From an optimization exercise on the open Yosys and OpenROAD flow, aimed at small area; shortcuts taken in it are not production practice.
Function was checked by simulation only, so behaviour that the tests miss may differ from the original.
The series may have gaps, and a smaller design here may also do less where the tests do not look.
Power and IR drop assume default switching activity.

File: run.sh
#!/bin/bash
# synth_recipe.tcl (not shown) runs the flow's synth.tcl, then flattens the netlist and writes it again
# the make line also repeats each setting of config.mk as NAME=value (left out here)
make -C /OpenROAD-flow-scripts/flow DESIGN_CONFIG=/design/flow/config.mk WORK_HOME=/design/flow/orfs CLKGATE_MAP_FILE= SYNTH_SCRIPT=/design/flow/synth_recipe.tcl finish
File: config.mk
export PLATFORM = sky130hd
export DESIGN_NAME = Top
export DESIGN_NICKNAME = Top
export VERILOG_FILES = /design/flow/design.v
export SDC_FILE = /design/flow/constraint.sdc
export NUM_CORES = 4
export LEC_CHECK = 0
export CAP_MARGIN = 20
export CORE_MARGIN = 2
export CORE_UTILIZATION = 30
export PLACE_DENSITY = 0.45
export SETUP_SLACK_MARGIN = 0.3
export SLEW_MARGIN = 20
File: constraint.sdc
create_clock -name core_clock -period 14.0 [get_ports {Clk}]
set_input_delay 2.8000 -clock core_clock [delete_from_list [all_inputs] [get_ports {Clk}]]
set_output_delay 2.8000 -clock core_clock [all_outputs]
set_load 0.01 [all_outputs]
File: design.v
`timescale 1ns / 1ps
module ALU(A, B, OP, F, ZF, OF);
input [31:0] A, B;
input [2:0] OP;
output reg [31:0] F;
output reg ZF, OF;
always @(*)
begin
	case(OP)
		3'b000:
		begin
			F = A & B;
			OF = 0;
		end
		3'b001:
		begin
			F = A | B;
			OF = 0;
		end
		3'b010:
		begin
			F = A ^ B;
			OF = 0;
		end
		3'b011:
		begin
			F = ~(A | B);
			OF = 0;
		end
		3'b100:
		begin
			F = A + B;
			OF = (A[31] == B[31]) && (F[31] != A[31]);
		end
		3'b101:
		begin
			F = A - B;
			OF = (A[31] != B[31]) && (F[31] != A[31]);
		end
		3'b110:
		begin
			if (A < B)
			begin
				F = 32'b00000000000000000000000000000001;
			end
			else
			begin
				F = 32'b00000000000000000000000000000000; 
			end
			OF = 0;
		end
		default:
		begin
			F = B << A;
			OF = 0;
		end
	endcase
	ZF = (F == 32'b0);
end
endmodule
`timescale 1ns / 1ps
module Reg(RA,RB,WR,WA,WD,RDA,RDB,Clk,Reset);
input [4:0] RA,RB,WA;
input [31:0] WD;
input WR,Clk,Reset;
output reg [31:0] RDA, RDB;
reg [31:0] REG[0:31];
reg [5:0] i;
always @ (posedge Clk or posedge Reset)
begin
	if(Reset)
		for(i=0;i<32;i=i+1)
			REG[i] <= 0;
	else
	begin
		if(WR)
			REG[WA] <= WD;
	end
end 
always @(*)
	begin
		RDA = REG[RA];
		RDB = REG[RB];
	end
endmodule
`timescale 1ns / 1ps
module qzl(Rst, Clk, Instr, op, rs, rt, rd, func);
input Rst,Clk;
input [31:0] Instr;
reg [31:0] Incode;
output reg [5:0] op,func;
output reg [4:0] rs,rt,rd;
always @(posedge Clk)
	Incode <= Instr;
always @(Incode)
begin
	op = Incode[31:26];
	rs = Incode[25:21];
	rt = Incode[20:16];
	rd = Incode[15:11];
	func = Incode[5:0];
end
endmodule
`timescale 1ns / 1ps
module CPU(Rst, Clk, Instr, ZF, OF, alu_out);
output ZF, OF;
output [31:0] alu_out;
input Rst, Clk;
input [31:0] Instr;
wire [5:0] op,func;
wire [4:0] rd,rs,rt;
reg [2:0] alu_op;
reg write;
wire [31:0]outa, outb, alu_out;
qzl x1(Rst, Clk, Instr, op, rs, rt, rd, func);
always @(func, write)
begin
		write = 1;
	case(func)
		6'b100000:
		alu_op = 3'b100;
		6'b100010:
		alu_op = 3'b101;
		6'b100100:
		alu_op = 3'b000;
		6'b100101:
		alu_op = 3'b001;
		6'b100110:
		alu_op = 3'b010;
		6'b100111:
		alu_op = 3'b011;
		6'b101011:
		alu_op = 3'b110;
		6'b000100:
		alu_op = 3'b111;
		default:
		begin
			alu_op = 000;
			write = 0;
		end
	endcase
end
Reg x2(rs, rt, write, rd, alu_out, outa, outb, Clk, Rst);
ALU x3(outa, outb, alu_op, alu_out, ZF, OF);
endmodule
`timescale 1ns / 1ps
module Top(Rst, Clk, SW, Instr, LED);
input Rst, Clk;
input [2:0] SW;
input [31:0] Instr;
output reg [7:0] LED;
wire ZF, OF;
wire [31:0] tmp;
CPU x4(Rst, Clk, Instr, ZF, OF, tmp);
always @(SW, tmp, ZF, OF)
begin
	case(SW)
		3'b000:
			LED = tmp[7:0];
		3'b001:
			LED = tmp[15:8];
		3'b010:
			LED = tmp[23:16];
		3'b011:
			LED = tmp[31:24];
		3'b100:
		begin
			LED[5:0] = 0;
			LED[6] = ZF;
			LED[7] = OF;
		end
		default:
			LED = 0;
	endcase
end
endmodule
**Run 1: routed metal, one colour a layer**

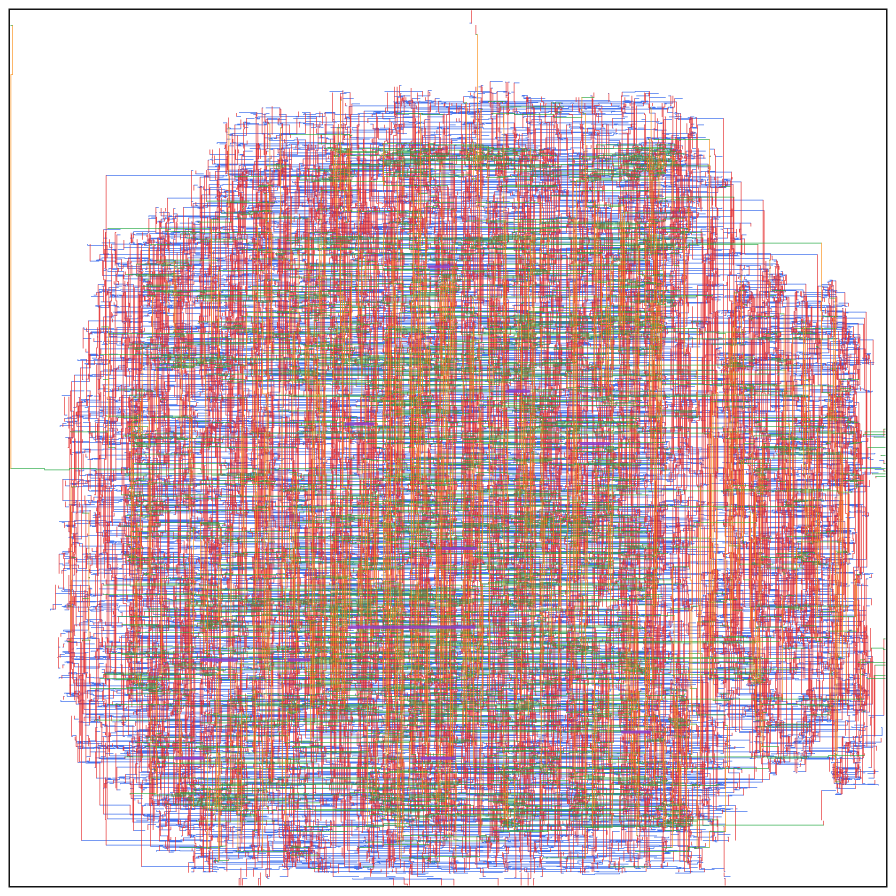
layer	colour	wire length
M3	green	43.8 mm
M5	purple	202 um
M4	orange	26.8 mm
M2	red	151 mm
M1	blue	140 mm
wirelength, routed: 362000 um
routed via count: 63400

**Run 1: the whole layout, all layers**

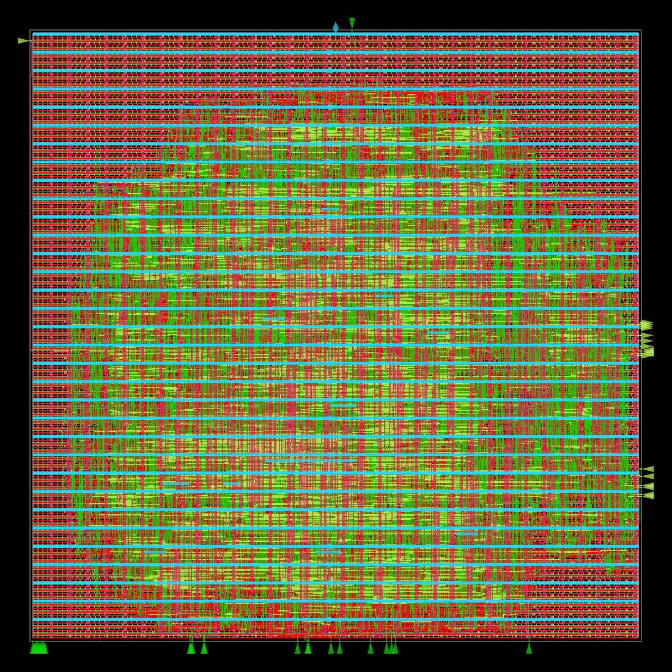
final instance area: 68800 um2
fin util: 34.1%
Layout Cells excl Fill: 9707
die area: 207000 um2
Die Width: 454 um

**Run 1: clock tree after CTS**

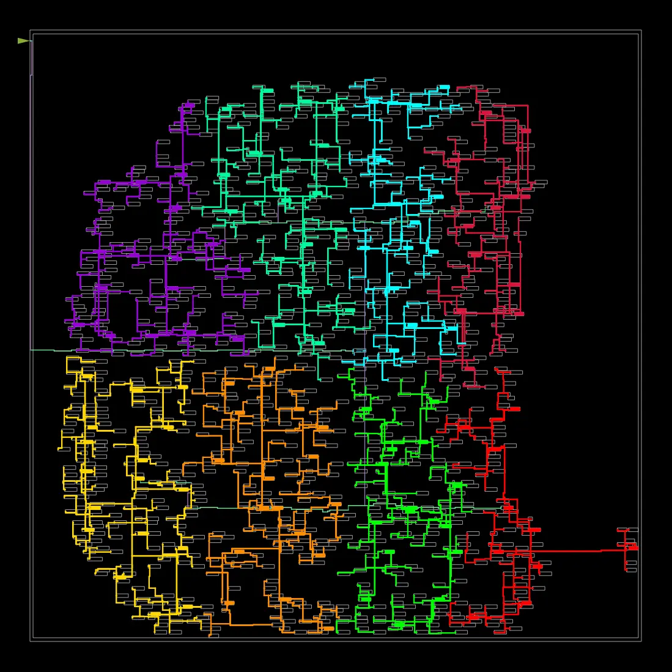
seq_cells: 1045
Clock Tree Root: clkbuf_16
clock sink count: 1045
Num CTS Buffers: 121
htree depth: 3

[run 1: worst min-delay path by stage]
| stage | slack (ns) | start | endpoint |
|---|---|---|---|
| finish | 0.50 | x4.x2.REG[1][0]$_DFFE_PP0P_ | x4.x2.REG[1][0]$_DFFE_PP0P_ |
| CTS | 0.50 | x4.x2.REG[8][13]$_DFFE_PP0P_ | x4.x2.REG[8][13]$_DFFE_PP0P_ |
| detailed placement | 0.48 | x4.x2.REG[8][13]$_DFFE_PP0P_ | x4.x2.REG[8][13]$_DFFE_PP0P_ |
| global route | 0.53 | x4.x2.REG[5][13]$_DFFE_PP0P_ | x4.x2.REG[5][13]$_DFFE_PP0P_ |
| floorplan | 0.45 | x4.x2.REG[2][6]$_DFFE_PP0P_ | x4.x2.REG[2][6]$_DFFE_PP0P_ |
| global placement | 0.47 | x4.x2.REG[13][18]$_DFFE_PP0P_ | x4.x2.REG[13][18]$_DFFE_PP0P_ |
[run 1: area by class of cell]
cell class	instances	area (um2)	share of cell area, %
Timing Repair Buffer	285	2440	3.54
Antenna cell	28	70.1	0.102
Sequential cell	1045	26100	37.9
Multi-Input combinational cell	5332	32200	46.8
Clock inverter	55	728	1.06
Clock buffer	175	3570	5.19
Tap cell	2672	3340	4.86
Inverter	115	435	0.633
[run 1: state kept, by name (all words and copies together) (netlist names)]
signal and count:
x4.x1.Incode 21, x4.x2.REG 1024
[run 1: per-stage QoR]
| stage | std cells | TNS [ns] | utilization, % |
|---|---|---|---|
| after global placement | 9448 | 0 | 31.9 |
| after global routing | 9686 | 0 | 34.1 |
| after floorplan | 7202 | -2983.87 | - |
| final | 9707 | 0 | 34.1 |
| after CTS | 9679 | 0 | 34.0 |
| after detailed placement | 9449 | 0 | 31.9 |
[run 1: power by group through the flow]
stage               clock network [W]  logic [W]  registers [W]
finish                        0.00349    0.00150        0.00350
global route                  0.00363    0.00158        0.00352
CTS                           0.00351    0.00145        0.00348
detailed placement                  0    0.00145        0.00354
global placement                    0    0.00144        0.00353
floorplan                           0   0.000914        0.00345
[run 1: worst max-delay path: cells and delay by family, from the launching register on]
family | cells | cell delay (ns)
adders and majority gates | 1 | 0.42
DFF | 1 | 0.68
AOI/OAI and AO/OA | 11 | 4.05
muxes | 1 | 0.25
and+or+nand+nor | 6 | 2.43
buffers and inverters | 4 | 1.52
==> results by group, run 1 <==
Status
  • Run status: finished clean

Synth
  • Synthesized area per cell: ~8.5 um2
  • Number of flops mapped to enable cells by yosys: 0
  • Synth Area in Simple Gates: around a quarter
  • Main combinational cell family by area after synthesis: simple AND/OR/NAND/NOR gates
  • Post-Syn Area: just over 60000 um2
  • Register area share after synthesis: a little over two fifths
  • Synthesized flop and latch total: 1045
  • Post-Syn Nets: 7356
  • Count of cell types in the netlist: 115

Setup path
  • Crit-path max FO: 34
  • Most used cell, CP: buf_4
  • Critical Path Max Stage Delay: 1.04 ns
  • Critical Path Sink Type: output port
  • Reg2reg end: x4.x2.REG[9][27]$_DFFE_PP0P_
  • Critical path endpoint: LED[6]
  • FF-to-FF Start: x4.x1.Incode[25]$_DFF_P_

Power
  • Pwr Density: approximately 120 nW/um2
  • Clock Power Share: between 40% and 50%
  • Combinational power share: roughly 18%
  • Pleak: approximately 30 nW
  • Final Total Pwr: approximately 0.0085 W
  • Sw frac: 32.6%
  • Seq pwr share: roughly two fifths

Routing
  • Vias per inst: between 6 and 7
  • Max layer used: met5
  • Drc violations: 0
  • Drt first pass iters: 9
  • Met3 WL: about 44000 um
  • DR WL/cell: around 37 um

Global routing
  • Vias in the first global route: approximately 60000
  • GR Layer Usage met2: between 40 and 50%
  • Initial antenna violation count: 43

Timing
  • Worst setup margin: around 0.95 ns
  • Worst Tran Pin Value: between 1 and 1.5 ns
  • Final setup violation count: 0
  • FMAX: around 77 MHz
  • Fin crit period: about 13 ns
  • RSZ-0062 raised after global routing: no

Hold path
  • Worst hold path class: flip-flop to flip-flop

Final layout
  • Share of post-route cells with drive strength above 1: between 10 and 15%
  • Filler cells: 21000
  • Fin nets: approximately 7100

CTS
  • TritonCTS clock tree: built
  • Clk slew on worst S/H paths: ~0.060 ns
  • Worst-skew pair later-pin latency: between 0.8 and 0.9 ns
  • Post CTS Setup Buffer Count: 0
  • Cts hold-fix bufs: 0

Floorplanning
  • Row count: 165

Placement
  • Dpl cell area: about 64000 um2
  • DP HPWL: ~230000 um
**Run 1: clock distribution**

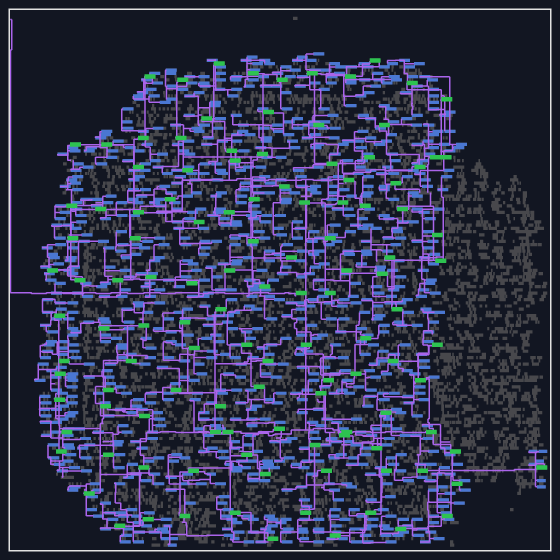

## Run 2: files that changed since run 1, shown whole
removed: run.sh
==> design.v <==
module ALU(A, B, OP, F, ZF, OF);
input [31:0] A, B;
input [2:0] OP;
output [31:0] F;
output ZF, OF;
wire sub = OP[0] | OP[1];                
wire [31:0] Bx = B ^ {32{sub}};
wire [31:0] P = A ^ Bx;
wire [31:0] G = A & Bx;
reg [31:0] g1, p1;
integer i, s;
always @(*)
begin
	g1 = G;
	p1 = P;
	g1[0] = G[0] | (P[0] & sub);
	for (s = 1; s < 32; s = s * 2)
		for (i = 2*s - 1; i < 32; i = i + 2*s) begin
			g1[i] = g1[i] | (p1[i] & g1[i-s]);
			p1[i] = p1[i] & p1[i-s];
		end
	for (s = 8; s >= 1; s = s / 2)
		for (i = 3*s - 1; i < 32; i = i + 2*s) begin
			g1[i] = g1[i] | (p1[i] & g1[i-s]);
			p1[i] = p1[i] & p1[i-s];
		end
end
wire [32:0] c = {g1, sub};
wire ltu = ~c[32];
wire [31:0] SH = (|A[31:5]) ? 32'b0 : (B << A[4:0]);
reg [3:0] tt;
always @(*)
	case (OP)
		3'b000: tt = 4'b1000;
		3'b001: tt = 4'b1110;
		3'b010: tt = 4'b0110;
		3'b011: tt = 4'b0001;
		3'b100: tt = 4'b0110;
		3'b101: tt = 4'b1001;
		default: tt = 4'b0000;
	endcase
wire o_sum = OP[2] & ~OP[1];
wire o_slt = OP[2] & OP[1] & ~OP[0];
wire [31:0] L;
genvar j;
generate for (j = 0; j < 32; j = j + 1) begin : b
	assign L[j] = tt[{A[j], B[j]}];
end endgenerate
assign F = (L ^ ({32{o_sum}} & c[31:0])) | SH & {32{OP[2] & OP[1] & OP[0]}} | {31'b0, o_slt & ltu};
assign OF = o_sum & (c[32] ^ c[31]);
assign ZF = ~|F;
endmodule
module Reg(RA, RB, WR, WA, WD, RDA, RDB, Clk, Reset);
input [4:0] RA, RB, WA;
input [31:0] WD;
input WR, Clk, Reset;
output [31:0] RDA, RDB;
reg [31:0] V;
wire [31:0] wsel = WR ? (32'b1 << WA) : 32'b0;
wire [31:0] asel = V & (32'b1 << RA);
wire [31:0] bsel = V & (32'b1 << RB);
always @(posedge Clk or posedge Reset)
	if (Reset)
		V <= 32'b0;
	else
		V <= V | wsel;
genvar i;
wire [31:0] ta [0:32];
wire [31:0] tb [0:32];
assign ta[0] = 32'b0;
assign tb[0] = 32'b0;
generate
	for (i = 0; i < 32; i = i + 1) begin : r
		reg [31:0] d;
		always @(posedge Clk)
			if (wsel[i])
				d <= WD;
		assign ta[i+1] = ta[i] | ({32{asel[i]}} & d);
		assign tb[i+1] = tb[i] | ({32{bsel[i]}} & d);
	end
endgenerate
assign RDA = ta[32];
assign RDB = tb[32];
endmodule
module qzl(Clk, Instr, rs, rt, rd, func);
input Clk;
input [31:0] Instr;
output [4:0] rs, rt, rd;
output [5:0] func;
reg [31:0] Incode;
always @(posedge Clk)
	Incode <= Instr;
assign rs = Incode[25:21];
assign rt = Incode[20:16];
assign rd = Incode[15:11];
assign func = Incode[5:0];
endmodule
module CPU(Rst, Clk, Instr, ZF, OF, alu_out);
output ZF, OF;
output [31:0] alu_out;
input Rst, Clk;
input [31:0] Instr;
wire [5:0] func;
wire [4:0] rd, rs, rt;
reg [2:0] alu_op;
reg write;
wire [31:0] outa, outb;
qzl x1(Clk, Instr, rs, rt, rd, func);
always @(*)
begin
	write = 1'b1;
	case (func)
		6'b100000: alu_op = 3'b100;
		6'b100010: alu_op = 3'b101;
		6'b100100: alu_op = 3'b000;
		6'b100101: alu_op = 3'b001;
		6'b100110: alu_op = 3'b010;
		6'b100111: alu_op = 3'b011;
		6'b101011: alu_op = 3'b110;
		6'b000100: alu_op = 3'b111;
		default:
		begin
			alu_op = 3'b000;
			write = 1'b0;
		end
	endcase
end
Reg x2(rs, rt, write, rd, alu_out, outa, outb, Clk, Rst);
ALU x3(outa, outb, alu_op, alu_out, ZF, OF);
endmodule
module Top(Rst, Clk, SW, Instr, LED);
input Rst, Clk;
input [2:0] SW;
input [31:0] Instr;
output reg [7:0] LED;
wire ZF, OF;
wire [31:0] tmp;
CPU x4(Rst, Clk, Instr, ZF, OF, tmp);
always @(*)
begin
	case (SW)
		3'b000: LED = tmp[7:0];
		3'b001: LED = tmp[15:8];
		3'b010: LED = tmp[23:16];
		3'b011: LED = tmp[31:24];
		3'b100: LED = {OF, ZF, 6'b000000};
		default: LED = 8'h00;
	endcase
end
endmodule
==> flow/run.sh <==
#!/bin/bash
# Standard ORFS layout, except that synthesis maps with an area-oriented ABC
# script (flow/abc_area.script) in place of ORFS's delay-oriented one. The
# rest of the ORFS scripts are used unchanged from a private copy.
set -euo pipefail
cd "$(dirname "$0")/.."
rm -rf scripts_own
cp -r "$FLOW_HOME/scripts" scripts_own
cp flow/abc_area.script scripts_own/abc_speed.script
bash standard.sh SCRIPTS_DIR="$PWD/scripts_own" finish > own_flow.log 2>&1
==> flow/abc_area.script <==
&get -n
&st
&dch -f
&nf -R 1000
&put
==> standard.sh <==
#!/bin/bash
# synth_recipe.tcl (not shown) runs the flow's synth.tcl, then flattens the netlist and writes it again
# the make line also repeats each setting of config.mk as NAME=value (left out here)
make -C /OpenROAD-flow-scripts/flow DESIGN_CONFIG=/design/flow/config.mk WORK_HOME=/design/flow/orfs CLKGATE_MAP_FILE= SYNTH_SCRIPT=/design/flow/synth_recipe.tcl "${@:-finish}"
==> config.mk <==
export PLATFORM = sky130hd
export DESIGN_NAME = Top
export DESIGN_NICKNAME = Top
export VERILOG_FILES = /design/flow/design.v
export SDC_FILE = /design/flow/constraint.sdc
export NUM_CORES = 4
export LEC_CHECK = 0
export CAP_MARGIN = 20
export CORE_MARGIN = 2
export CORE_UTILIZATION = 50
export CTS_BUF_LIST = sky130_fd_sc_hd__clkbuf_8
export PLACE_DENSITY = 0.6
export SETUP_SLACK_MARGIN = 0.3
export SLEW_MARGIN = 20
**Run 2: clock distribution**

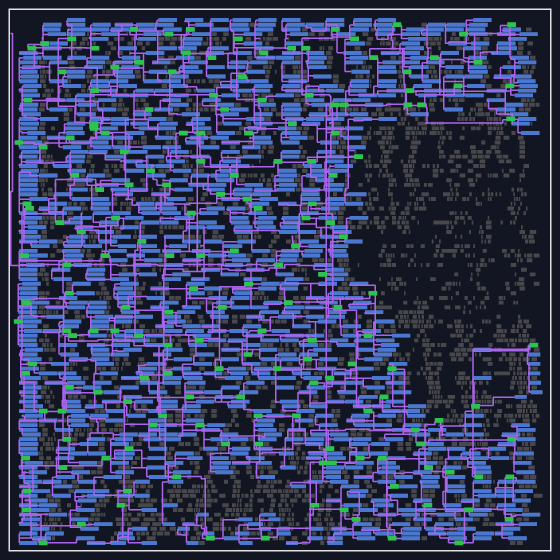
[clock wires] purple | length: 13200 um
[flip-flops] blue | count: 1077
[clock-net drivers] green | count: 175
flops lie	widely spread
routed clock nets	176
Clock Skews: 0.0508 ns
worst-skew pair later-pin latency: 0.87 ns

**Run 2: register map, names as in the netlist**

The bar under the picture is 100 um long. Other cells in grey.
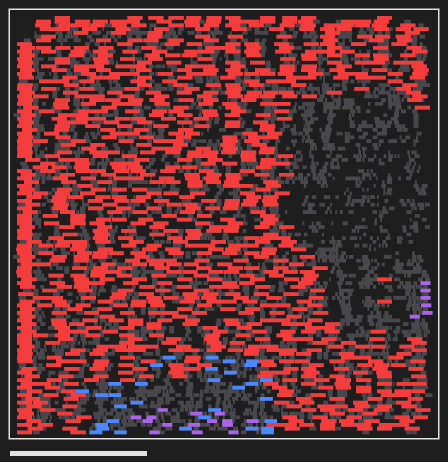
netlist name	colour	placed flops
`x4.x2.r.d`	red	1024
`x4.x1.Incode`	purple	21
`x4.x2.V`	blue	32
sequential cell area: 32000 um2
seq pwr: 0.00384 W

==> results by group, run 2 <==
Final layout
  • Share of post-route cells with drive strength above 1: around 14%
  • Area of the multi-input gates: about 16000 um2
  • Largest registers: x4.x2.r.d: 1024 flops, x4.x2.V: 32 flops, x4.x1.Incode: 21 flops
  • Fin util: approximately three fifths
  • Largest Register: x4.x2.r.d
  • Fin nets: ~3600
  • Filler cells: roughly 7600

Timing
  • FMAX: about 76 MHz
  • Worst Tran Pin Value: 1.11 ns
  • Worst setup margin: 0.908 ns
  • RSZ-0062 raised after global routing: no

Routing
  • DR WL/cell: approximately 35 um
  • Drc violations: 0
  • Vias per inst: approximately 7.4
  • Max layer used: met5
  • Wirelength, routed: 175000 um
  • Routed via count: between 30000 and 40000
  • Met3 WL: 20500 um

Power
  • Clk pwr: 0.00250 W
  • Pleak: around 18 nW
  • Highest-power group: registers
  • Combinational power: approximately 0.0014 W
  • Pwr Density: approximately 140 nW/um2

CTS
  • Clk slew on worst S/H paths: ~0.060 ns
  • Clock Tree Root: clkbuf_8
  • Num CTS Buffers: approximately 180
  • TritonCTS clock tree: built
  • Cts hold-fix bufs: 0

Status
  • Run status: finished clean

Synth
  • Synthesized flop and latch total: 1077
  • Number of flops mapped to enable cells by yosys: 1024
  • Count of cell types in the netlist: between 50 and 60
  • Post-Syn Nets: about 3200

Floorplanning
  • Die Width: 312 um
  • Row count: 112

Global routing
  • Vias in the first global route: 35800
  • Initial antenna violation count: 4

Hold path
  • WHS Endpoint: x4.x2.V[13]$_DFF_PP0_
  • Worst hold path class: flip-flop to flip-flop
  • Hold_sp: x4.x2.V[13]$_DFF_PP0_

Setup path
  • Crit-path max FO: 33
  • Reg2reg end: x4.x2.r[9].d[22]$_DFFE_PP_
  • Critical Path Sink Type: output port
  • Critical Path Max Stage Delay: about 0.63 ns
-- run 2: changes by cell type in the layout (fill, tap and decap cells not counted), moves of 134 or more --
| cell | change |
|---|---|
| and3_1 | -464 |
| a2111oi_0 | -134 |
| a21oi_1 | -500 |
| nor2_1 | -524 |
| clkbuf_8 | +150 |
| dfrtp_1 | -992 |
| nand4_1 | -167 |
| nand3_1 | -608 |
| edfxtp_1 | +1024 |
| a221o_1 | +428 |
| o21ai_0 | -500 |
| nand2_1 | -374 |
| a222oi_1 | +203 |
-- run 2: cell families (layout without fill, tap and decap cells) --
logic type               after synthesis  after routing  synth area share [%]
AO/OA/AOI/OAI                       1093           1093                  20.3
XOR/XNOR                              62             62                  1.15
multiplexers                          98             98                  2.08
adder cells (fa/ha/maj)               31             31                 0.819
AND/OR/NAND/NOR                      740            740                  7.86
flip-flops                          1077           1077                  67.5
other                                  0              4                     0
buffers and inverters                 42            598                 0.333
-- run 2: metrics by stage --
| step | instance area [um2] | cells |
|---|---|---|
| 2_1_floorplan | 47400 | 3143 |
| 3_3_place_gp | 51300 | 4628 |
| 3_5_place_dp | 51400 | 4629 |
| 4_1_cts | 54500 | 4945 |
| 5_1_grt | 54700 | 4954 |
| 6_report | 54700 | 4957 |
-- run 2: worst max path at each step --
| stage | endpoint | slack [ns] | depth (start not counted) |
|---|---|---|---|
| after detailed placement | LED[6] | 0.61 | 37 |
| after global routing | LED[7] | 0.63 | 37 |
| after CTS | LED[6] | 0.31 | 41 |
| after global placement | LED[6] | 0.68 | 37 |
| after floorplan | LED[6] | 0.32 | 37 |
| final | LED[5] | 0.91 | 36 |
-- run 2: layout make-up --
type,instances,share of cell area [%]
clock buffer,178,4.48
multi-input combinational,2024,29.0
antenna,4,0.0183
tap,1254,2.87
timing repair buffer,240,3.60
clock inverter,138,1.26
sequential,1077,58.5
inverter,42,0.295
-- run 2: worst max-delay path, delay by kind of cell (launching register included) --
kind | cells | cell delay, ns
AND/OR/NAND/NOR | 8 | 1.18
buffers and inverters | 4 | 1.38
flip-flops | 1 | 0.41
AO/OA/AOI/OAI | 23 | 6.28
XOR/XNOR | 1 | 0.16
-- run 2: timing repair --
| action | in CTS | in global routing |
|---|---|---|
| gates resized for setup | 10 | 19 |
| pin swaps | 0 | 4 |
| setup endpoints to repair | 8 | 4 |
| endpoints found under the hold margin | 0 | 0 |
| buffers inserted | 0 | 5 |
**Run 2: routed metal, one colour a layer**

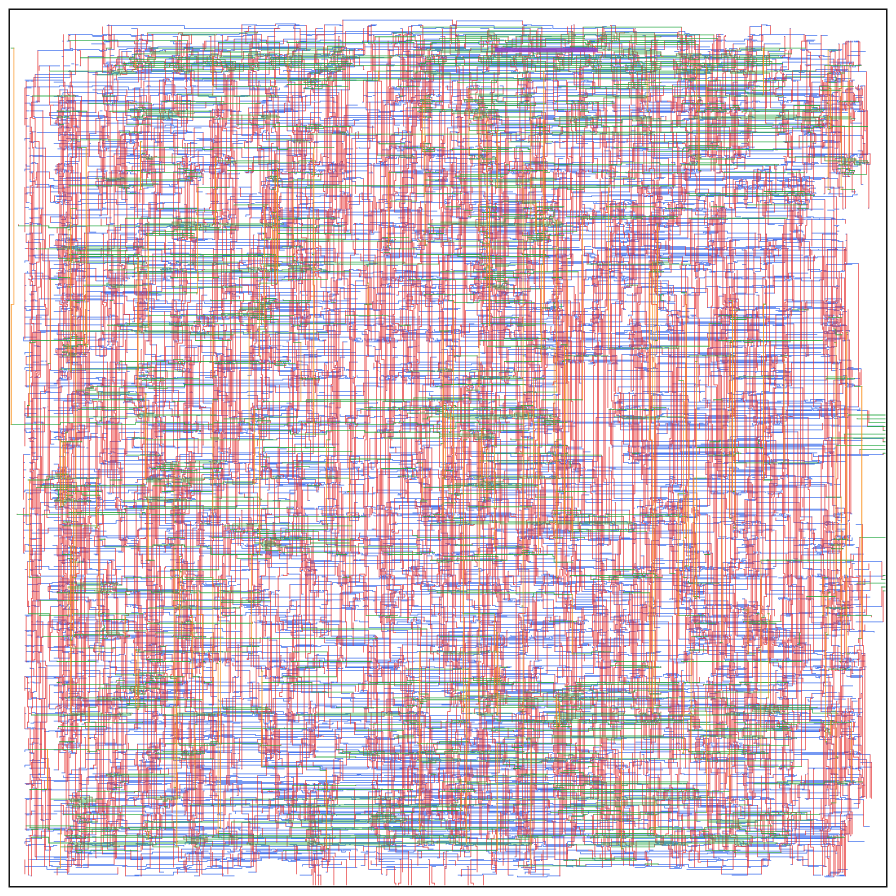

==> inputs of run 3 (changes only) <==
--- a/design.v
+++ b/design.v
@@ -66,7 +66,3 @@
 		V <= V | wsel;
-genvar i;
-wire [31:0] ta [0:32];
-wire [31:0] tb [0:32];
-assign ta[0] = 32'b0;
-assign tb[0] = 32'b0;
+genvar i, j, g;
 generate
@@ -77,8 +73,17 @@
 				d <= WD;
-		assign ta[i+1] = ta[i] | ({32{asel[i]}} & d);
-		assign tb[i+1] = tb[i] | ({32{bsel[i]}} & d);
+	end
+	for (j = 0; j < 32; j = j + 1) begin : c
+		wire [10:0] qa, qb;
+		for (g = 0; g < 10; g = g + 1) begin : t
+			assign qa[g] = ~((r[3*g].d[j] & asel[3*g]) | (r[3*g+1].d[j] & asel[3*g+1])
+				| (r[3*g+2].d[j] & asel[3*g+2]));
+			assign qb[g] = ~((r[3*g].d[j] & bsel[3*g]) | (r[3*g+1].d[j] & bsel[3*g+1])
+				| (r[3*g+2].d[j] & bsel[3*g+2]));
+		end
+		assign qa[10] = ~((r[30].d[j] & asel[30]) | (r[31].d[j] & asel[31]));
+		assign qb[10] = ~((r[30].d[j] & bsel[30]) | (r[31].d[j] & bsel[31]));
+		assign RDA[j] = ~&qa[3:0] | ~&qa[7:4] | ~&qa[10:8];
+		assign RDB[j] = ~&qb[3:0] | ~&qb[7:4] | ~&qb[10:8];
 	end
 endgenerate
-assign RDA = ta[32];
-assign RDB = tb[32];
 endmodule
==> run.sh (new file) <==
#!/bin/bash
# synth_recipe.tcl (not shown) runs the flow's synth.tcl, then flattens the netlist and writes it again
# the make line also repeats each setting of config.mk as NAME=value (left out here)
make -C /OpenROAD-flow-scripts/flow DESIGN_CONFIG=/design/flow/config.mk WORK_HOME=/design/flow/orfs CLKGATE_MAP_FILE= SYNTH_SCRIPT=/design/flow/synth_recipe.tcl finish
--- a/config.mk
+++ b/config.mk
@@ -9,6 +9,8 @@
 export CORE_MARGIN = 2
-export CORE_UTILIZATION = 50
+export CORE_UTILIZATION = 45
 export CTS_BUF_LIST = sky130_fd_sc_hd__clkbuf_8
-export PLACE_DENSITY = 0.6
-export SETUP_SLACK_MARGIN = 0.3
+export CTS_CLUSTER_DIAMETER = 50
+export CTS_CLUSTER_SIZE = 12
+export PLACE_DENSITY = 0.55
+export SETUP_SLACK_MARGIN = 0.2
 export SLEW_MARGIN = 20
removed: flow/run.sh
removed: flow/abc_area.script
removed: standard.sh
**Run 3: routed metal, one colour a layer**

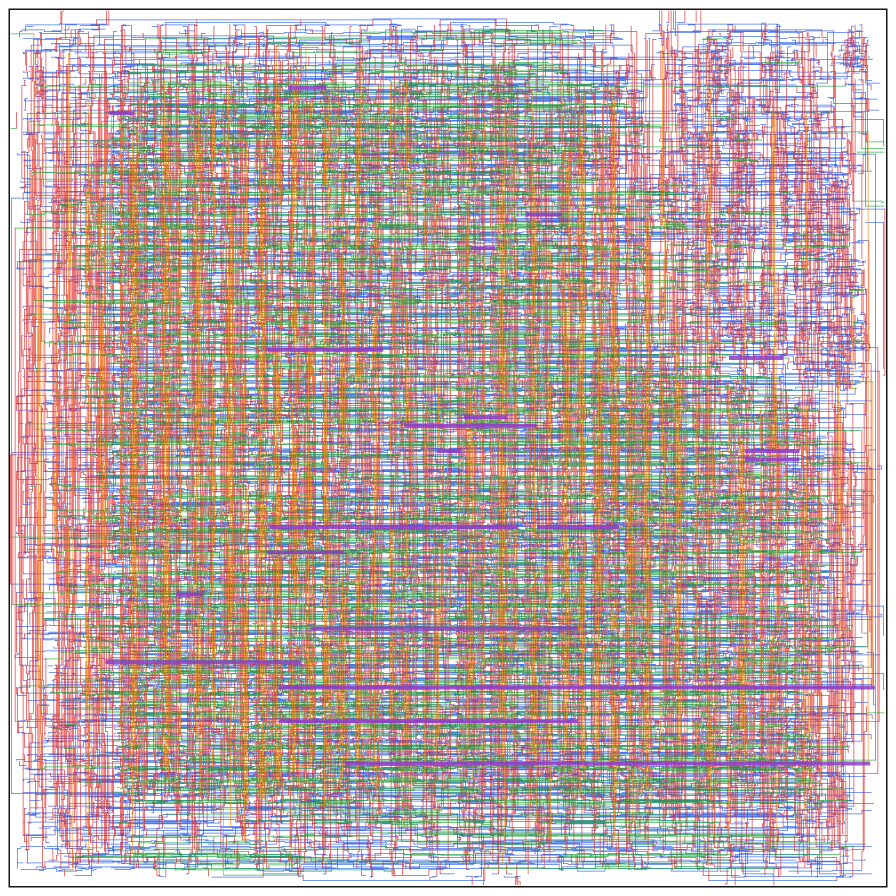
layer	colour	wire length
M1	blue	121 mm
M3	green	72.7 mm
M5	purple	1140 um
M4	orange	39.4 mm
M2	red	136 mm
routed via count: 57600
DR WL/cell: 53.9 um

==> results by group, run 3 <==
Status
  • Run status: finished clean

Setup path
  • Reg2reg end: x4.x2.r[26].d[23]$_DFFE_PP_
  • Arrival @ worst endpoint: 10.35 ns
  • FF-to-FF Start: x4.x1.Incode[24]$_DFF_P_
  • R2R setup slack: roughly 5.0 ns
  • Critical Path Sink Type: output port
  • Critical Path Source: x4.x1.Incode[24]$_DFF_P_

Synth
  • Number of flops mapped to enable cells by yosys: between 1000 and 1500
  • Count of cell types in the netlist: 100
  • Register area share after synthesis: approximately three fifths
  • Synthesized area per cell: about 11 um2
  • Synthesized flop and latch total: 1077
  • Post-Syn Area: 54700 um2
  • Post-Syn Nets: about 5000

Routing
  • Drc violations: 0
  • Drt first pass iters: 9
  • Vias per inst: 8.39
  • Wirelength, routed: around 370000 um
  • Met3 WL: approximately 73000 um

Final layout
  • Filler cells: roughly 11000
  • Share of post-route cells with drive strength above 1: between 10% and 20%
  • Largest registers: x4.x2.r.d: 1024 flops, x4.x2.V: 32 flops, x4.x1.Incode: 21 flops
  • Fin nets: 5141
  • Flip-flop count of the largest register after layout: 1024
  • Layout Cells excl Fill: about 6900
  • Largest Register: x4.x2.r.d

Timing
  • FMAX: between 70 and 80 MHz
  • Worst setup margin: between 0.8 and 0.9 ns
  • TNS Setup: 0 ns
  • Fin crit period: ~13 ns
  • Final setup violation count: 0

Global routing
  • Initial antenna violation count: between 50 and 60
  • Vias in the first global route: around 50000
  • GR Layer Usage met2: 73.6%

Power
  • Combinational power: roughly 0.0013 W
  • Sw frac: approximately 34%
  • Seq pwr share: 48.5%
  • Seq pwr: approximately 0.0037 W
  • Highest-power group: registers
  • Pwr Density: between 100 and 150 nW/um2

CTS
  • Num CTS Buffers: approximately 140
  • TritonCTS clock tree: built
  • Clock sink count: 1077
  • Clock Tree Root: clkbuf_8
  • Htree depth: 4
  • PostCTS Resize Cnt: 0
  • Clk slew on worst S/H paths: 0.08 ns

Placement
  • Inst Count DP: roughly 6500
  • DP HPWL: between 200000 and 250000 um

Hold path
  • Worst hold path class: flip-flop to flip-flop
  • Hold_sp: x4.x2.V[11]$_DFF_PP0_

Floorplanning
  • Row count: 127
  • Die Width: around 350 um
  • Die area: around 120000 um2
**Run 3: clock distribution**

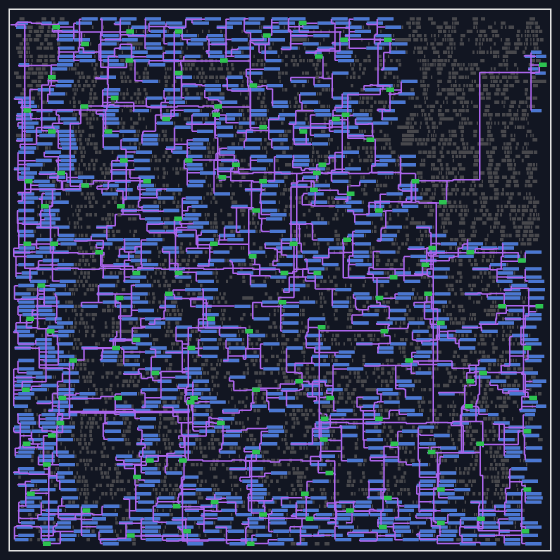
[flip-flops] blue | count: 1077
[clock wires] purple | length: 14800 um
[clock-net drivers] green | count: 135
flops lie	widely spread
Clock Power Share: 33.7%
worst-skew pair later-pin latency: 0.98 ns
clk pwr: 0.00254 W
Clock Skews: 0.0809 ns

[run 3: cell count changes after synthesis, moves of 54 or more]
cell,change
nand2_1,+825
a22oi_1,-117
o22ai_1,+661
a222oi_1,-218
nor4_1,+121
buf_2,+130
clkbuf_1,+208
or3_1,+85
mux2_2,+54
nor3_1,+158
a221o_1,-460
or4_1,+55
[run 3: worst max path at each step]
| stage | slack, ns | endpoint | cells past startpoint |
|---|---|---|---|
| floorplan | 4.53 | LED[6] | 27 |
| global placement | 2.35 | LED[6] | 23 |
| detailed placement | 2.39 | LED[6] | 23 |
| CTS | 1.31 | LED[6] | 23 |
| global route | 0.95 | LED[6] | 23 |
| finish | 0.85 | LED[6] | 23 |
[run 3: area by class of cell]
cell class	count	area [um2]	area share (%)
Clock buffer	138	1900	3.12
Clock inverter	102	888	1.46
Multi-Input combinational cell	3471	21000	34.5
Tap cell	1612	2020	3.31
Antenna cell	73	183	0.300
Inverter	46	173	0.284
Sequential cell	1077	32000	52.6
Timing Repair Buffer	342	2730	4.48
[run 3: critical path: stages, from the launching register on]
cell,delay [ns]
dfxtp_2,0.59
buf_4,0.40
nor3b_2,1.08
nand2_1,0.92
buf_4,0.59
o22ai_1,0.23
or4_1,0.16
and4bb_1,0.45
inv_2,0.47
ha_1,0.34
nand4_1,0.11
inv_1,0.04
o31a_1,0.10
a21boi_2,0.20
o211ai_1,0.44
a21oi_1,0.16
o311a_1,0.39
or2_1,0.27
a311oi_1,0.46
o221ai_2,0.18
buf_4,0.29
or4_1,0.52
o31ai_2,0.30
clkdlybuf4s50_1,0.60
[run 3: per-stage QoR]
step / area, um2 / util (%) / power, W / hold slack (ns)
after floorplan: 54700 / - / 0.00423 / 0.741
after global placement: 57800 / 48.1 / 0.00492 / 0.460
after detailed placement: 57800 / 48.1 / 0.00491 / 0.463
after CTS: 60600 / 50.4 / 0.00735 / 0.481
after global routing: 60700 / 50.5 / 0.00755 / 0.486
final: 60900 / 50.6 / 0.00756 / 0.482
[run 3: cell families after synthesis]
kind of cell	share of synthesized area [%]
buffers and inverters	4.09
DFF	58.5
adders and majority gates	0.709
AOI/OAI and AO/OA	13.7
and+or+nand+nor	18.4
muxes	3.74
xor gates and xnor gates	0.897
**Run 3: the whole layout, all layers**

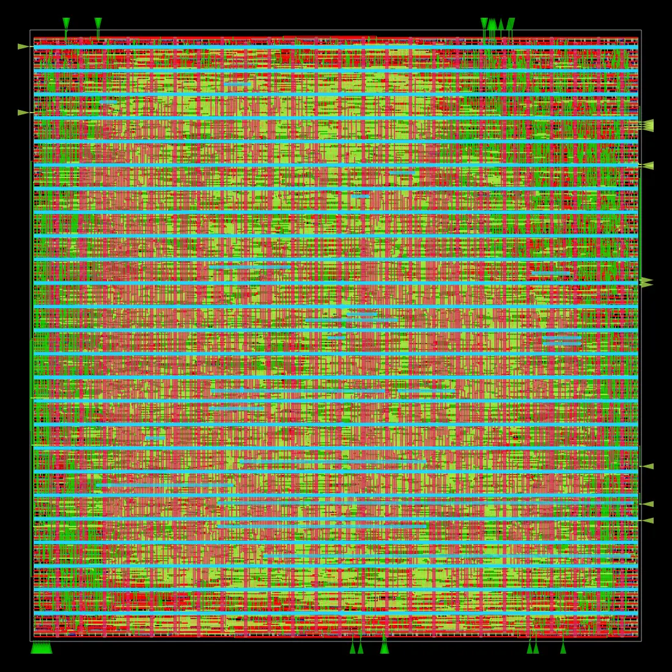

==> inputs of run 4 (changes only) <==
==> flow/run.sh (new file) <==
#!/bin/bash
set -euo pipefail
cd "$(dirname "$0")/.."
rm -rf scripts_own
cp -r "$FLOW_HOME/scripts" scripts_own
cp flow/abc_area.script scripts_own/abc_speed.script
CTS="-sink_clustering_enable -repair_clock_nets -dont_use_dummy_load"
CTS="$CTS -buf_list sky130_fd_sc_hd__clkbuf_4 -sink_clustering_size 8 -sink_clustering_max_diameter 40"
BP="-inputs -outputs -buffer_cell sky130_fd_sc_hd__buf_1"
bash standard.sh SCRIPTS_DIR="$PWD/scripts_own" "CTS_ARGS=$CTS" "BUFFER_PORTS_ARGS=$BP" finish > own_flow.log 2>&1
==> flow/abc_area.script (new file) <==
&get -n
&st
&dch -f
&nf -R 1000
&put
==> standard.sh (new file) <==
#!/bin/bash
# synth_recipe.tcl (not shown) runs the flow's synth.tcl, then flattens the netlist and writes it again
# the make line also repeats each setting of config.mk as NAME=value (left out here)
make -C /OpenROAD-flow-scripts/flow DESIGN_CONFIG=/design/flow/config.mk WORK_HOME=/design/flow/orfs CLKGATE_MAP_FILE= SYNTH_SCRIPT=/design/flow/synth_recipe.tcl "${@:-finish}"
==> config.mk (replaced) <==
export PLATFORM = sky130hd
export DESIGN_NAME = Top
export DESIGN_NICKNAME = Top
export VERILOG_FILES = /design/flow/design.v
export SDC_FILE = /design/flow/constraint.sdc
export NUM_CORES = 4
export LEC_CHECK = 0
export CAP_MARGIN = 15
export CORE_MARGIN = 2
export CORE_UTILIZATION = 50
export CTS_BUF_LIST = sky130_fd_sc_hd__clkbuf_4
export CTS_CLUSTER_DIAMETER = 40
export CTS_CLUSTER_SIZE = 8
export PLACE_DENSITY = 0.6
export SETUP_SLACK_MARGIN = 0.1
export SLEW_MARGIN = 15
removed: run.sh
**Run 4: the whole layout, all layers**

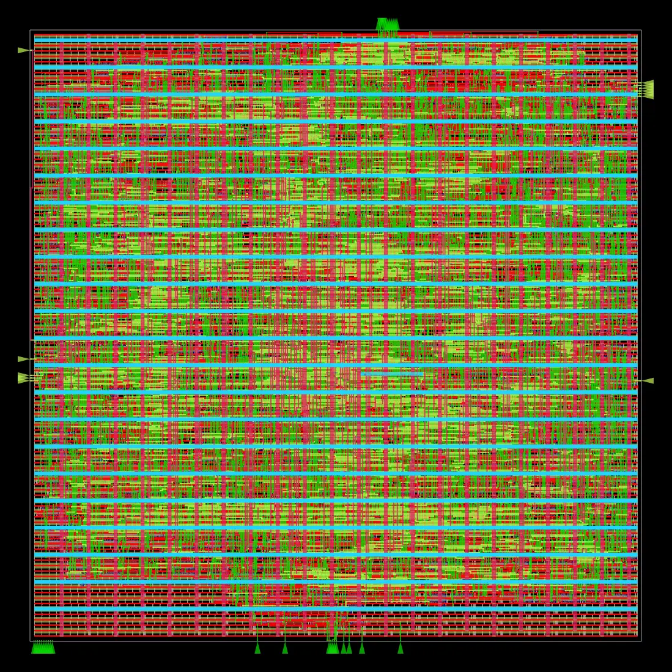
row count: 111
fin util: 55.4%
Ports: 45

**Run 4: clock distribution**

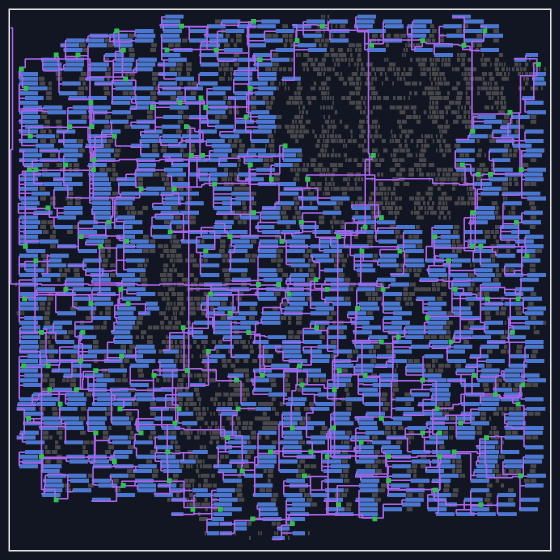
[clock wires] purple | length: 12400 um
[flip-flops] blue | count: 1077
[clock-net drivers] green | count: 168
routed clock nets	169
worst-skew pair later-pin latency: 1.14 ns
clk pwr: 0.00158 W

==> results by group, run 4 <==
Synth
  • Synthesized flop and latch total: ~1100
  • Synthesized area per cell: about 16 um2
  • Adder-cell share of the synthesized area: 0.845%
  • Register area share after synthesis: between 60% and 70%
  • Post-Syn Area: 45900 um2
  • Post-Synth XOR/XNOR Area: under 10%
  • Mux share of post-synthesis cell area: roughly 2.8%
  • Count of cell types in the netlist: a little under 60
  • Compound-Gate Fraction of Synth Area: between 15 and 20%
  • Synth Area in Simple Gates: ~8%

CTS
  • Clock Tree Root: clkbuf_4
  • PostCTS Resize Cnt: 0
  • Num CTS Buffers: 168

Setup path
  • Critical Path Source: x4.x1.Incode[24]$_DFF_P_
  • Critical Path Sink Type: output port
  • Arrival @ worst endpoint: between 10 and 15 ns
  • R2R setup slack: 5.55 ns
  • FF-to-FF Start: x4.x1.Incode[21]$_DFF_P_

Final layout
  • Largest Register: x4.x2.r.d
  • Share of post-route cells with drive strength above 1: between 10% and 20%
  • Flip-flop count of the largest register after layout: 1024

Hold path
  • Worst hold path class: flip-flop to flip-flop

Routing
  • DR WL/cell: 41.1 um
  • Vias per inst: between 8 and 9
  • Wirelength, routed: roughly 180000 um
  • Drc violations: 0
  • Drt first pass iters: 13

Timing
  • Fin crit period: 13.02 ns
  • WHS: between 0.4 and 0.5 ns
  • Final setup violation count: 0

Status
  • Run status: finished clean

Global routing
  • Initial antenna violation count: 12

Floorplanning
  • Die Width: a little over 300 um
  • Die area: 94300 um2
[run 4: worst max-delay path: cells and delay by family (launching register included)]
| kind | cells | cell delay [ns] |
|---|---|---|
| flops | 1 | 0.33 |
| compound gates | 9 | 2.48 |
| buf+inv | 7 | 2.73 |
| xor+xnor | 1 | 0.12 |
| simple gates | 14 | 3.40 |
[run 4: cells by family (layout without fill, tap and decap cells)]
kind of cell / count (synthesis) / count (layout)
buf+inv: 18 / 371
xor+xnor: 59 / 59
simple gates: 684 / 684
fa+ha+maj: 31 / 31
other cells: 0 / 11
flops: 1077 / 1077
compound gates: 896 / 896
mux: 124 / 124
[run 4: where the power goes]
group	internal, W	switching (W)
Sequential	0.00367	0.0000277
Clock	0.000547	0.00103
Combinational	0.000221	0.000613
[run 4: area by class of cell]
class,instances,area (um2)
Antenna cell,11,27.5
Clock buffer,168,1260
Fill cell,7332,40800
Inverter,18,67.6
Multi-Input combinational cell,1794,14500
Sequential cell,1077,32000
Tap cell,1186,1480
Timing Repair Buffer,185,1310
[run 4: worst min-delay path by stage]
stage / from / endpoint / slack (ns) / cells after the start
4_1_cts: x4.x2.V[8]$_DFF_PP0_ / x4.x2.V[8]$_DFF_PP0_ / 0.49 / 1
3_3_place_gp: x4.x2.V[7]$_DFF_PP0_ / x4.x2.V[7]$_DFF_PP0_ / 0.47 / 1
3_5_place_dp: x4.x2.V[6]$_DFF_PP0_ / x4.x2.V[6]$_DFF_PP0_ / 0.48 / 1
5_1_grt: x4.x2.V[28]$_DFF_PP0_ / x4.x2.V[28]$_DFF_PP0_ / 0.52 / 1
2_1_floorplan: x4.x2.V[0]$_DFF_PP0_ / x4.x2.V[0]$_DFF_PP0_ / 0.45 / 1
6_report: x4.x2.V[8]$_DFF_PP0_ / x4.x2.V[8]$_DFF_PP0_ / 0.49 / 1
[run 4: layer usage]
layer	global-route usage, %	wire length (um)	vias up
met4	23.3	12100	2
li1	-	-	14200
met2	55.2	78000	3293
met1	46.6	62000	17700
met3	16.0	30100	627
met5	0.413	29	-
[run 4: through the flow]
step,setup WS [ns],total power (W),area (um2),util [%],cells
finish,0.982,0.00611,50600,55.4,4439
CTS,1.26,0.00609,50500,55.3,4426
detailed placement,2.49,0.00456,49300,53.9,4258
floorplan,2.21,0.00421,45900,-,2889
global placement,2.65,0.00454,49300,53.9,4257
global route,0.564,0.00629,50600,55.4,4432
**Run 4: wires at chosen ports, followed through buffers**

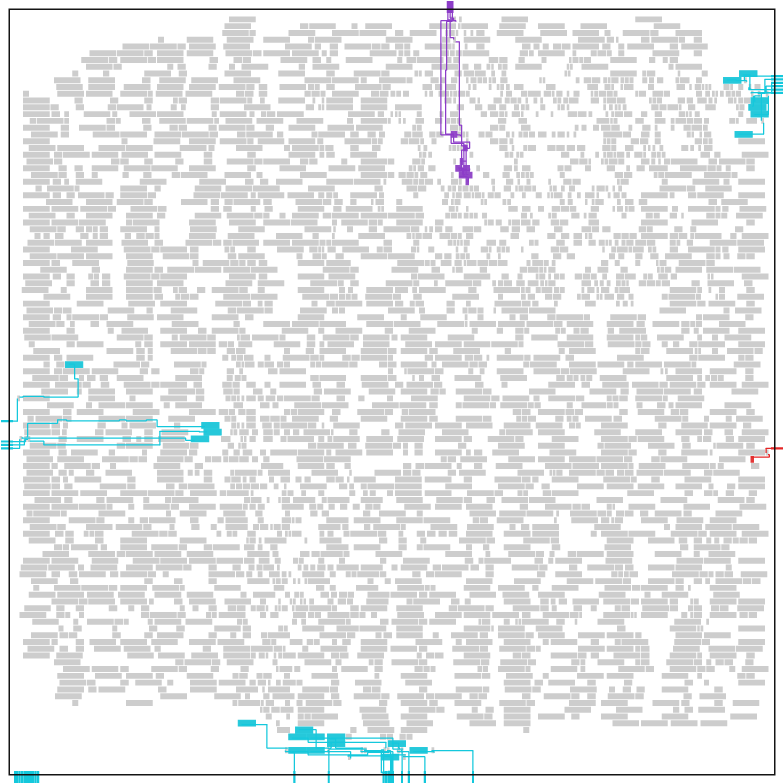

==> inputs of run 5 (changes only) <==
--- a/config.mk
+++ b/config.mk
@@ -9,3 +9,3 @@
 export CORE_MARGIN = 2
-export CORE_UTILIZATION = 50
+export CORE_UTILIZATION = 55
 export CTS_BUF_LIST = sky130_fd_sc_hd__clkbuf_4
@@ -13,3 +13,3 @@
 export CTS_CLUSTER_SIZE = 8
-export PLACE_DENSITY = 0.6
+export PLACE_DENSITY = 0.7
 export SETUP_SLACK_MARGIN = 0.1
**Run 5: wires at chosen ports, followed through buffers**

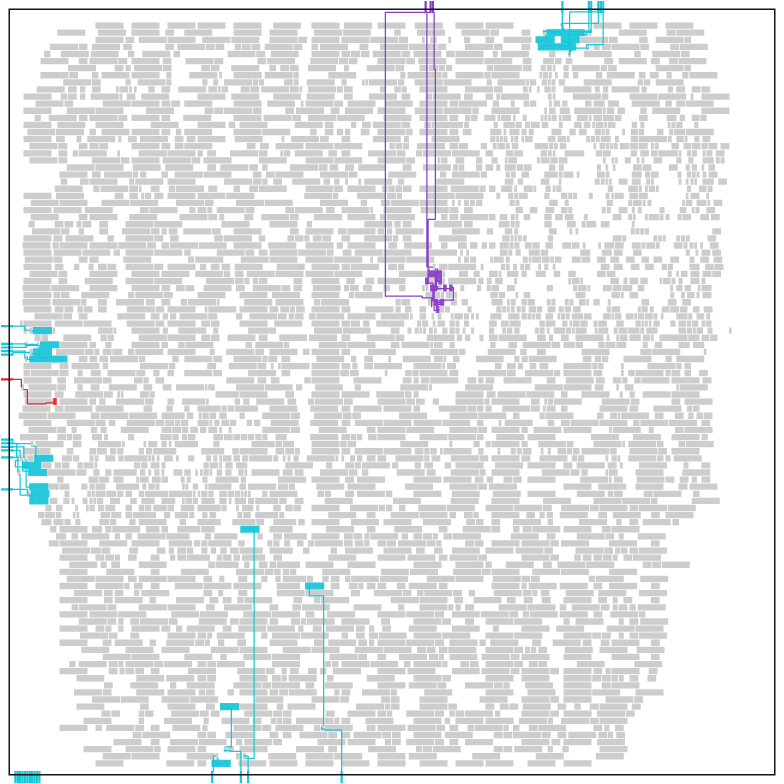
port	colour	direction	edge	end cells	buffers	wire
`SW`	purple	input	top	10	3	435 um
`Rst`	red	input	left	1	1	24.8 um
`Instr`	cyan	input	15 bottom, 11 left, 6 top	21	21	563 um
Port Buf Inserts: 33

==> results by group, run 5 <==
Status
  • Run status: finished clean

Routing
  • Vias per inst: ~8.4
  • Met1 WL: between 50000 and 60000 um
  • DR WL/cell: slightly above 40 um
  • Drc violations: 0

Placement
  • DP HPWL: slightly below 100000 um
  • Dpl cell area: roughly 50000 um2
  • Worst setup slack after placement: 2.26 ns

Floorplanning
  • Die Width: around 290 um
  • Ports: 45
  • Die area: between 80000 and 90000 um2

Synth
  • Number of flops mapped to enable cells by yosys: ~1000
  • Post-Syn Area: roughly 46000 um2
  • Post-Syn Nets: roughly 3000

Setup path
  • Crit-path max FO: 42
  • Critical Path Max Stage Delay: 1.05 ns
  • Cell family with most CP delay: simple AND/OR/NAND/NOR gates
  • Reg2reg end: x4.x2.r[23].d[19]$_DFFE_PP_

Final layout
  • Fin util: 61.1%
  • Largest registers: x4.x2.r.d: 1024 flops, x4.x2.V: 32 flops, x4.x1.Incode: 21 flops
  • Filler cells: between 6000 and 7000
  • Share of post-route cells with drive strength above 1: between 10% and 20%

Timing
  • FMAX: approximately 75 MHz
  • TNS Setup: 0 ns
  • Fin crit period: ~13 ns
  • Worst setup margin: between 0.6 and 0.7 ns

CTS
  • Clock Tree Root: clkbuf_4
  • Clock sink count: 1077
  • TritonCTS clock tree: built
  • Num CTS Buffers: between 150 and 200

Power
  • Combinational power share: between 10 and 15%
  • Switching power: 0.00165 W
  • Internal power: around 0.0044 W
**Run 5: clock distribution**

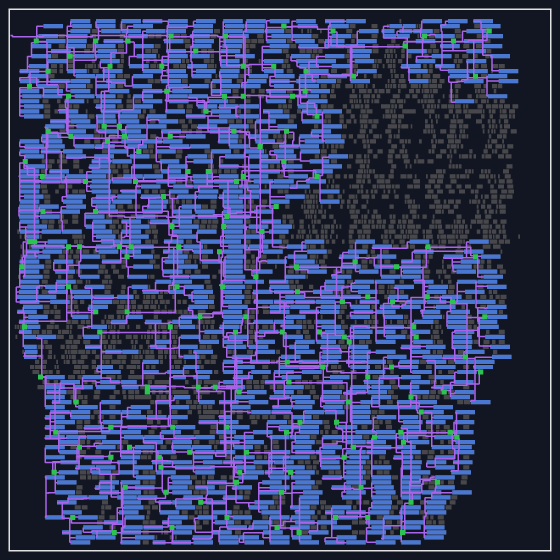
[clock-net drivers] green | count: 158
[flip-flops] blue | count: 1077
[clock wires] purple | length: 11700 um
flops lie	widely spread
worst-skew pair later-pin latency: 1.08 ns
Clock Skews: 0.135 ns
Clock Power Share: 25.1%
clk pwr: 0.00152 W

-- run 5: worst min-delay path by stage --
stage	from	to	slack, ns	depth (start not counted)
CTS	x4.x2.V[14]$_DFF_PP0_	x4.x2.V[14]$_DFF_PP0_	0.49	1
detailed placement	x4.x2.V[26]$_DFF_PP0_	x4.x2.V[26]$_DFF_PP0_	0.47	1
floorplan	x4.x2.V[0]$_DFF_PP0_	x4.x2.V[0]$_DFF_PP0_	0.45	1
global placement	x4.x2.V[9]$_DFF_PP0_	x4.x2.V[9]$_DFF_PP0_	0.47	1
global route	x4.x2.V[16]$_DFF_PP0_	x4.x2.V[16]$_DFF_PP0_	0.51	1
finish	x4.x2.V[26]$_DFF_PP0_	x4.x2.V[26]$_DFF_PP0_	0.49	1
-- run 5: area by class of cell --
cell class / instances / area share [%]
Sequential cell: 1077 / 63.5
Tap cell: 1070 / 2.66
Inverter: 18 / 0.134
Multi-Input combinational cell: 1794 / 28.8
Timing Repair Buffer: 184 / 2.50
Clock buffer: 158 / 2.36
Antenna cell: 8 / 0.0398
-- run 5: metrics by stage --
stage          total power [W]  cells
6_report               0.00605   4309
3_3_place_gp           0.00453   4142
3_5_place_dp           0.00456   4142
2_1_floorplan          0.00421   2889
4_1_cts                0.00601   4300
5_1_grt                0.00622   4304
-- run 5: logic make-up (layout without fill, tap and decap cells) --
kind of cell | after synthesis | count (layout) | share of synthesized area [%]
xor gates and xnor gates | 59 | 59 | 1.13
buffers and inverters | 18 | 360 | 0.147
muxes | 124 | 124 | 2.77
AOI/OAI and AO/OA | 896 | 896 | 17.5
other | 0 | 8 | 0
adders and majority gates | 31 | 31 | 0.845
DFF | 1077 | 1077 | 69.6
and+or+nand+nor | 684 | 684 | 7.98
-- run 5: worst reg2reg max path: cells and delay by family, from the launching register on --
kind                       cells  cell delay (ns)
and+or+nand+nor                7             2.01
DFF                            1             1.05
AOI/OAI and AO/OA              7             2.10
xor gates and xnor gates       1             0.10
adders and majority gates      1             0.37
buffers and inverters          5             2.32
-- run 5: power groups by stage --
stage | clock, W | sequential [W] | combinational [W]
after global routing | 0.00165 | 0.00370 | 0.000863
after global placement | 0 | 0.00377 | 0.000762
after floorplan | 0 | 0.00377 | 0.000442
final | 0.00152 | 0.00370 | 0.000834
after detailed placement | 0 | 0.00377 | 0.000789
after CTS | 0.00152 | 0.00370 | 0.000790
**Run 5: the whole layout, all layers**

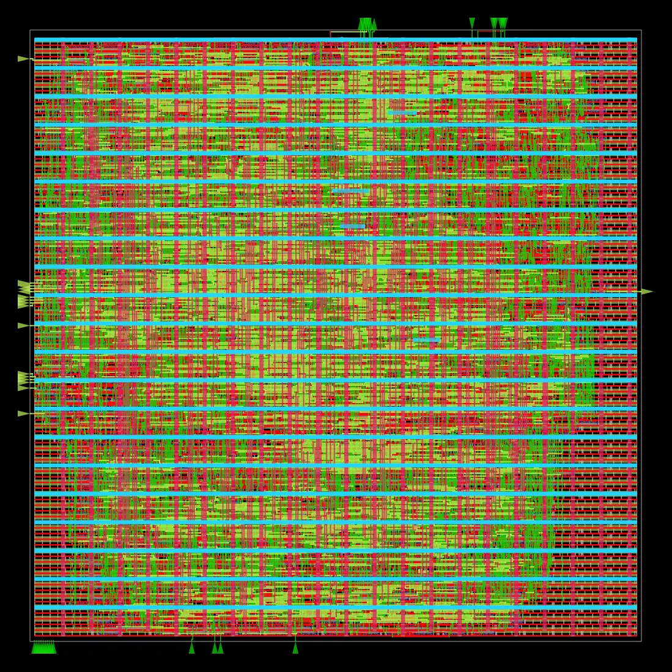

==> inputs of run 6 (changes only) <==
--- a/design.v
+++ b/design.v
@@ -29,3 +29,5 @@
 wire ltu = ~c[32];
-wire [31:0] SH = (|A[31:5]) ? 32'b0 : (B << A[4:0]);
+wire [3:0] h = 4'b1 << A[1:0];
+wire [31:0] t0 = ({32{h[0]}} & B) | ({32{h[1]}} & {B[30:0],1'b0}) | ({32{h[2]}} & {B[29:0],2'b0}) | ({32{h[3]}} & {B[28:0],3'b0});
+wire [31:0] SH = (|A[31:5]) ? 32'b0 : (t0 << {A[4:2], 2'b00});
 reg [3:0] tt;
**Run 6: the whole layout, all layers**

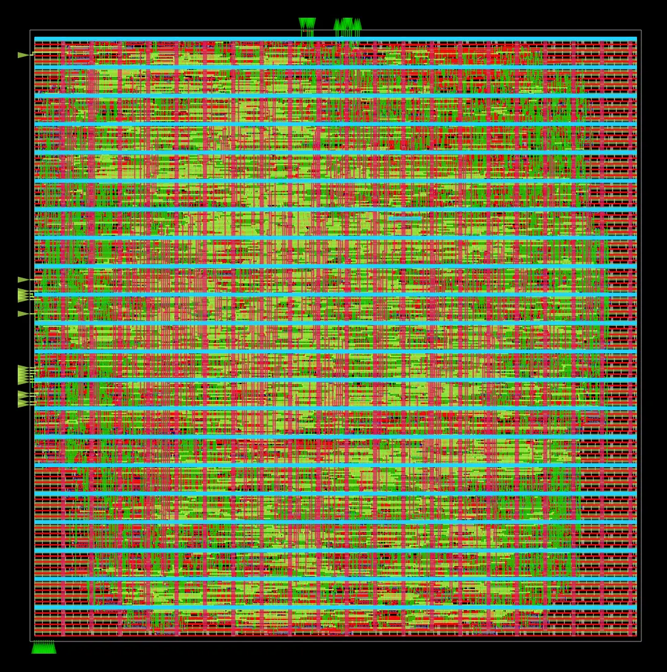
die area: 85600 um2
wirelength, routed: 176000 um
fin util: 61.0%
DIE HEIGHT: 293 um
row count: 105

==> results by group, run 6 <==
Placement
  • DP HPWL: 101000 um
  • Inst Count DP: approximately 4200
  • Dpl cell area: roughly 49000 um2

Power
  • Switching power: between 0.0015 and 0.002 W
  • Sw frac: between 20 and 30%
  • Seq pwr: between 0.003 and 0.004 W
  • Highest-power group: registers
  • Internal power: 0.00448 W
  • Pwr Density: between 100 and 150 nW/um2
  • Seq pwr share: 60.5%
  • Final Total Pwr: roughly 0.0062 W

CTS
  • TritonCTS clock tree: built
  • Worst-skew pair later-pin latency: 1.11 ns
  • Cts hold-fix bufs: 0
  • Num CTS Buffers: 156
  • Htree depth: 4

Hold path
  • WHS Path Cells: 1
  • Worst hold path class: flip-flop to flip-flop

Floorplanning
  • Ports: between 40 and 50

Final layout
  • Final instance area: 50200 um2
  • Share of post-route cells with drive strength above 1: 11.9%
  • Largest registers: x4.x2.r.d: 1024 flops, x4.x2.V: 32 flops, x4.x1.Incode: 21 flops
  • Flip-flop count of the largest register after layout: around 1000
  • Fin nets: 3335

Routing
  • Met3 WL: about 32000 um
  • Max layer used: met5
  • DR WL met2: 73800 um

Setup path
  • Critical Path Sink Type: output port
  • Arrival @ worst endpoint: ~10 ns

Timing
  • Clock Skews: between 0.15 and 0.2 ns
  • Final setup violation count: 0

Synth
  • Count of cell types in the netlist: 52
  • Synthesized area per cell: between 15 and 20 um2
  • Synthesized flop and latch total: about 1100

Status
  • Run status: finished clean
**Run 6: clock tree after CTS**

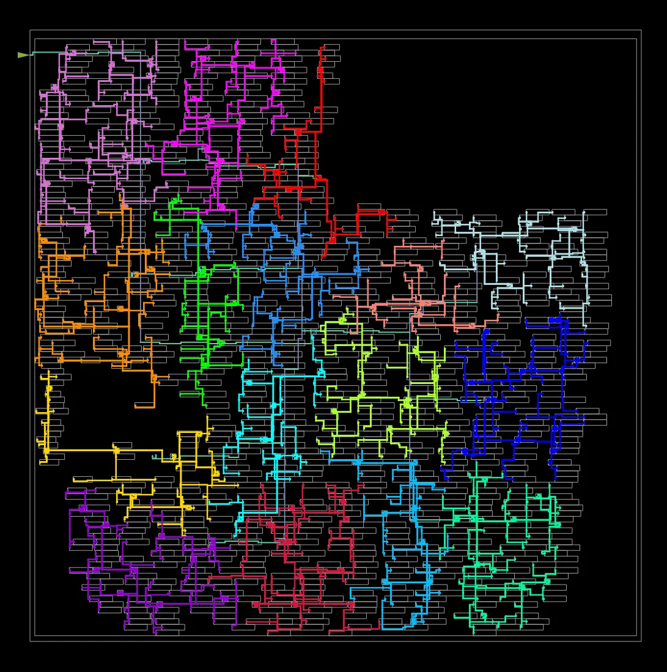
seq_cells: 1077
clock sink count: 1077

## run 6: cell families (layout without fill, tap and decap cells)
family          after synthesis  after routing  share of synthesized area (%)
xor+xnor                     59             59                           1.13
buf+inv                      23            357                          0.189
other cells                   0              6                              0
mux                          40             40                          0.880
fa+ha+maj                    31             31                          0.847
simple gates                742            742                           8.45
compound gates              959            959                           18.7
flops                      1077           1077                           69.8
## run 6: cell type report
type                       count  area, um2
clock buffer                 156       1170
multi-input combinational   1831      14400
sequential                  1077      32000
antenna                        6       15.0
tap                         1070       1340
timing repair buffer         178       1240
inverter                      23       86.3
fill                        6198      32100
## run 6: final timing paths
path	slack, ns	start	to
min reg2reg	0.50	x4.x2.V[14]$_DFF_PP0_	x4.x2.V[14]$_DFF_PP0_
max in group asynchronous	11.82	Rst	x4.x2.V[31]$_DFF_PP0_
min in group asynchronous	1.77	Rst	x4.x2.V[16]$_DFF_PP0_
min	0.50	x4.x2.V[14]$_DFF_PP0_	x4.x2.V[14]$_DFF_PP0_
max reg2reg	4.24	x4.x1.Incode[20]$_DFF_P_	x4.x2.r[31].d[27]$_DFFE_PP_
max	0.94	x4.x1.Incode[20]$_DFF_P_	LED[6]
## run 6: critical path, cell delays in order, from the launching register on
cell,delay (ns)
dfxtp_1,0.93
and4b_1,0.28
buf_4,0.31
a222oi_1,0.49
nand4_1,0.43
nor2_1,0.50
nand4_1,0.55
xnor2_1,0.29
ha_1,0.33
a31o_1,0.18
a31oi_1,0.15
o211ai_1,0.54
a221oi_1,0.29
o41ai_1,1.09
a21oi_1,0.33
o21ai_0,0.38
a21oi_1,0.16
nor2_1,0.15
xor2_1,0.15
nand2_1,0.07
buf_4,0.29
nor4_1,0.23
nand4_1,0.13
nor4_1,0.30
nor2b_1,0.16
a21oi_1,0.05
nand3_1,0.21
buf_1,0.19
## run 6: per-layer routing
layer / GRT usage [%] / up-vias
li1: - / 14400
met1: 51.1 / 17800
met2: 57.3 / 3914
met3: 16.5 / 761
met4: 27.4 / 2
met5: 0 / -
## run 6: metrics by stage
stage / setup WS, ns / hold slack [ns]
2_1_floorplan: 2.18 / 0.448
3_3_place_gp: 2.53 / 0.467
3_5_place_dp: 2.52 / 0.476
4_1_cts: 1.44 / 0.498
5_1_grt: 0.637 / 0.519
6_report: 0.943 / 0.496
**Run 6: routed metal, one colour a layer**

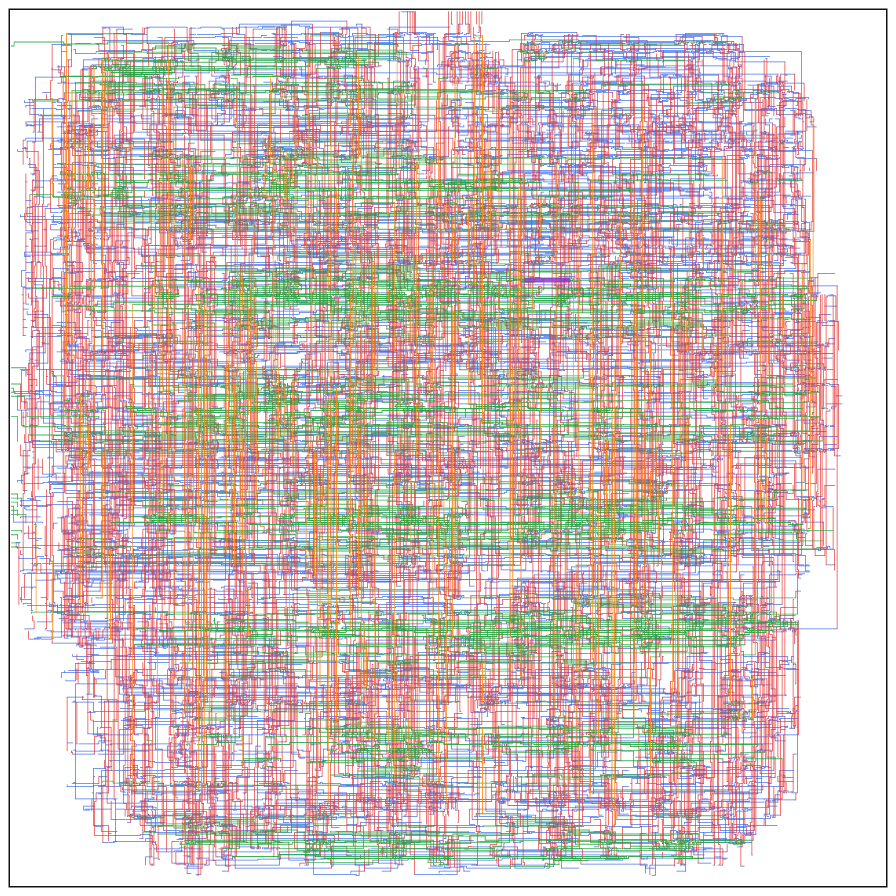

==> inputs of run 7 (changes only) <==
--- a/config.mk
+++ b/config.mk
@@ -9,3 +9,3 @@
 export CORE_MARGIN = 2
-export CORE_UTILIZATION = 55
+export CORE_UTILIZATION = 50
 export CTS_BUF_LIST = sky130_fd_sc_hd__clkbuf_4
@@ -13,3 +13,3 @@
 export CTS_CLUSTER_SIZE = 8
-export PLACE_DENSITY = 0.7
+export PLACE_DENSITY = 0.6
 export SETUP_SLACK_MARGIN = 0.1
**Run 7: routed metal, one colour a layer**

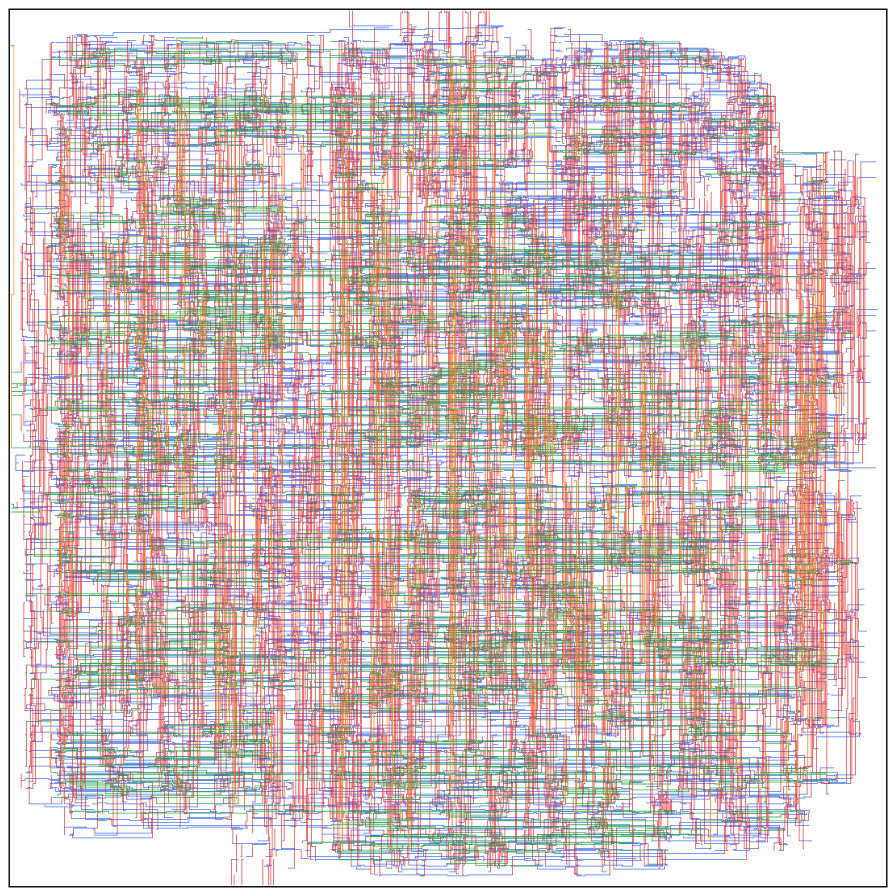
wirelength, routed: 181000 um
DR WL/cell: 40.7 um
routed via count: 36200

**Run 7: wires at chosen ports, followed through buffers**

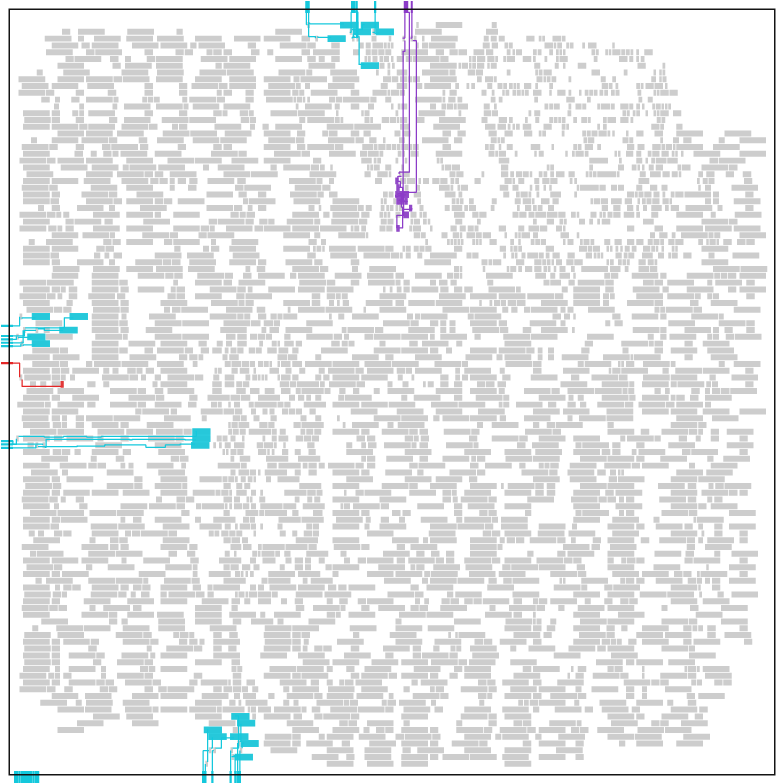
port	colour	direction	edge	end cells	buffers	wire
`SW`	purple	input	top	10	3	289 um
`Instr`	cyan	input	18 bottom, 8 left, 6 top	21	21	552 um
`Rst`	red	input	left	1	1	27.4 um

==> results by group, run 7 <==
Status
  • Run status: finished clean

Setup path
  • Critical Path Sink Type: output port
  • Cell family with most CP delay: simple AND/OR/NAND/NOR gates
  • Critical Path Max Stage Delay: 0.96 ns
  • R2R setup slack: 4.67 ns
  • Crit-path max FO: 34
  • Most used cell, CP: nand4_1

Hold path
  • Hold_sp: x4.x2.V[11]$_DFF_PP0_

Routing
  • DR WL met2: approximately 79000 um

Power
  • Clock Power Share: approximately a quarter
  • Pleak: approximately 16 nW
  • Pwr Density: roughly 120 nW/um2
  • Sw frac: approximately 28%
  • Switching power: approximately 0.0018 W

Synth
  • Count of cell types in the netlist: 52
  • Synth Area in Simple Gates: about 8.4%
  • Synthesized flop and latch total: 1077
  • Post-Syn Nets: between 2000 and 3000
  • Main combinational cell family by area after synthesis: compound AO/OA/AOI/OAI gates
  • Synthesized area per cell: 15.6 um2
  • Mux share of post-synthesis cell area: less than 1%

Placement
  • Worst setup slack after placement: around 2.6 ns

Timing
  • RSZ-0062 raised after global routing: no
  • FMAX: around 80 MHz
  • Clock Skews: 0.139 ns

Final layout
  • Share of post-route cells with drive strength above 1: between 10% and 20%

CTS
  • Num CTS Buffers: about 170
  • Worst-skew pair later-pin latency: 1.14 ns
  • Htree depth: 4
  • TritonCTS clock tree: built
  • Clock sink count: between 1000 and 1500
[run 7: cell count changes in the layout (fill, tap and decap cells not counted)]
cell	delta
clkbuf_4	+9
buf_4	+4
diode_2	+4
buf_12	-2
a21o_1	-1
a21o_2	+1
and3_1	-1
and3_2	+1
and4b_1	-1
and4b_2	+1
clkinv_1	+1
inv_2	-1
nand2_1	+1
nand2_2	-1
[run 7: kinds of logic (layout without fill, tap and decap cells)]
group	Yosys count	in the layout
adders and majority gates	31	31
AOI/OAI and AO/OA	959	959
DFF	1077	1077
muxes	40	40
other	0	10
and+or+nand+nor	742	742
buffers and inverters	23	368
xor gates and xnor gates	59	59
[run 7: power by group through the flow]
stage               combinational [W]  sequential (W)  clock, W
floorplan                    0.000500         0.00383         0
global placement             0.000902         0.00383         0
detailed placement           0.000925         0.00384         0
CTS                          0.000928         0.00376   0.00157
global route                  0.00101         0.00377   0.00170
finish                       0.000963         0.00376   0.00156
[run 7: how the worst max path moves through the flow]
stage	startpoint	to	cells after the start
after floorplan	x4.x1.Incode[4]$_DFF_P_	LED[6]	15
after global placement	x4.x1.Incode[20]$_DFF_P_	LED[6]	27
after detailed placement	x4.x1.Incode[20]$_DFF_P_	LED[6]	27
after CTS	x4.x1.Incode[20]$_DFF_P_	LED[6]	27
after global routing	x4.x1.Incode[20]$_DFF_P_	LED[6]	24
final	x4.x1.Incode[20]$_DFF_P_	LED[6]	27
[run 7: metrics by stage]
stage	instance area [um2]	total power [W]	hold slack (ns)	util, %	cells
after detailed placement	49100	0.00476	0.473	54.3	4287
final	50400	0.00628	0.494	55.7	4462
after global routing	50400	0.00648	0.510	55.7	4456
after global placement	49100	0.00473	0.465	54.3	4287
after floorplan	45800	0.00433	0.448	-	2931
after CTS	50400	0.00626	0.488	55.7	4452
[run 7: cell type report]
class | count | area share, %
clock buffer | 165 | 2.46
multi-input combinational | 1831 | 28.5
sequential | 1077 | 63.5
timing repair buffer | 180 | 2.44
tap | 1176 | 2.92
inverter | 23 | 0.171
antenna | 10 | 0.0497
[run 7: per-layer routing]
layer	global-route usage (%)	up-vias
met4	23.5	0
met1	48.1	17700
met5	0	-
li1	-	14400
met2	55.9	3486
met3	12.9	611
**Run 7: clock distribution**

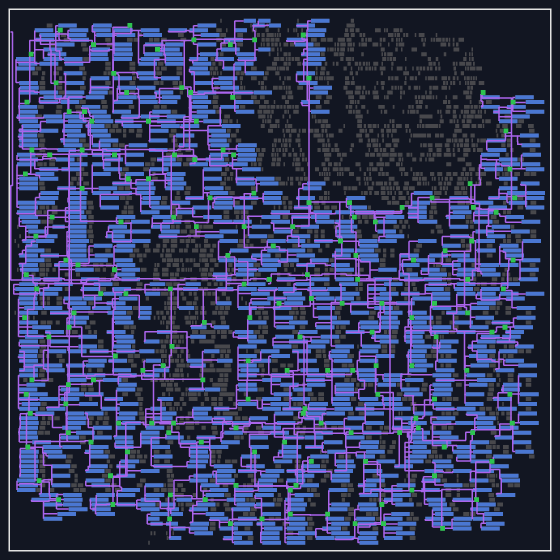

==> inputs of run 8 (changes only) <==
--- a/flow/run.sh
+++ b/flow/run.sh
@@ -7,3 +7,3 @@
 CTS="-sink_clustering_enable -repair_clock_nets -dont_use_dummy_load"
-CTS="$CTS -buf_list sky130_fd_sc_hd__clkbuf_4 -sink_clustering_size 8 -sink_clustering_max_diameter 40"
+CTS="$CTS -buf_list sky130_fd_sc_hd__clkbuf_4 -sink_clustering_size 10 -sink_clustering_max_diameter 40"
 BP="-inputs -outputs -buffer_cell sky130_fd_sc_hd__buf_1"
--- a/config.mk
+++ b/config.mk
@@ -12,5 +12,5 @@
 export CTS_CLUSTER_DIAMETER = 40
-export CTS_CLUSTER_SIZE = 8
+export CTS_CLUSTER_SIZE = 10
 export PLACE_DENSITY = 0.6
-export SETUP_SLACK_MARGIN = 0.1
+export SETUP_SLACK_MARGIN = 0.0
 export SLEW_MARGIN = 15
**Run 8: clock distribution**

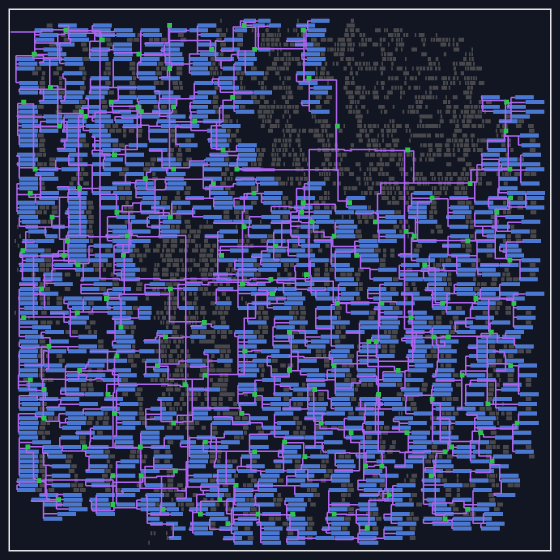
[clock wires] purple | length: 12200 um
[clock-net drivers] green | count: 149
[flip-flops] blue | count: 1077
routed clock nets	150
Clock Power Share: 24.0%
Clock Skews: 0.148 ns
clk pwr: 0.00150 W
worst-skew pair later-pin latency: 1.14 ns

==> results by group, run 8 <==
Timing
  • Fin crit period: around 13 ns
  • RSZ-0062 raised after global routing: no
  • Worst setup margin: between 1 and 1.5 ns
  • Final setup violation count: 0
  • Worst Tran Pin Value: between 1 and 1.5 ns

Floorplanning
  • Row count: 110
  • Die Width: roughly 310 um
  • Die area: around 94000 um2
  • Ports: 45

Power
  • Final Total Pwr: roughly 0.0062 W
  • Seq pwr share: between 60% and 70%
  • Pleak: roughly 16 nW

Routing
  • Drt first pass iters: 14
  • Routed via count: roughly 36000
  • Wirelength, routed: 182000 um

Final layout
  • Final instance area: 50300 um2
  • Flip-flop count of the largest register after layout: 1024
  • Share of post-route cells with drive strength above 1: a little under an eighth
  • Fin util: between 50 and 60%

Synth
  • Post-Syn Area: between 40000 and 50000 um2
  • Count of cell types in the netlist: between 50 and 60
  • Post-Syn Nets: between 2000 and 3000

CTS
  • Clock sink count: roughly 1100
  • Num CTS Buffers: 149

Status
  • Run status: finished clean

Placement
  • Dpl cell area: 49100 um2
  • Worst setup slack after placement: approximately 2.6 ns
**Run 8: wires at chosen ports, followed through buffers**

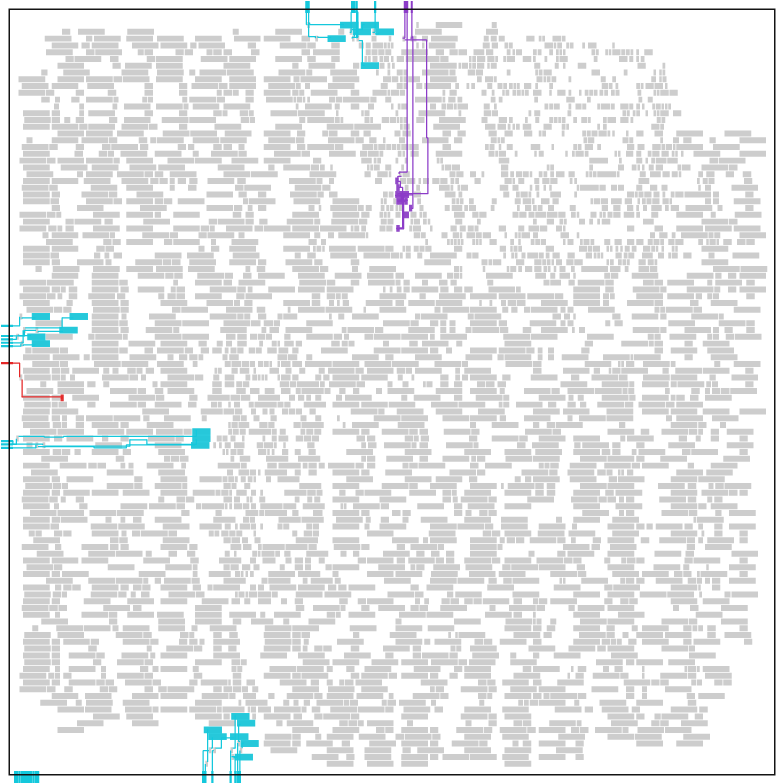

## run 8: per-layer routing
layer,up-vias,wire [um],global-route usage (%)
met5,-,15,0
met4,2,12200,24.0
met3,668,29900,13.1
met2,3508,78700,55.8
met1,17700,60800,47.9
li1,14400,-,-
## run 8: critical path, stage by stage, from the launching register on
cell	delay [ns]
dfxtp_1	0.94
buf_4	0.37
nor3b_2	0.07
buf_4	0.32
a222oi_1	0.46
nand4_1	0.53
nor2_1	0.53
nand4_1	0.50
xnor2_1	0.27
ha_1	0.34
nand4_1	0.10
o211ai_1	0.55
clkinv_1	0.13
o21ai_0	0.34
nand2_1	0.11
xor2_1	0.18
a21oi_1	0.35
clkinv_1	1.01
nor4_1	0.93
nand4_1	0.17
nor4_1	0.26
nor2b_1	0.18
a21oi_1	0.05
nand3_1	0.18
buf_1	0.18
## run 8: cell families after synthesis
logic type	after synthesis	share of synthesized area [%]
AO/OA/AOI/OAI	959	18.7
multiplexers	40	0.880
flip-flops	1077	69.8
buffers and inverters	23	0.189
adder cells (fa/ha/maj)	31	0.847
XOR/XNOR	59	1.13
AND/OR/NAND/NOR	742	8.45
## run 8: worst paths after layout
path	slack [ns]	startpoint	to
hold reg to reg	0.49	x4.x2.V[11]$_DFF_PP0_	x4.x2.V[11]$_DFF_PP0_
min in group asynchronous	1.84	Rst	x4.x2.V[27]$_DFF_PP0_
setup / recovery	1.04	x4.x1.Incode[20]$_DFF_P_	LED[6]
setup reg to reg	4.54	x4.x1.Incode[20]$_DFF_P_	x4.x2.r[19].d[27]$_DFFE_PP_
hold / removal	0.49	x4.x2.V[11]$_DFF_PP0_	x4.x2.V[11]$_DFF_PP0_
max in group asynchronous	11.78	Rst	x4.x2.V[19]$_DFF_PP0_
## run 8: area by class of cell
type / count / area (um2)
Multi-Input combinational cell: 1831 / 14400
Clock buffer: 149 / 1120
Antenna cell: 9 / 22.5
Tap cell: 1176 / 1470
Timing Repair Buffer: 180 / 1230
Fill cell: 7217 / 40200
Sequential cell: 1077 / 32000
Inverter: 23 / 86.3
## run 8: power groups by stage
stage,logic [W],registers [W],clock network (W)
final,0.000965,0.00376,0.00150
after global routing,0.00101,0.00377,0.00163
after CTS,0.000928,0.00376,0.00152
after detailed placement,0.000925,0.00384,0
after global placement,0.000902,0.00383,0
after floorplan,0.000500,0.00383,0
**Run 8: clock tree after CTS**

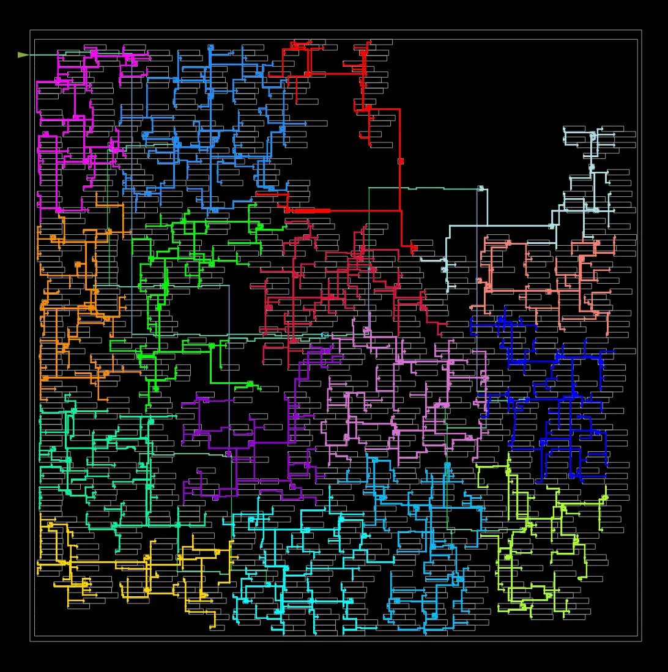

==> inputs of run 9 (changes only) <==
--- a/config.mk
+++ b/config.mk
@@ -9,3 +9,3 @@
 export CORE_MARGIN = 2
-export CORE_UTILIZATION = 50
+export CORE_UTILIZATION = 55
 export CTS_BUF_LIST = sky130_fd_sc_hd__clkbuf_4
@@ -13,3 +13,3 @@
 export CTS_CLUSTER_SIZE = 10
-export PLACE_DENSITY = 0.6
+export PLACE_DENSITY = 0.7
 export SETUP_SLACK_MARGIN = 0.0
**Run 9: clock tree after CTS**

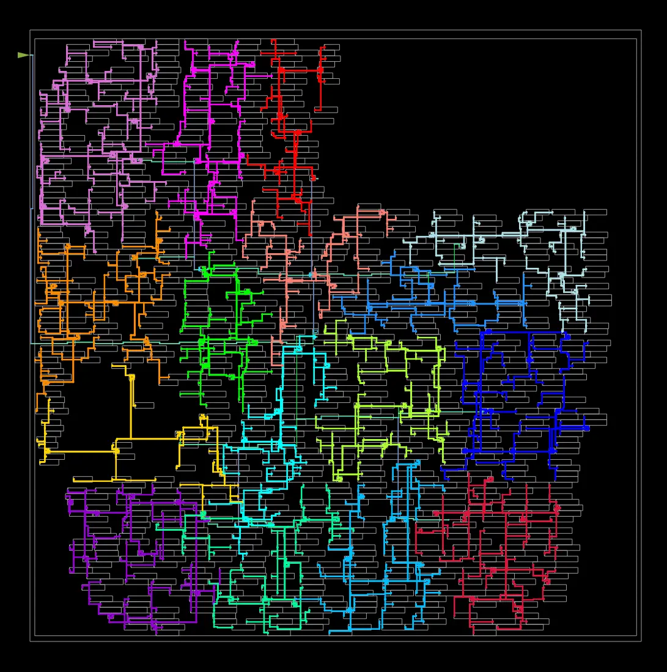
Num CTS Buffers: 140
Clock Tree Root: clkbuf_4
htree depth: 4

==> results by group, run 9 <==
Status
  • Run status: finished clean

Floorplanning
  • Ports: 45
  • Row count: ~110
  • Die area: about 86000 um2

Setup path
  • CP max stage cell: o41ai_1
  • Arrival @ worst endpoint: 10.27 ns
  • Critical Path Sink Type: output port
  • Cell family with most CP delay: compound AO/OA/AOI/OAI gates

Synth
  • Mux share of post-synthesis cell area: 0.880%
  • Adder-cell share of the synthesized area: 0.847%
  • Number of flops mapped to enable cells by yosys: about 1000
  • Post-Syn Nets: approximately 3000
  • Synth Area in Simple Gates: ~8.4%
  • Compound-Gate Fraction of Synth Area: about a fifth

Timing
  • Final setup violation count: 0
  • Fin crit period: 13.07 ns
  • RSZ-0062 raised after global routing: no
  • FMAX: around 77 MHz

Routing
  • DR WL met2: roughly 75000 um
  • Wirelength, routed: around 180000 um
  • Met3 WL: approximately 31000 um
  • Routed via count: between 30000 and 40000

Placement
  • DP HPWL: 101000 um
  • Worst setup slack after placement: around 2.5 ns

CTS
  • TritonCTS clock tree: built

Power
  • Pwr Density: between 100 and 150 nW/um2
  • Pleak: around 16 nW
  • Seq pwr share: 61.2%
  • Clock Power Share: between 20% and 30%

Final layout
  • Share of post-route cells with drive strength above 1: between 10% and 20%
  • Fin nets: ~3300

Hold path
  • Worst hold path class: flip-flop to flip-flop

Global routing
  • Initial antenna violation count: 8
**Run 9: wires at chosen ports, followed through buffers**

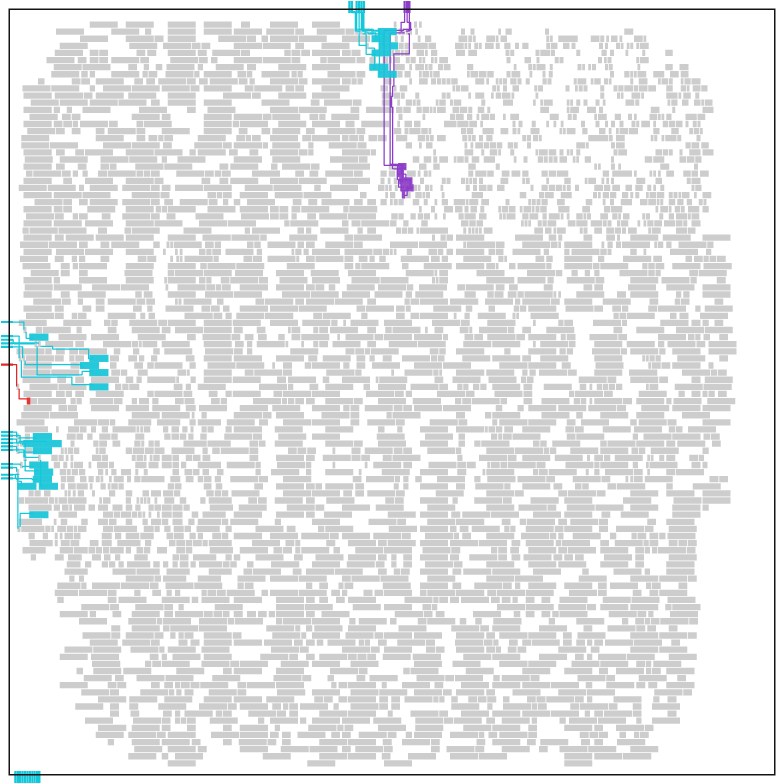

run 9: stage by stage:
stage / cells / power [W] / utilization, % / instance area (um2) / hold WS (ns)
floorplan: 2931 / 0.00433 / - / 45800 / 0.448
global placement: 4179 / 0.00472 / 59.6 / 49000 / 0.467
detailed placement: 4179 / 0.00475 / 59.6 / 49000 / 0.476
CTS: 4319 / 0.00611 / 60.8 / 50000 / 0.492
global route: 4323 / 0.00633 / 60.9 / 50100 / 0.512
finish: 4325 / 0.00616 / 60.9 / 50100 / 0.490
run 9: final timing paths:
path | slack (ns) | endpoint | start
worst max-delay path | 0.93 | LED[6] | x4.x1.Incode[25]$_DFF_P_
worst max register to register | 4.22 | x4.x2.r[5].d[26]$_DFFE_PP_ | x4.x1.Incode[25]$_DFF_P_
min in group asynchronous | 1.83 | x4.x2.V[14]$_DFF_PP0_ | Rst
max in group asynchronous | 11.74 | x4.x2.V[29]$_DFF_PP0_ | Rst
worst min-delay path | 0.49 | x4.x2.V[15]$_DFF_PP0_ | x4.x2.V[15]$_DFF_PP0_
worst min register to register | 0.49 | x4.x2.V[15]$_DFF_PP0_ | x4.x2.V[15]$_DFF_PP0_
run 9: cells by family (layout without fill, tap and decap cells):
group | after synthesis | count (layout)
multiplexers | 40 | 40
other | 0 | 6
XOR/XNOR | 59 | 59
buffers and inverters | 23 | 341
AO/OA/AOI/OAI | 959 | 959
flip-flops | 1077 | 1077
AND/OR/NAND/NOR | 742 | 742
adder cells (fa/ha/maj) | 31 | 31
run 9: final cells by class:
type | count | area, um2 | area share, %
multi-input cells | 1831 | 14400 | 28.7
repair buffers | 178 | 1240 | 2.47
well taps | 1070 | 1340 | 2.67
clock buffers | 140 | 1050 | 2.10
inverters | 23 | 86.3 | 0.172
diodes | 6 | 15.0 | 0.0300
flip-flops and latches | 1077 | 32000 | 63.9
run 9: power by group through the flow:
| stage | clock network [W] | registers (W) | logic (W) |
|---|---|---|---|
| 2_1_floorplan | 0 | 0.00383 | 0.000500 |
| 3_3_place_gp | 0 | 0.00383 | 0.000884 |
| 3_5_place_dp | 0 | 0.00384 | 0.000915 |
| 4_1_cts | 0.00143 | 0.00376 | 0.000917 |
| 5_1_grt | 0.00156 | 0.00377 | 0.000996 |
| 6_report | 0.00143 | 0.00377 | 0.000963 |
**Run 9: routed metal, one colour a layer**

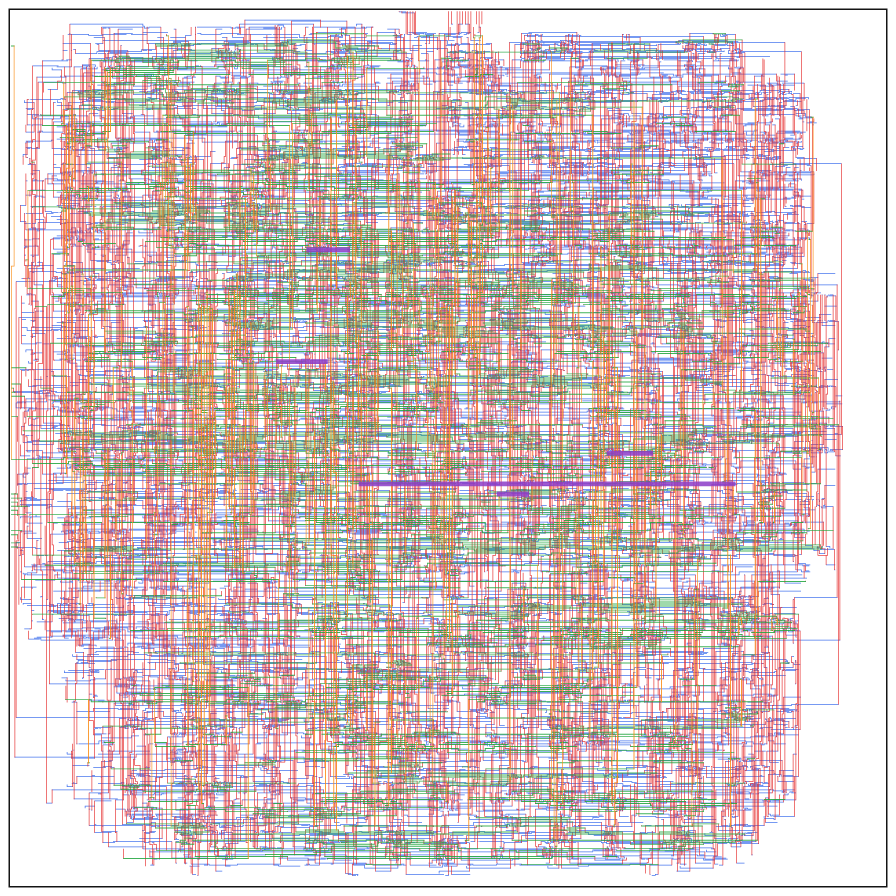

==> inputs of run 10 (changes only) <==
--- a/config.mk
+++ b/config.mk
@@ -9,3 +9,3 @@
 export CORE_MARGIN = 2
-export CORE_UTILIZATION = 55
+export CORE_UTILIZATION = 52
 export CTS_BUF_LIST = sky130_fd_sc_hd__clkbuf_4
@@ -13,3 +13,3 @@
 export CTS_CLUSTER_SIZE = 10
-export PLACE_DENSITY = 0.7
+export PLACE_DENSITY = 0.65
 export SETUP_SLACK_MARGIN = 0.0
**Run 10: routed metal, one colour a layer**

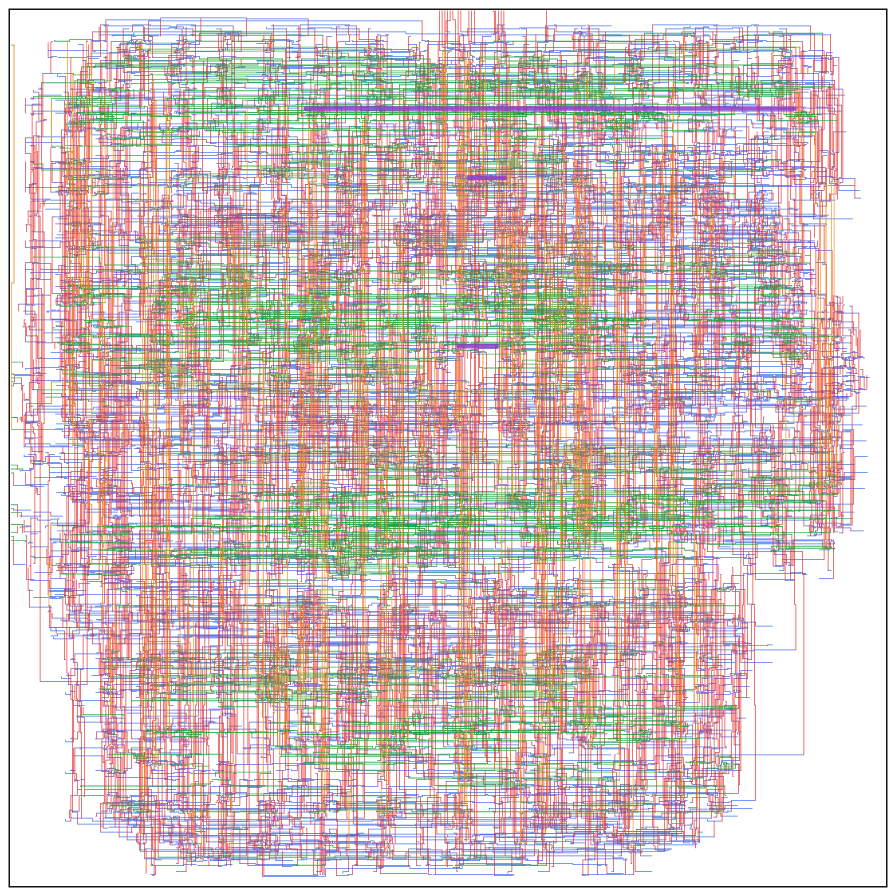
layer	colour	wire length
M5	purple	192 um
M2	red	74.2 mm
M3	green	32.2 mm
M1	blue	58.0 mm
M4	orange	13400 um
wirelength, routed: 178000 um
DR WL/cell: 40.3 um
Total GRT Usage: 38.5%
routed via count: 36500

**Run 10: the whole layout, all layers**

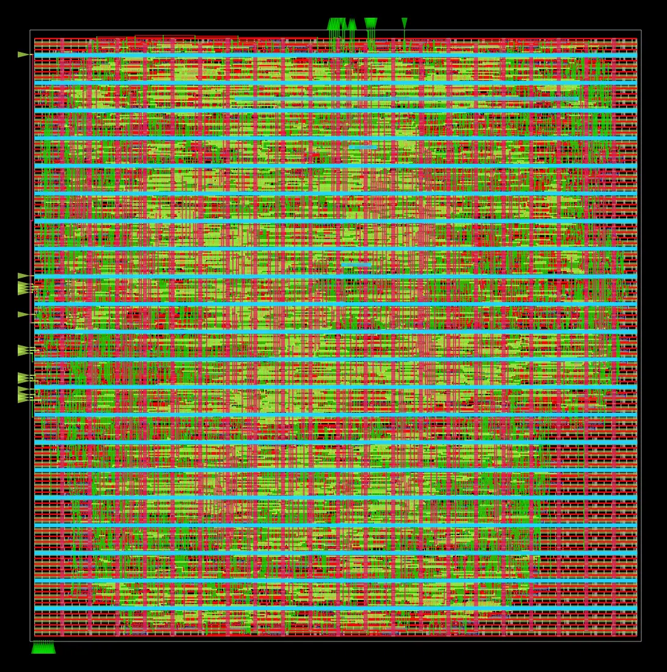
Die Width: 301 um
row count: 108
Layout Cells excl Fill: 4418

==> results by group, run 10 <==
Synth
  • Synthesized area per cell: around 16 um2
  • Number of flops mapped to enable cells by yosys: slightly above 1000
  • Synthesized flop and latch total: about 1100
  • Post-Syn Nets: ~3000

Placement
  • DP HPWL: a little over 100000 um
  • Dpl cell area: between 40000 and 50000 um2

Power
  • Pwr Density: 123 nW/um2
  • Pleak: approximately 16 nW

CTS
  • Clock Tree Root: clkbuf_4
  • Worst-skew pair later-pin latency: approximately 1.2 ns
  • TritonCTS clock tree: built
  • Num CTS Buffers: around 150
  • Cts hold-fix bufs: 0

Final layout
  • Area of the multi-input gates: between 10000 and 15000 um2
  • Final instance area: ~50000 um2
  • Largest registers: x4.x2.r.d: 1024 flops, x4.x2.V: 32 flops, x4.x1.Incode: 21 flops
  • Filler cells: roughly 6800
  • Fin nets: between 3000 and 4000
  • Largest Register: x4.x2.r.d
  • Flip-flop count of the largest register after layout: 1024
  • Sequential cell area: ~32000 um2

Setup path
  • Critical path endpoint: LED[6]
  • R2R setup slack: between 4 and 5 ns
  • Critical Path Sink Type: output port

Global routing
  • Initial antenna violation count: 7

Status
  • Run status: finished clean

Timing
  • RSZ-0062 raised after global routing: no
  • Fin crit period: between 10 and 15 ns

Routing
  • Vias per inst: 8.26

Hold path
  • Worst hold path class: flip-flop to flip-flop
run 10: cell types whose count changed in the layout (fill, tap and decap cells not counted), sizes merged:
cell / previous run / this run
clkbuf: 140 / 146
buf: 178 / 184
clkinv: 22 / 23
inv: 1 / 0
diode: 6 / 2
run 10: critical path: stages, from the launching register on:
cell	delay [ns]
dfxtp_1	0.87
buf_4	0.36
nor4bb_4	0.07
buf_4	0.38
a222oi_1	0.43
nand4_1	0.26
nor2_1	0.66
nand4_1	0.51
xnor2_1	0.30
ha_1	0.26
a31o_1	0.23
a31oi_1	0.26
o211ai_1	0.33
a221oi_1	0.84
nand2b_1	0.25
o22ai_1	0.11
a22oi_1	0.24
xor2_1	0.10
nor2_1	0.20
clkinv_1	0.93
or4_1	0.82
nor4_1	0.22
nor2b_1	0.21
a21oi_1	0.06
nand3_1	0.22
buf_1	0.20
run 10: per-layer routing:
layer / global-route usage (%) / vias to the layer above / share of wire (%)
met5: 1.43 / - / 0.11
met4: 25.8 / 6 / 7.5
met3: 13.7 / 667 / 18
met2: 54.3 / 3840 / 42
met1: 50.0 / 17600 / 33
li1: - / 14400 / -
run 10: final cells by class:
type	instances	area share, %
multi-input cells	1831	28.6
well taps	1155	2.88
inverters	23	0.172
diodes	2	0.00996
clock buffers	146	2.18
repair buffers	184	2.54
flip-flops and latches	1077	63.6
run 10: kinds of logic after synthesis:
family,Yosys count,share of synthesized area [%]
AOI/OAI and AO/OA,959,18.7
xor gates and xnor gates,59,1.13
adders and majority gates,31,0.847
buffers and inverters,23,0.189
DFF,1077,69.8
muxes,40,0.880
and+or+nand+nor,742,8.45
run 10: stage by stage:
stage	hold slack (ns)	setup slack [ns]
after detailed placement	0.478	2.31
after global placement	0.465	2.42
after global routing	0.516	0.636
after CTS	0.497	1.09
final	0.493	0.806
after floorplan	0.448	2.18
run 10: where the power goes:
part	switching [W]	leakage [nW]	internal [W]	total (W)
sequential	0.0000310	10.0	0.00374	0.00377
clock	0.000995	0.672	0.000478	0.00147
combinational	0.000720	4.89	0.000237	0.000957

## port drivers added, routing unchanged
Ports are ideal in the flow. The routed layouts listed here were re-timed in OpenROAD. Step 1: set_driving_cell puts a clkbuf_16 on Clk and a buf_2 on each other input, an assumption about the parent block. Step 2 times the ports against the registers' clock, not the clock port: input delays grow and output delays shrink by t, the midpoint of the rising clock arrivals with the driver on. Slacks: ideal ports / drivers / drivers and shift; pairs: ideal ports / drivers.
run | t, ns | slack for setup (ns) | hold slack, ns | worst setup path after step 2 | clock arrival spread, ns
run 1 | 0.872 | 0.951 / 0.862 / 1.734 | 0.495 / 0.495 / 0.495 | register to output | 0.090 / 0.090
run 2 | 0.905 | 0.908 / 0.846 / 1.751 | 0.490 / 0.490 / 0.490 | register to output | 0.051 / 0.051
run 3 | 1.028 | 0.848 / 0.757 / 1.786 | 0.482 / 0.482 / 0.482 | register to output | 0.081 / 0.081
run 4 | 1.142 | 0.982 / 0.919 / 2.061 | 0.491 / 0.491 / 0.491 | register to output | 0.133 / 0.132
run 5 | 1.080 | 0.607 / 0.539 / 1.620 | 0.489 / 0.489 / 0.489 | register to output | 0.135 / 0.135
run 6 | 1.095 | 0.943 / 0.873 / 1.968 | 0.496 / 0.496 / 0.496 | register to output | 0.162 / 0.163
run 7 | 1.131 | 1.175 / 1.110 / 2.242 | 0.494 / 0.494 / 0.494 | register to output | 0.139 / 0.139
run 8 | 1.141 | 1.043 / 0.970 / 2.111 | 0.493 / 0.493 / 0.493 | register to output | 0.147 / 0.148
run 9 | 1.066 | 0.933 / 0.868 / 1.934 | 0.490 / 0.490 / 0.490 | register to output | 0.163 / 0.162
run 10 | 1.143 | 0.806 / 0.743 / 1.886 | 0.493 / 0.493 / 0.493 | register to output | 0.144 / 0.143
After both steps setup and hold are still met in every run listed.
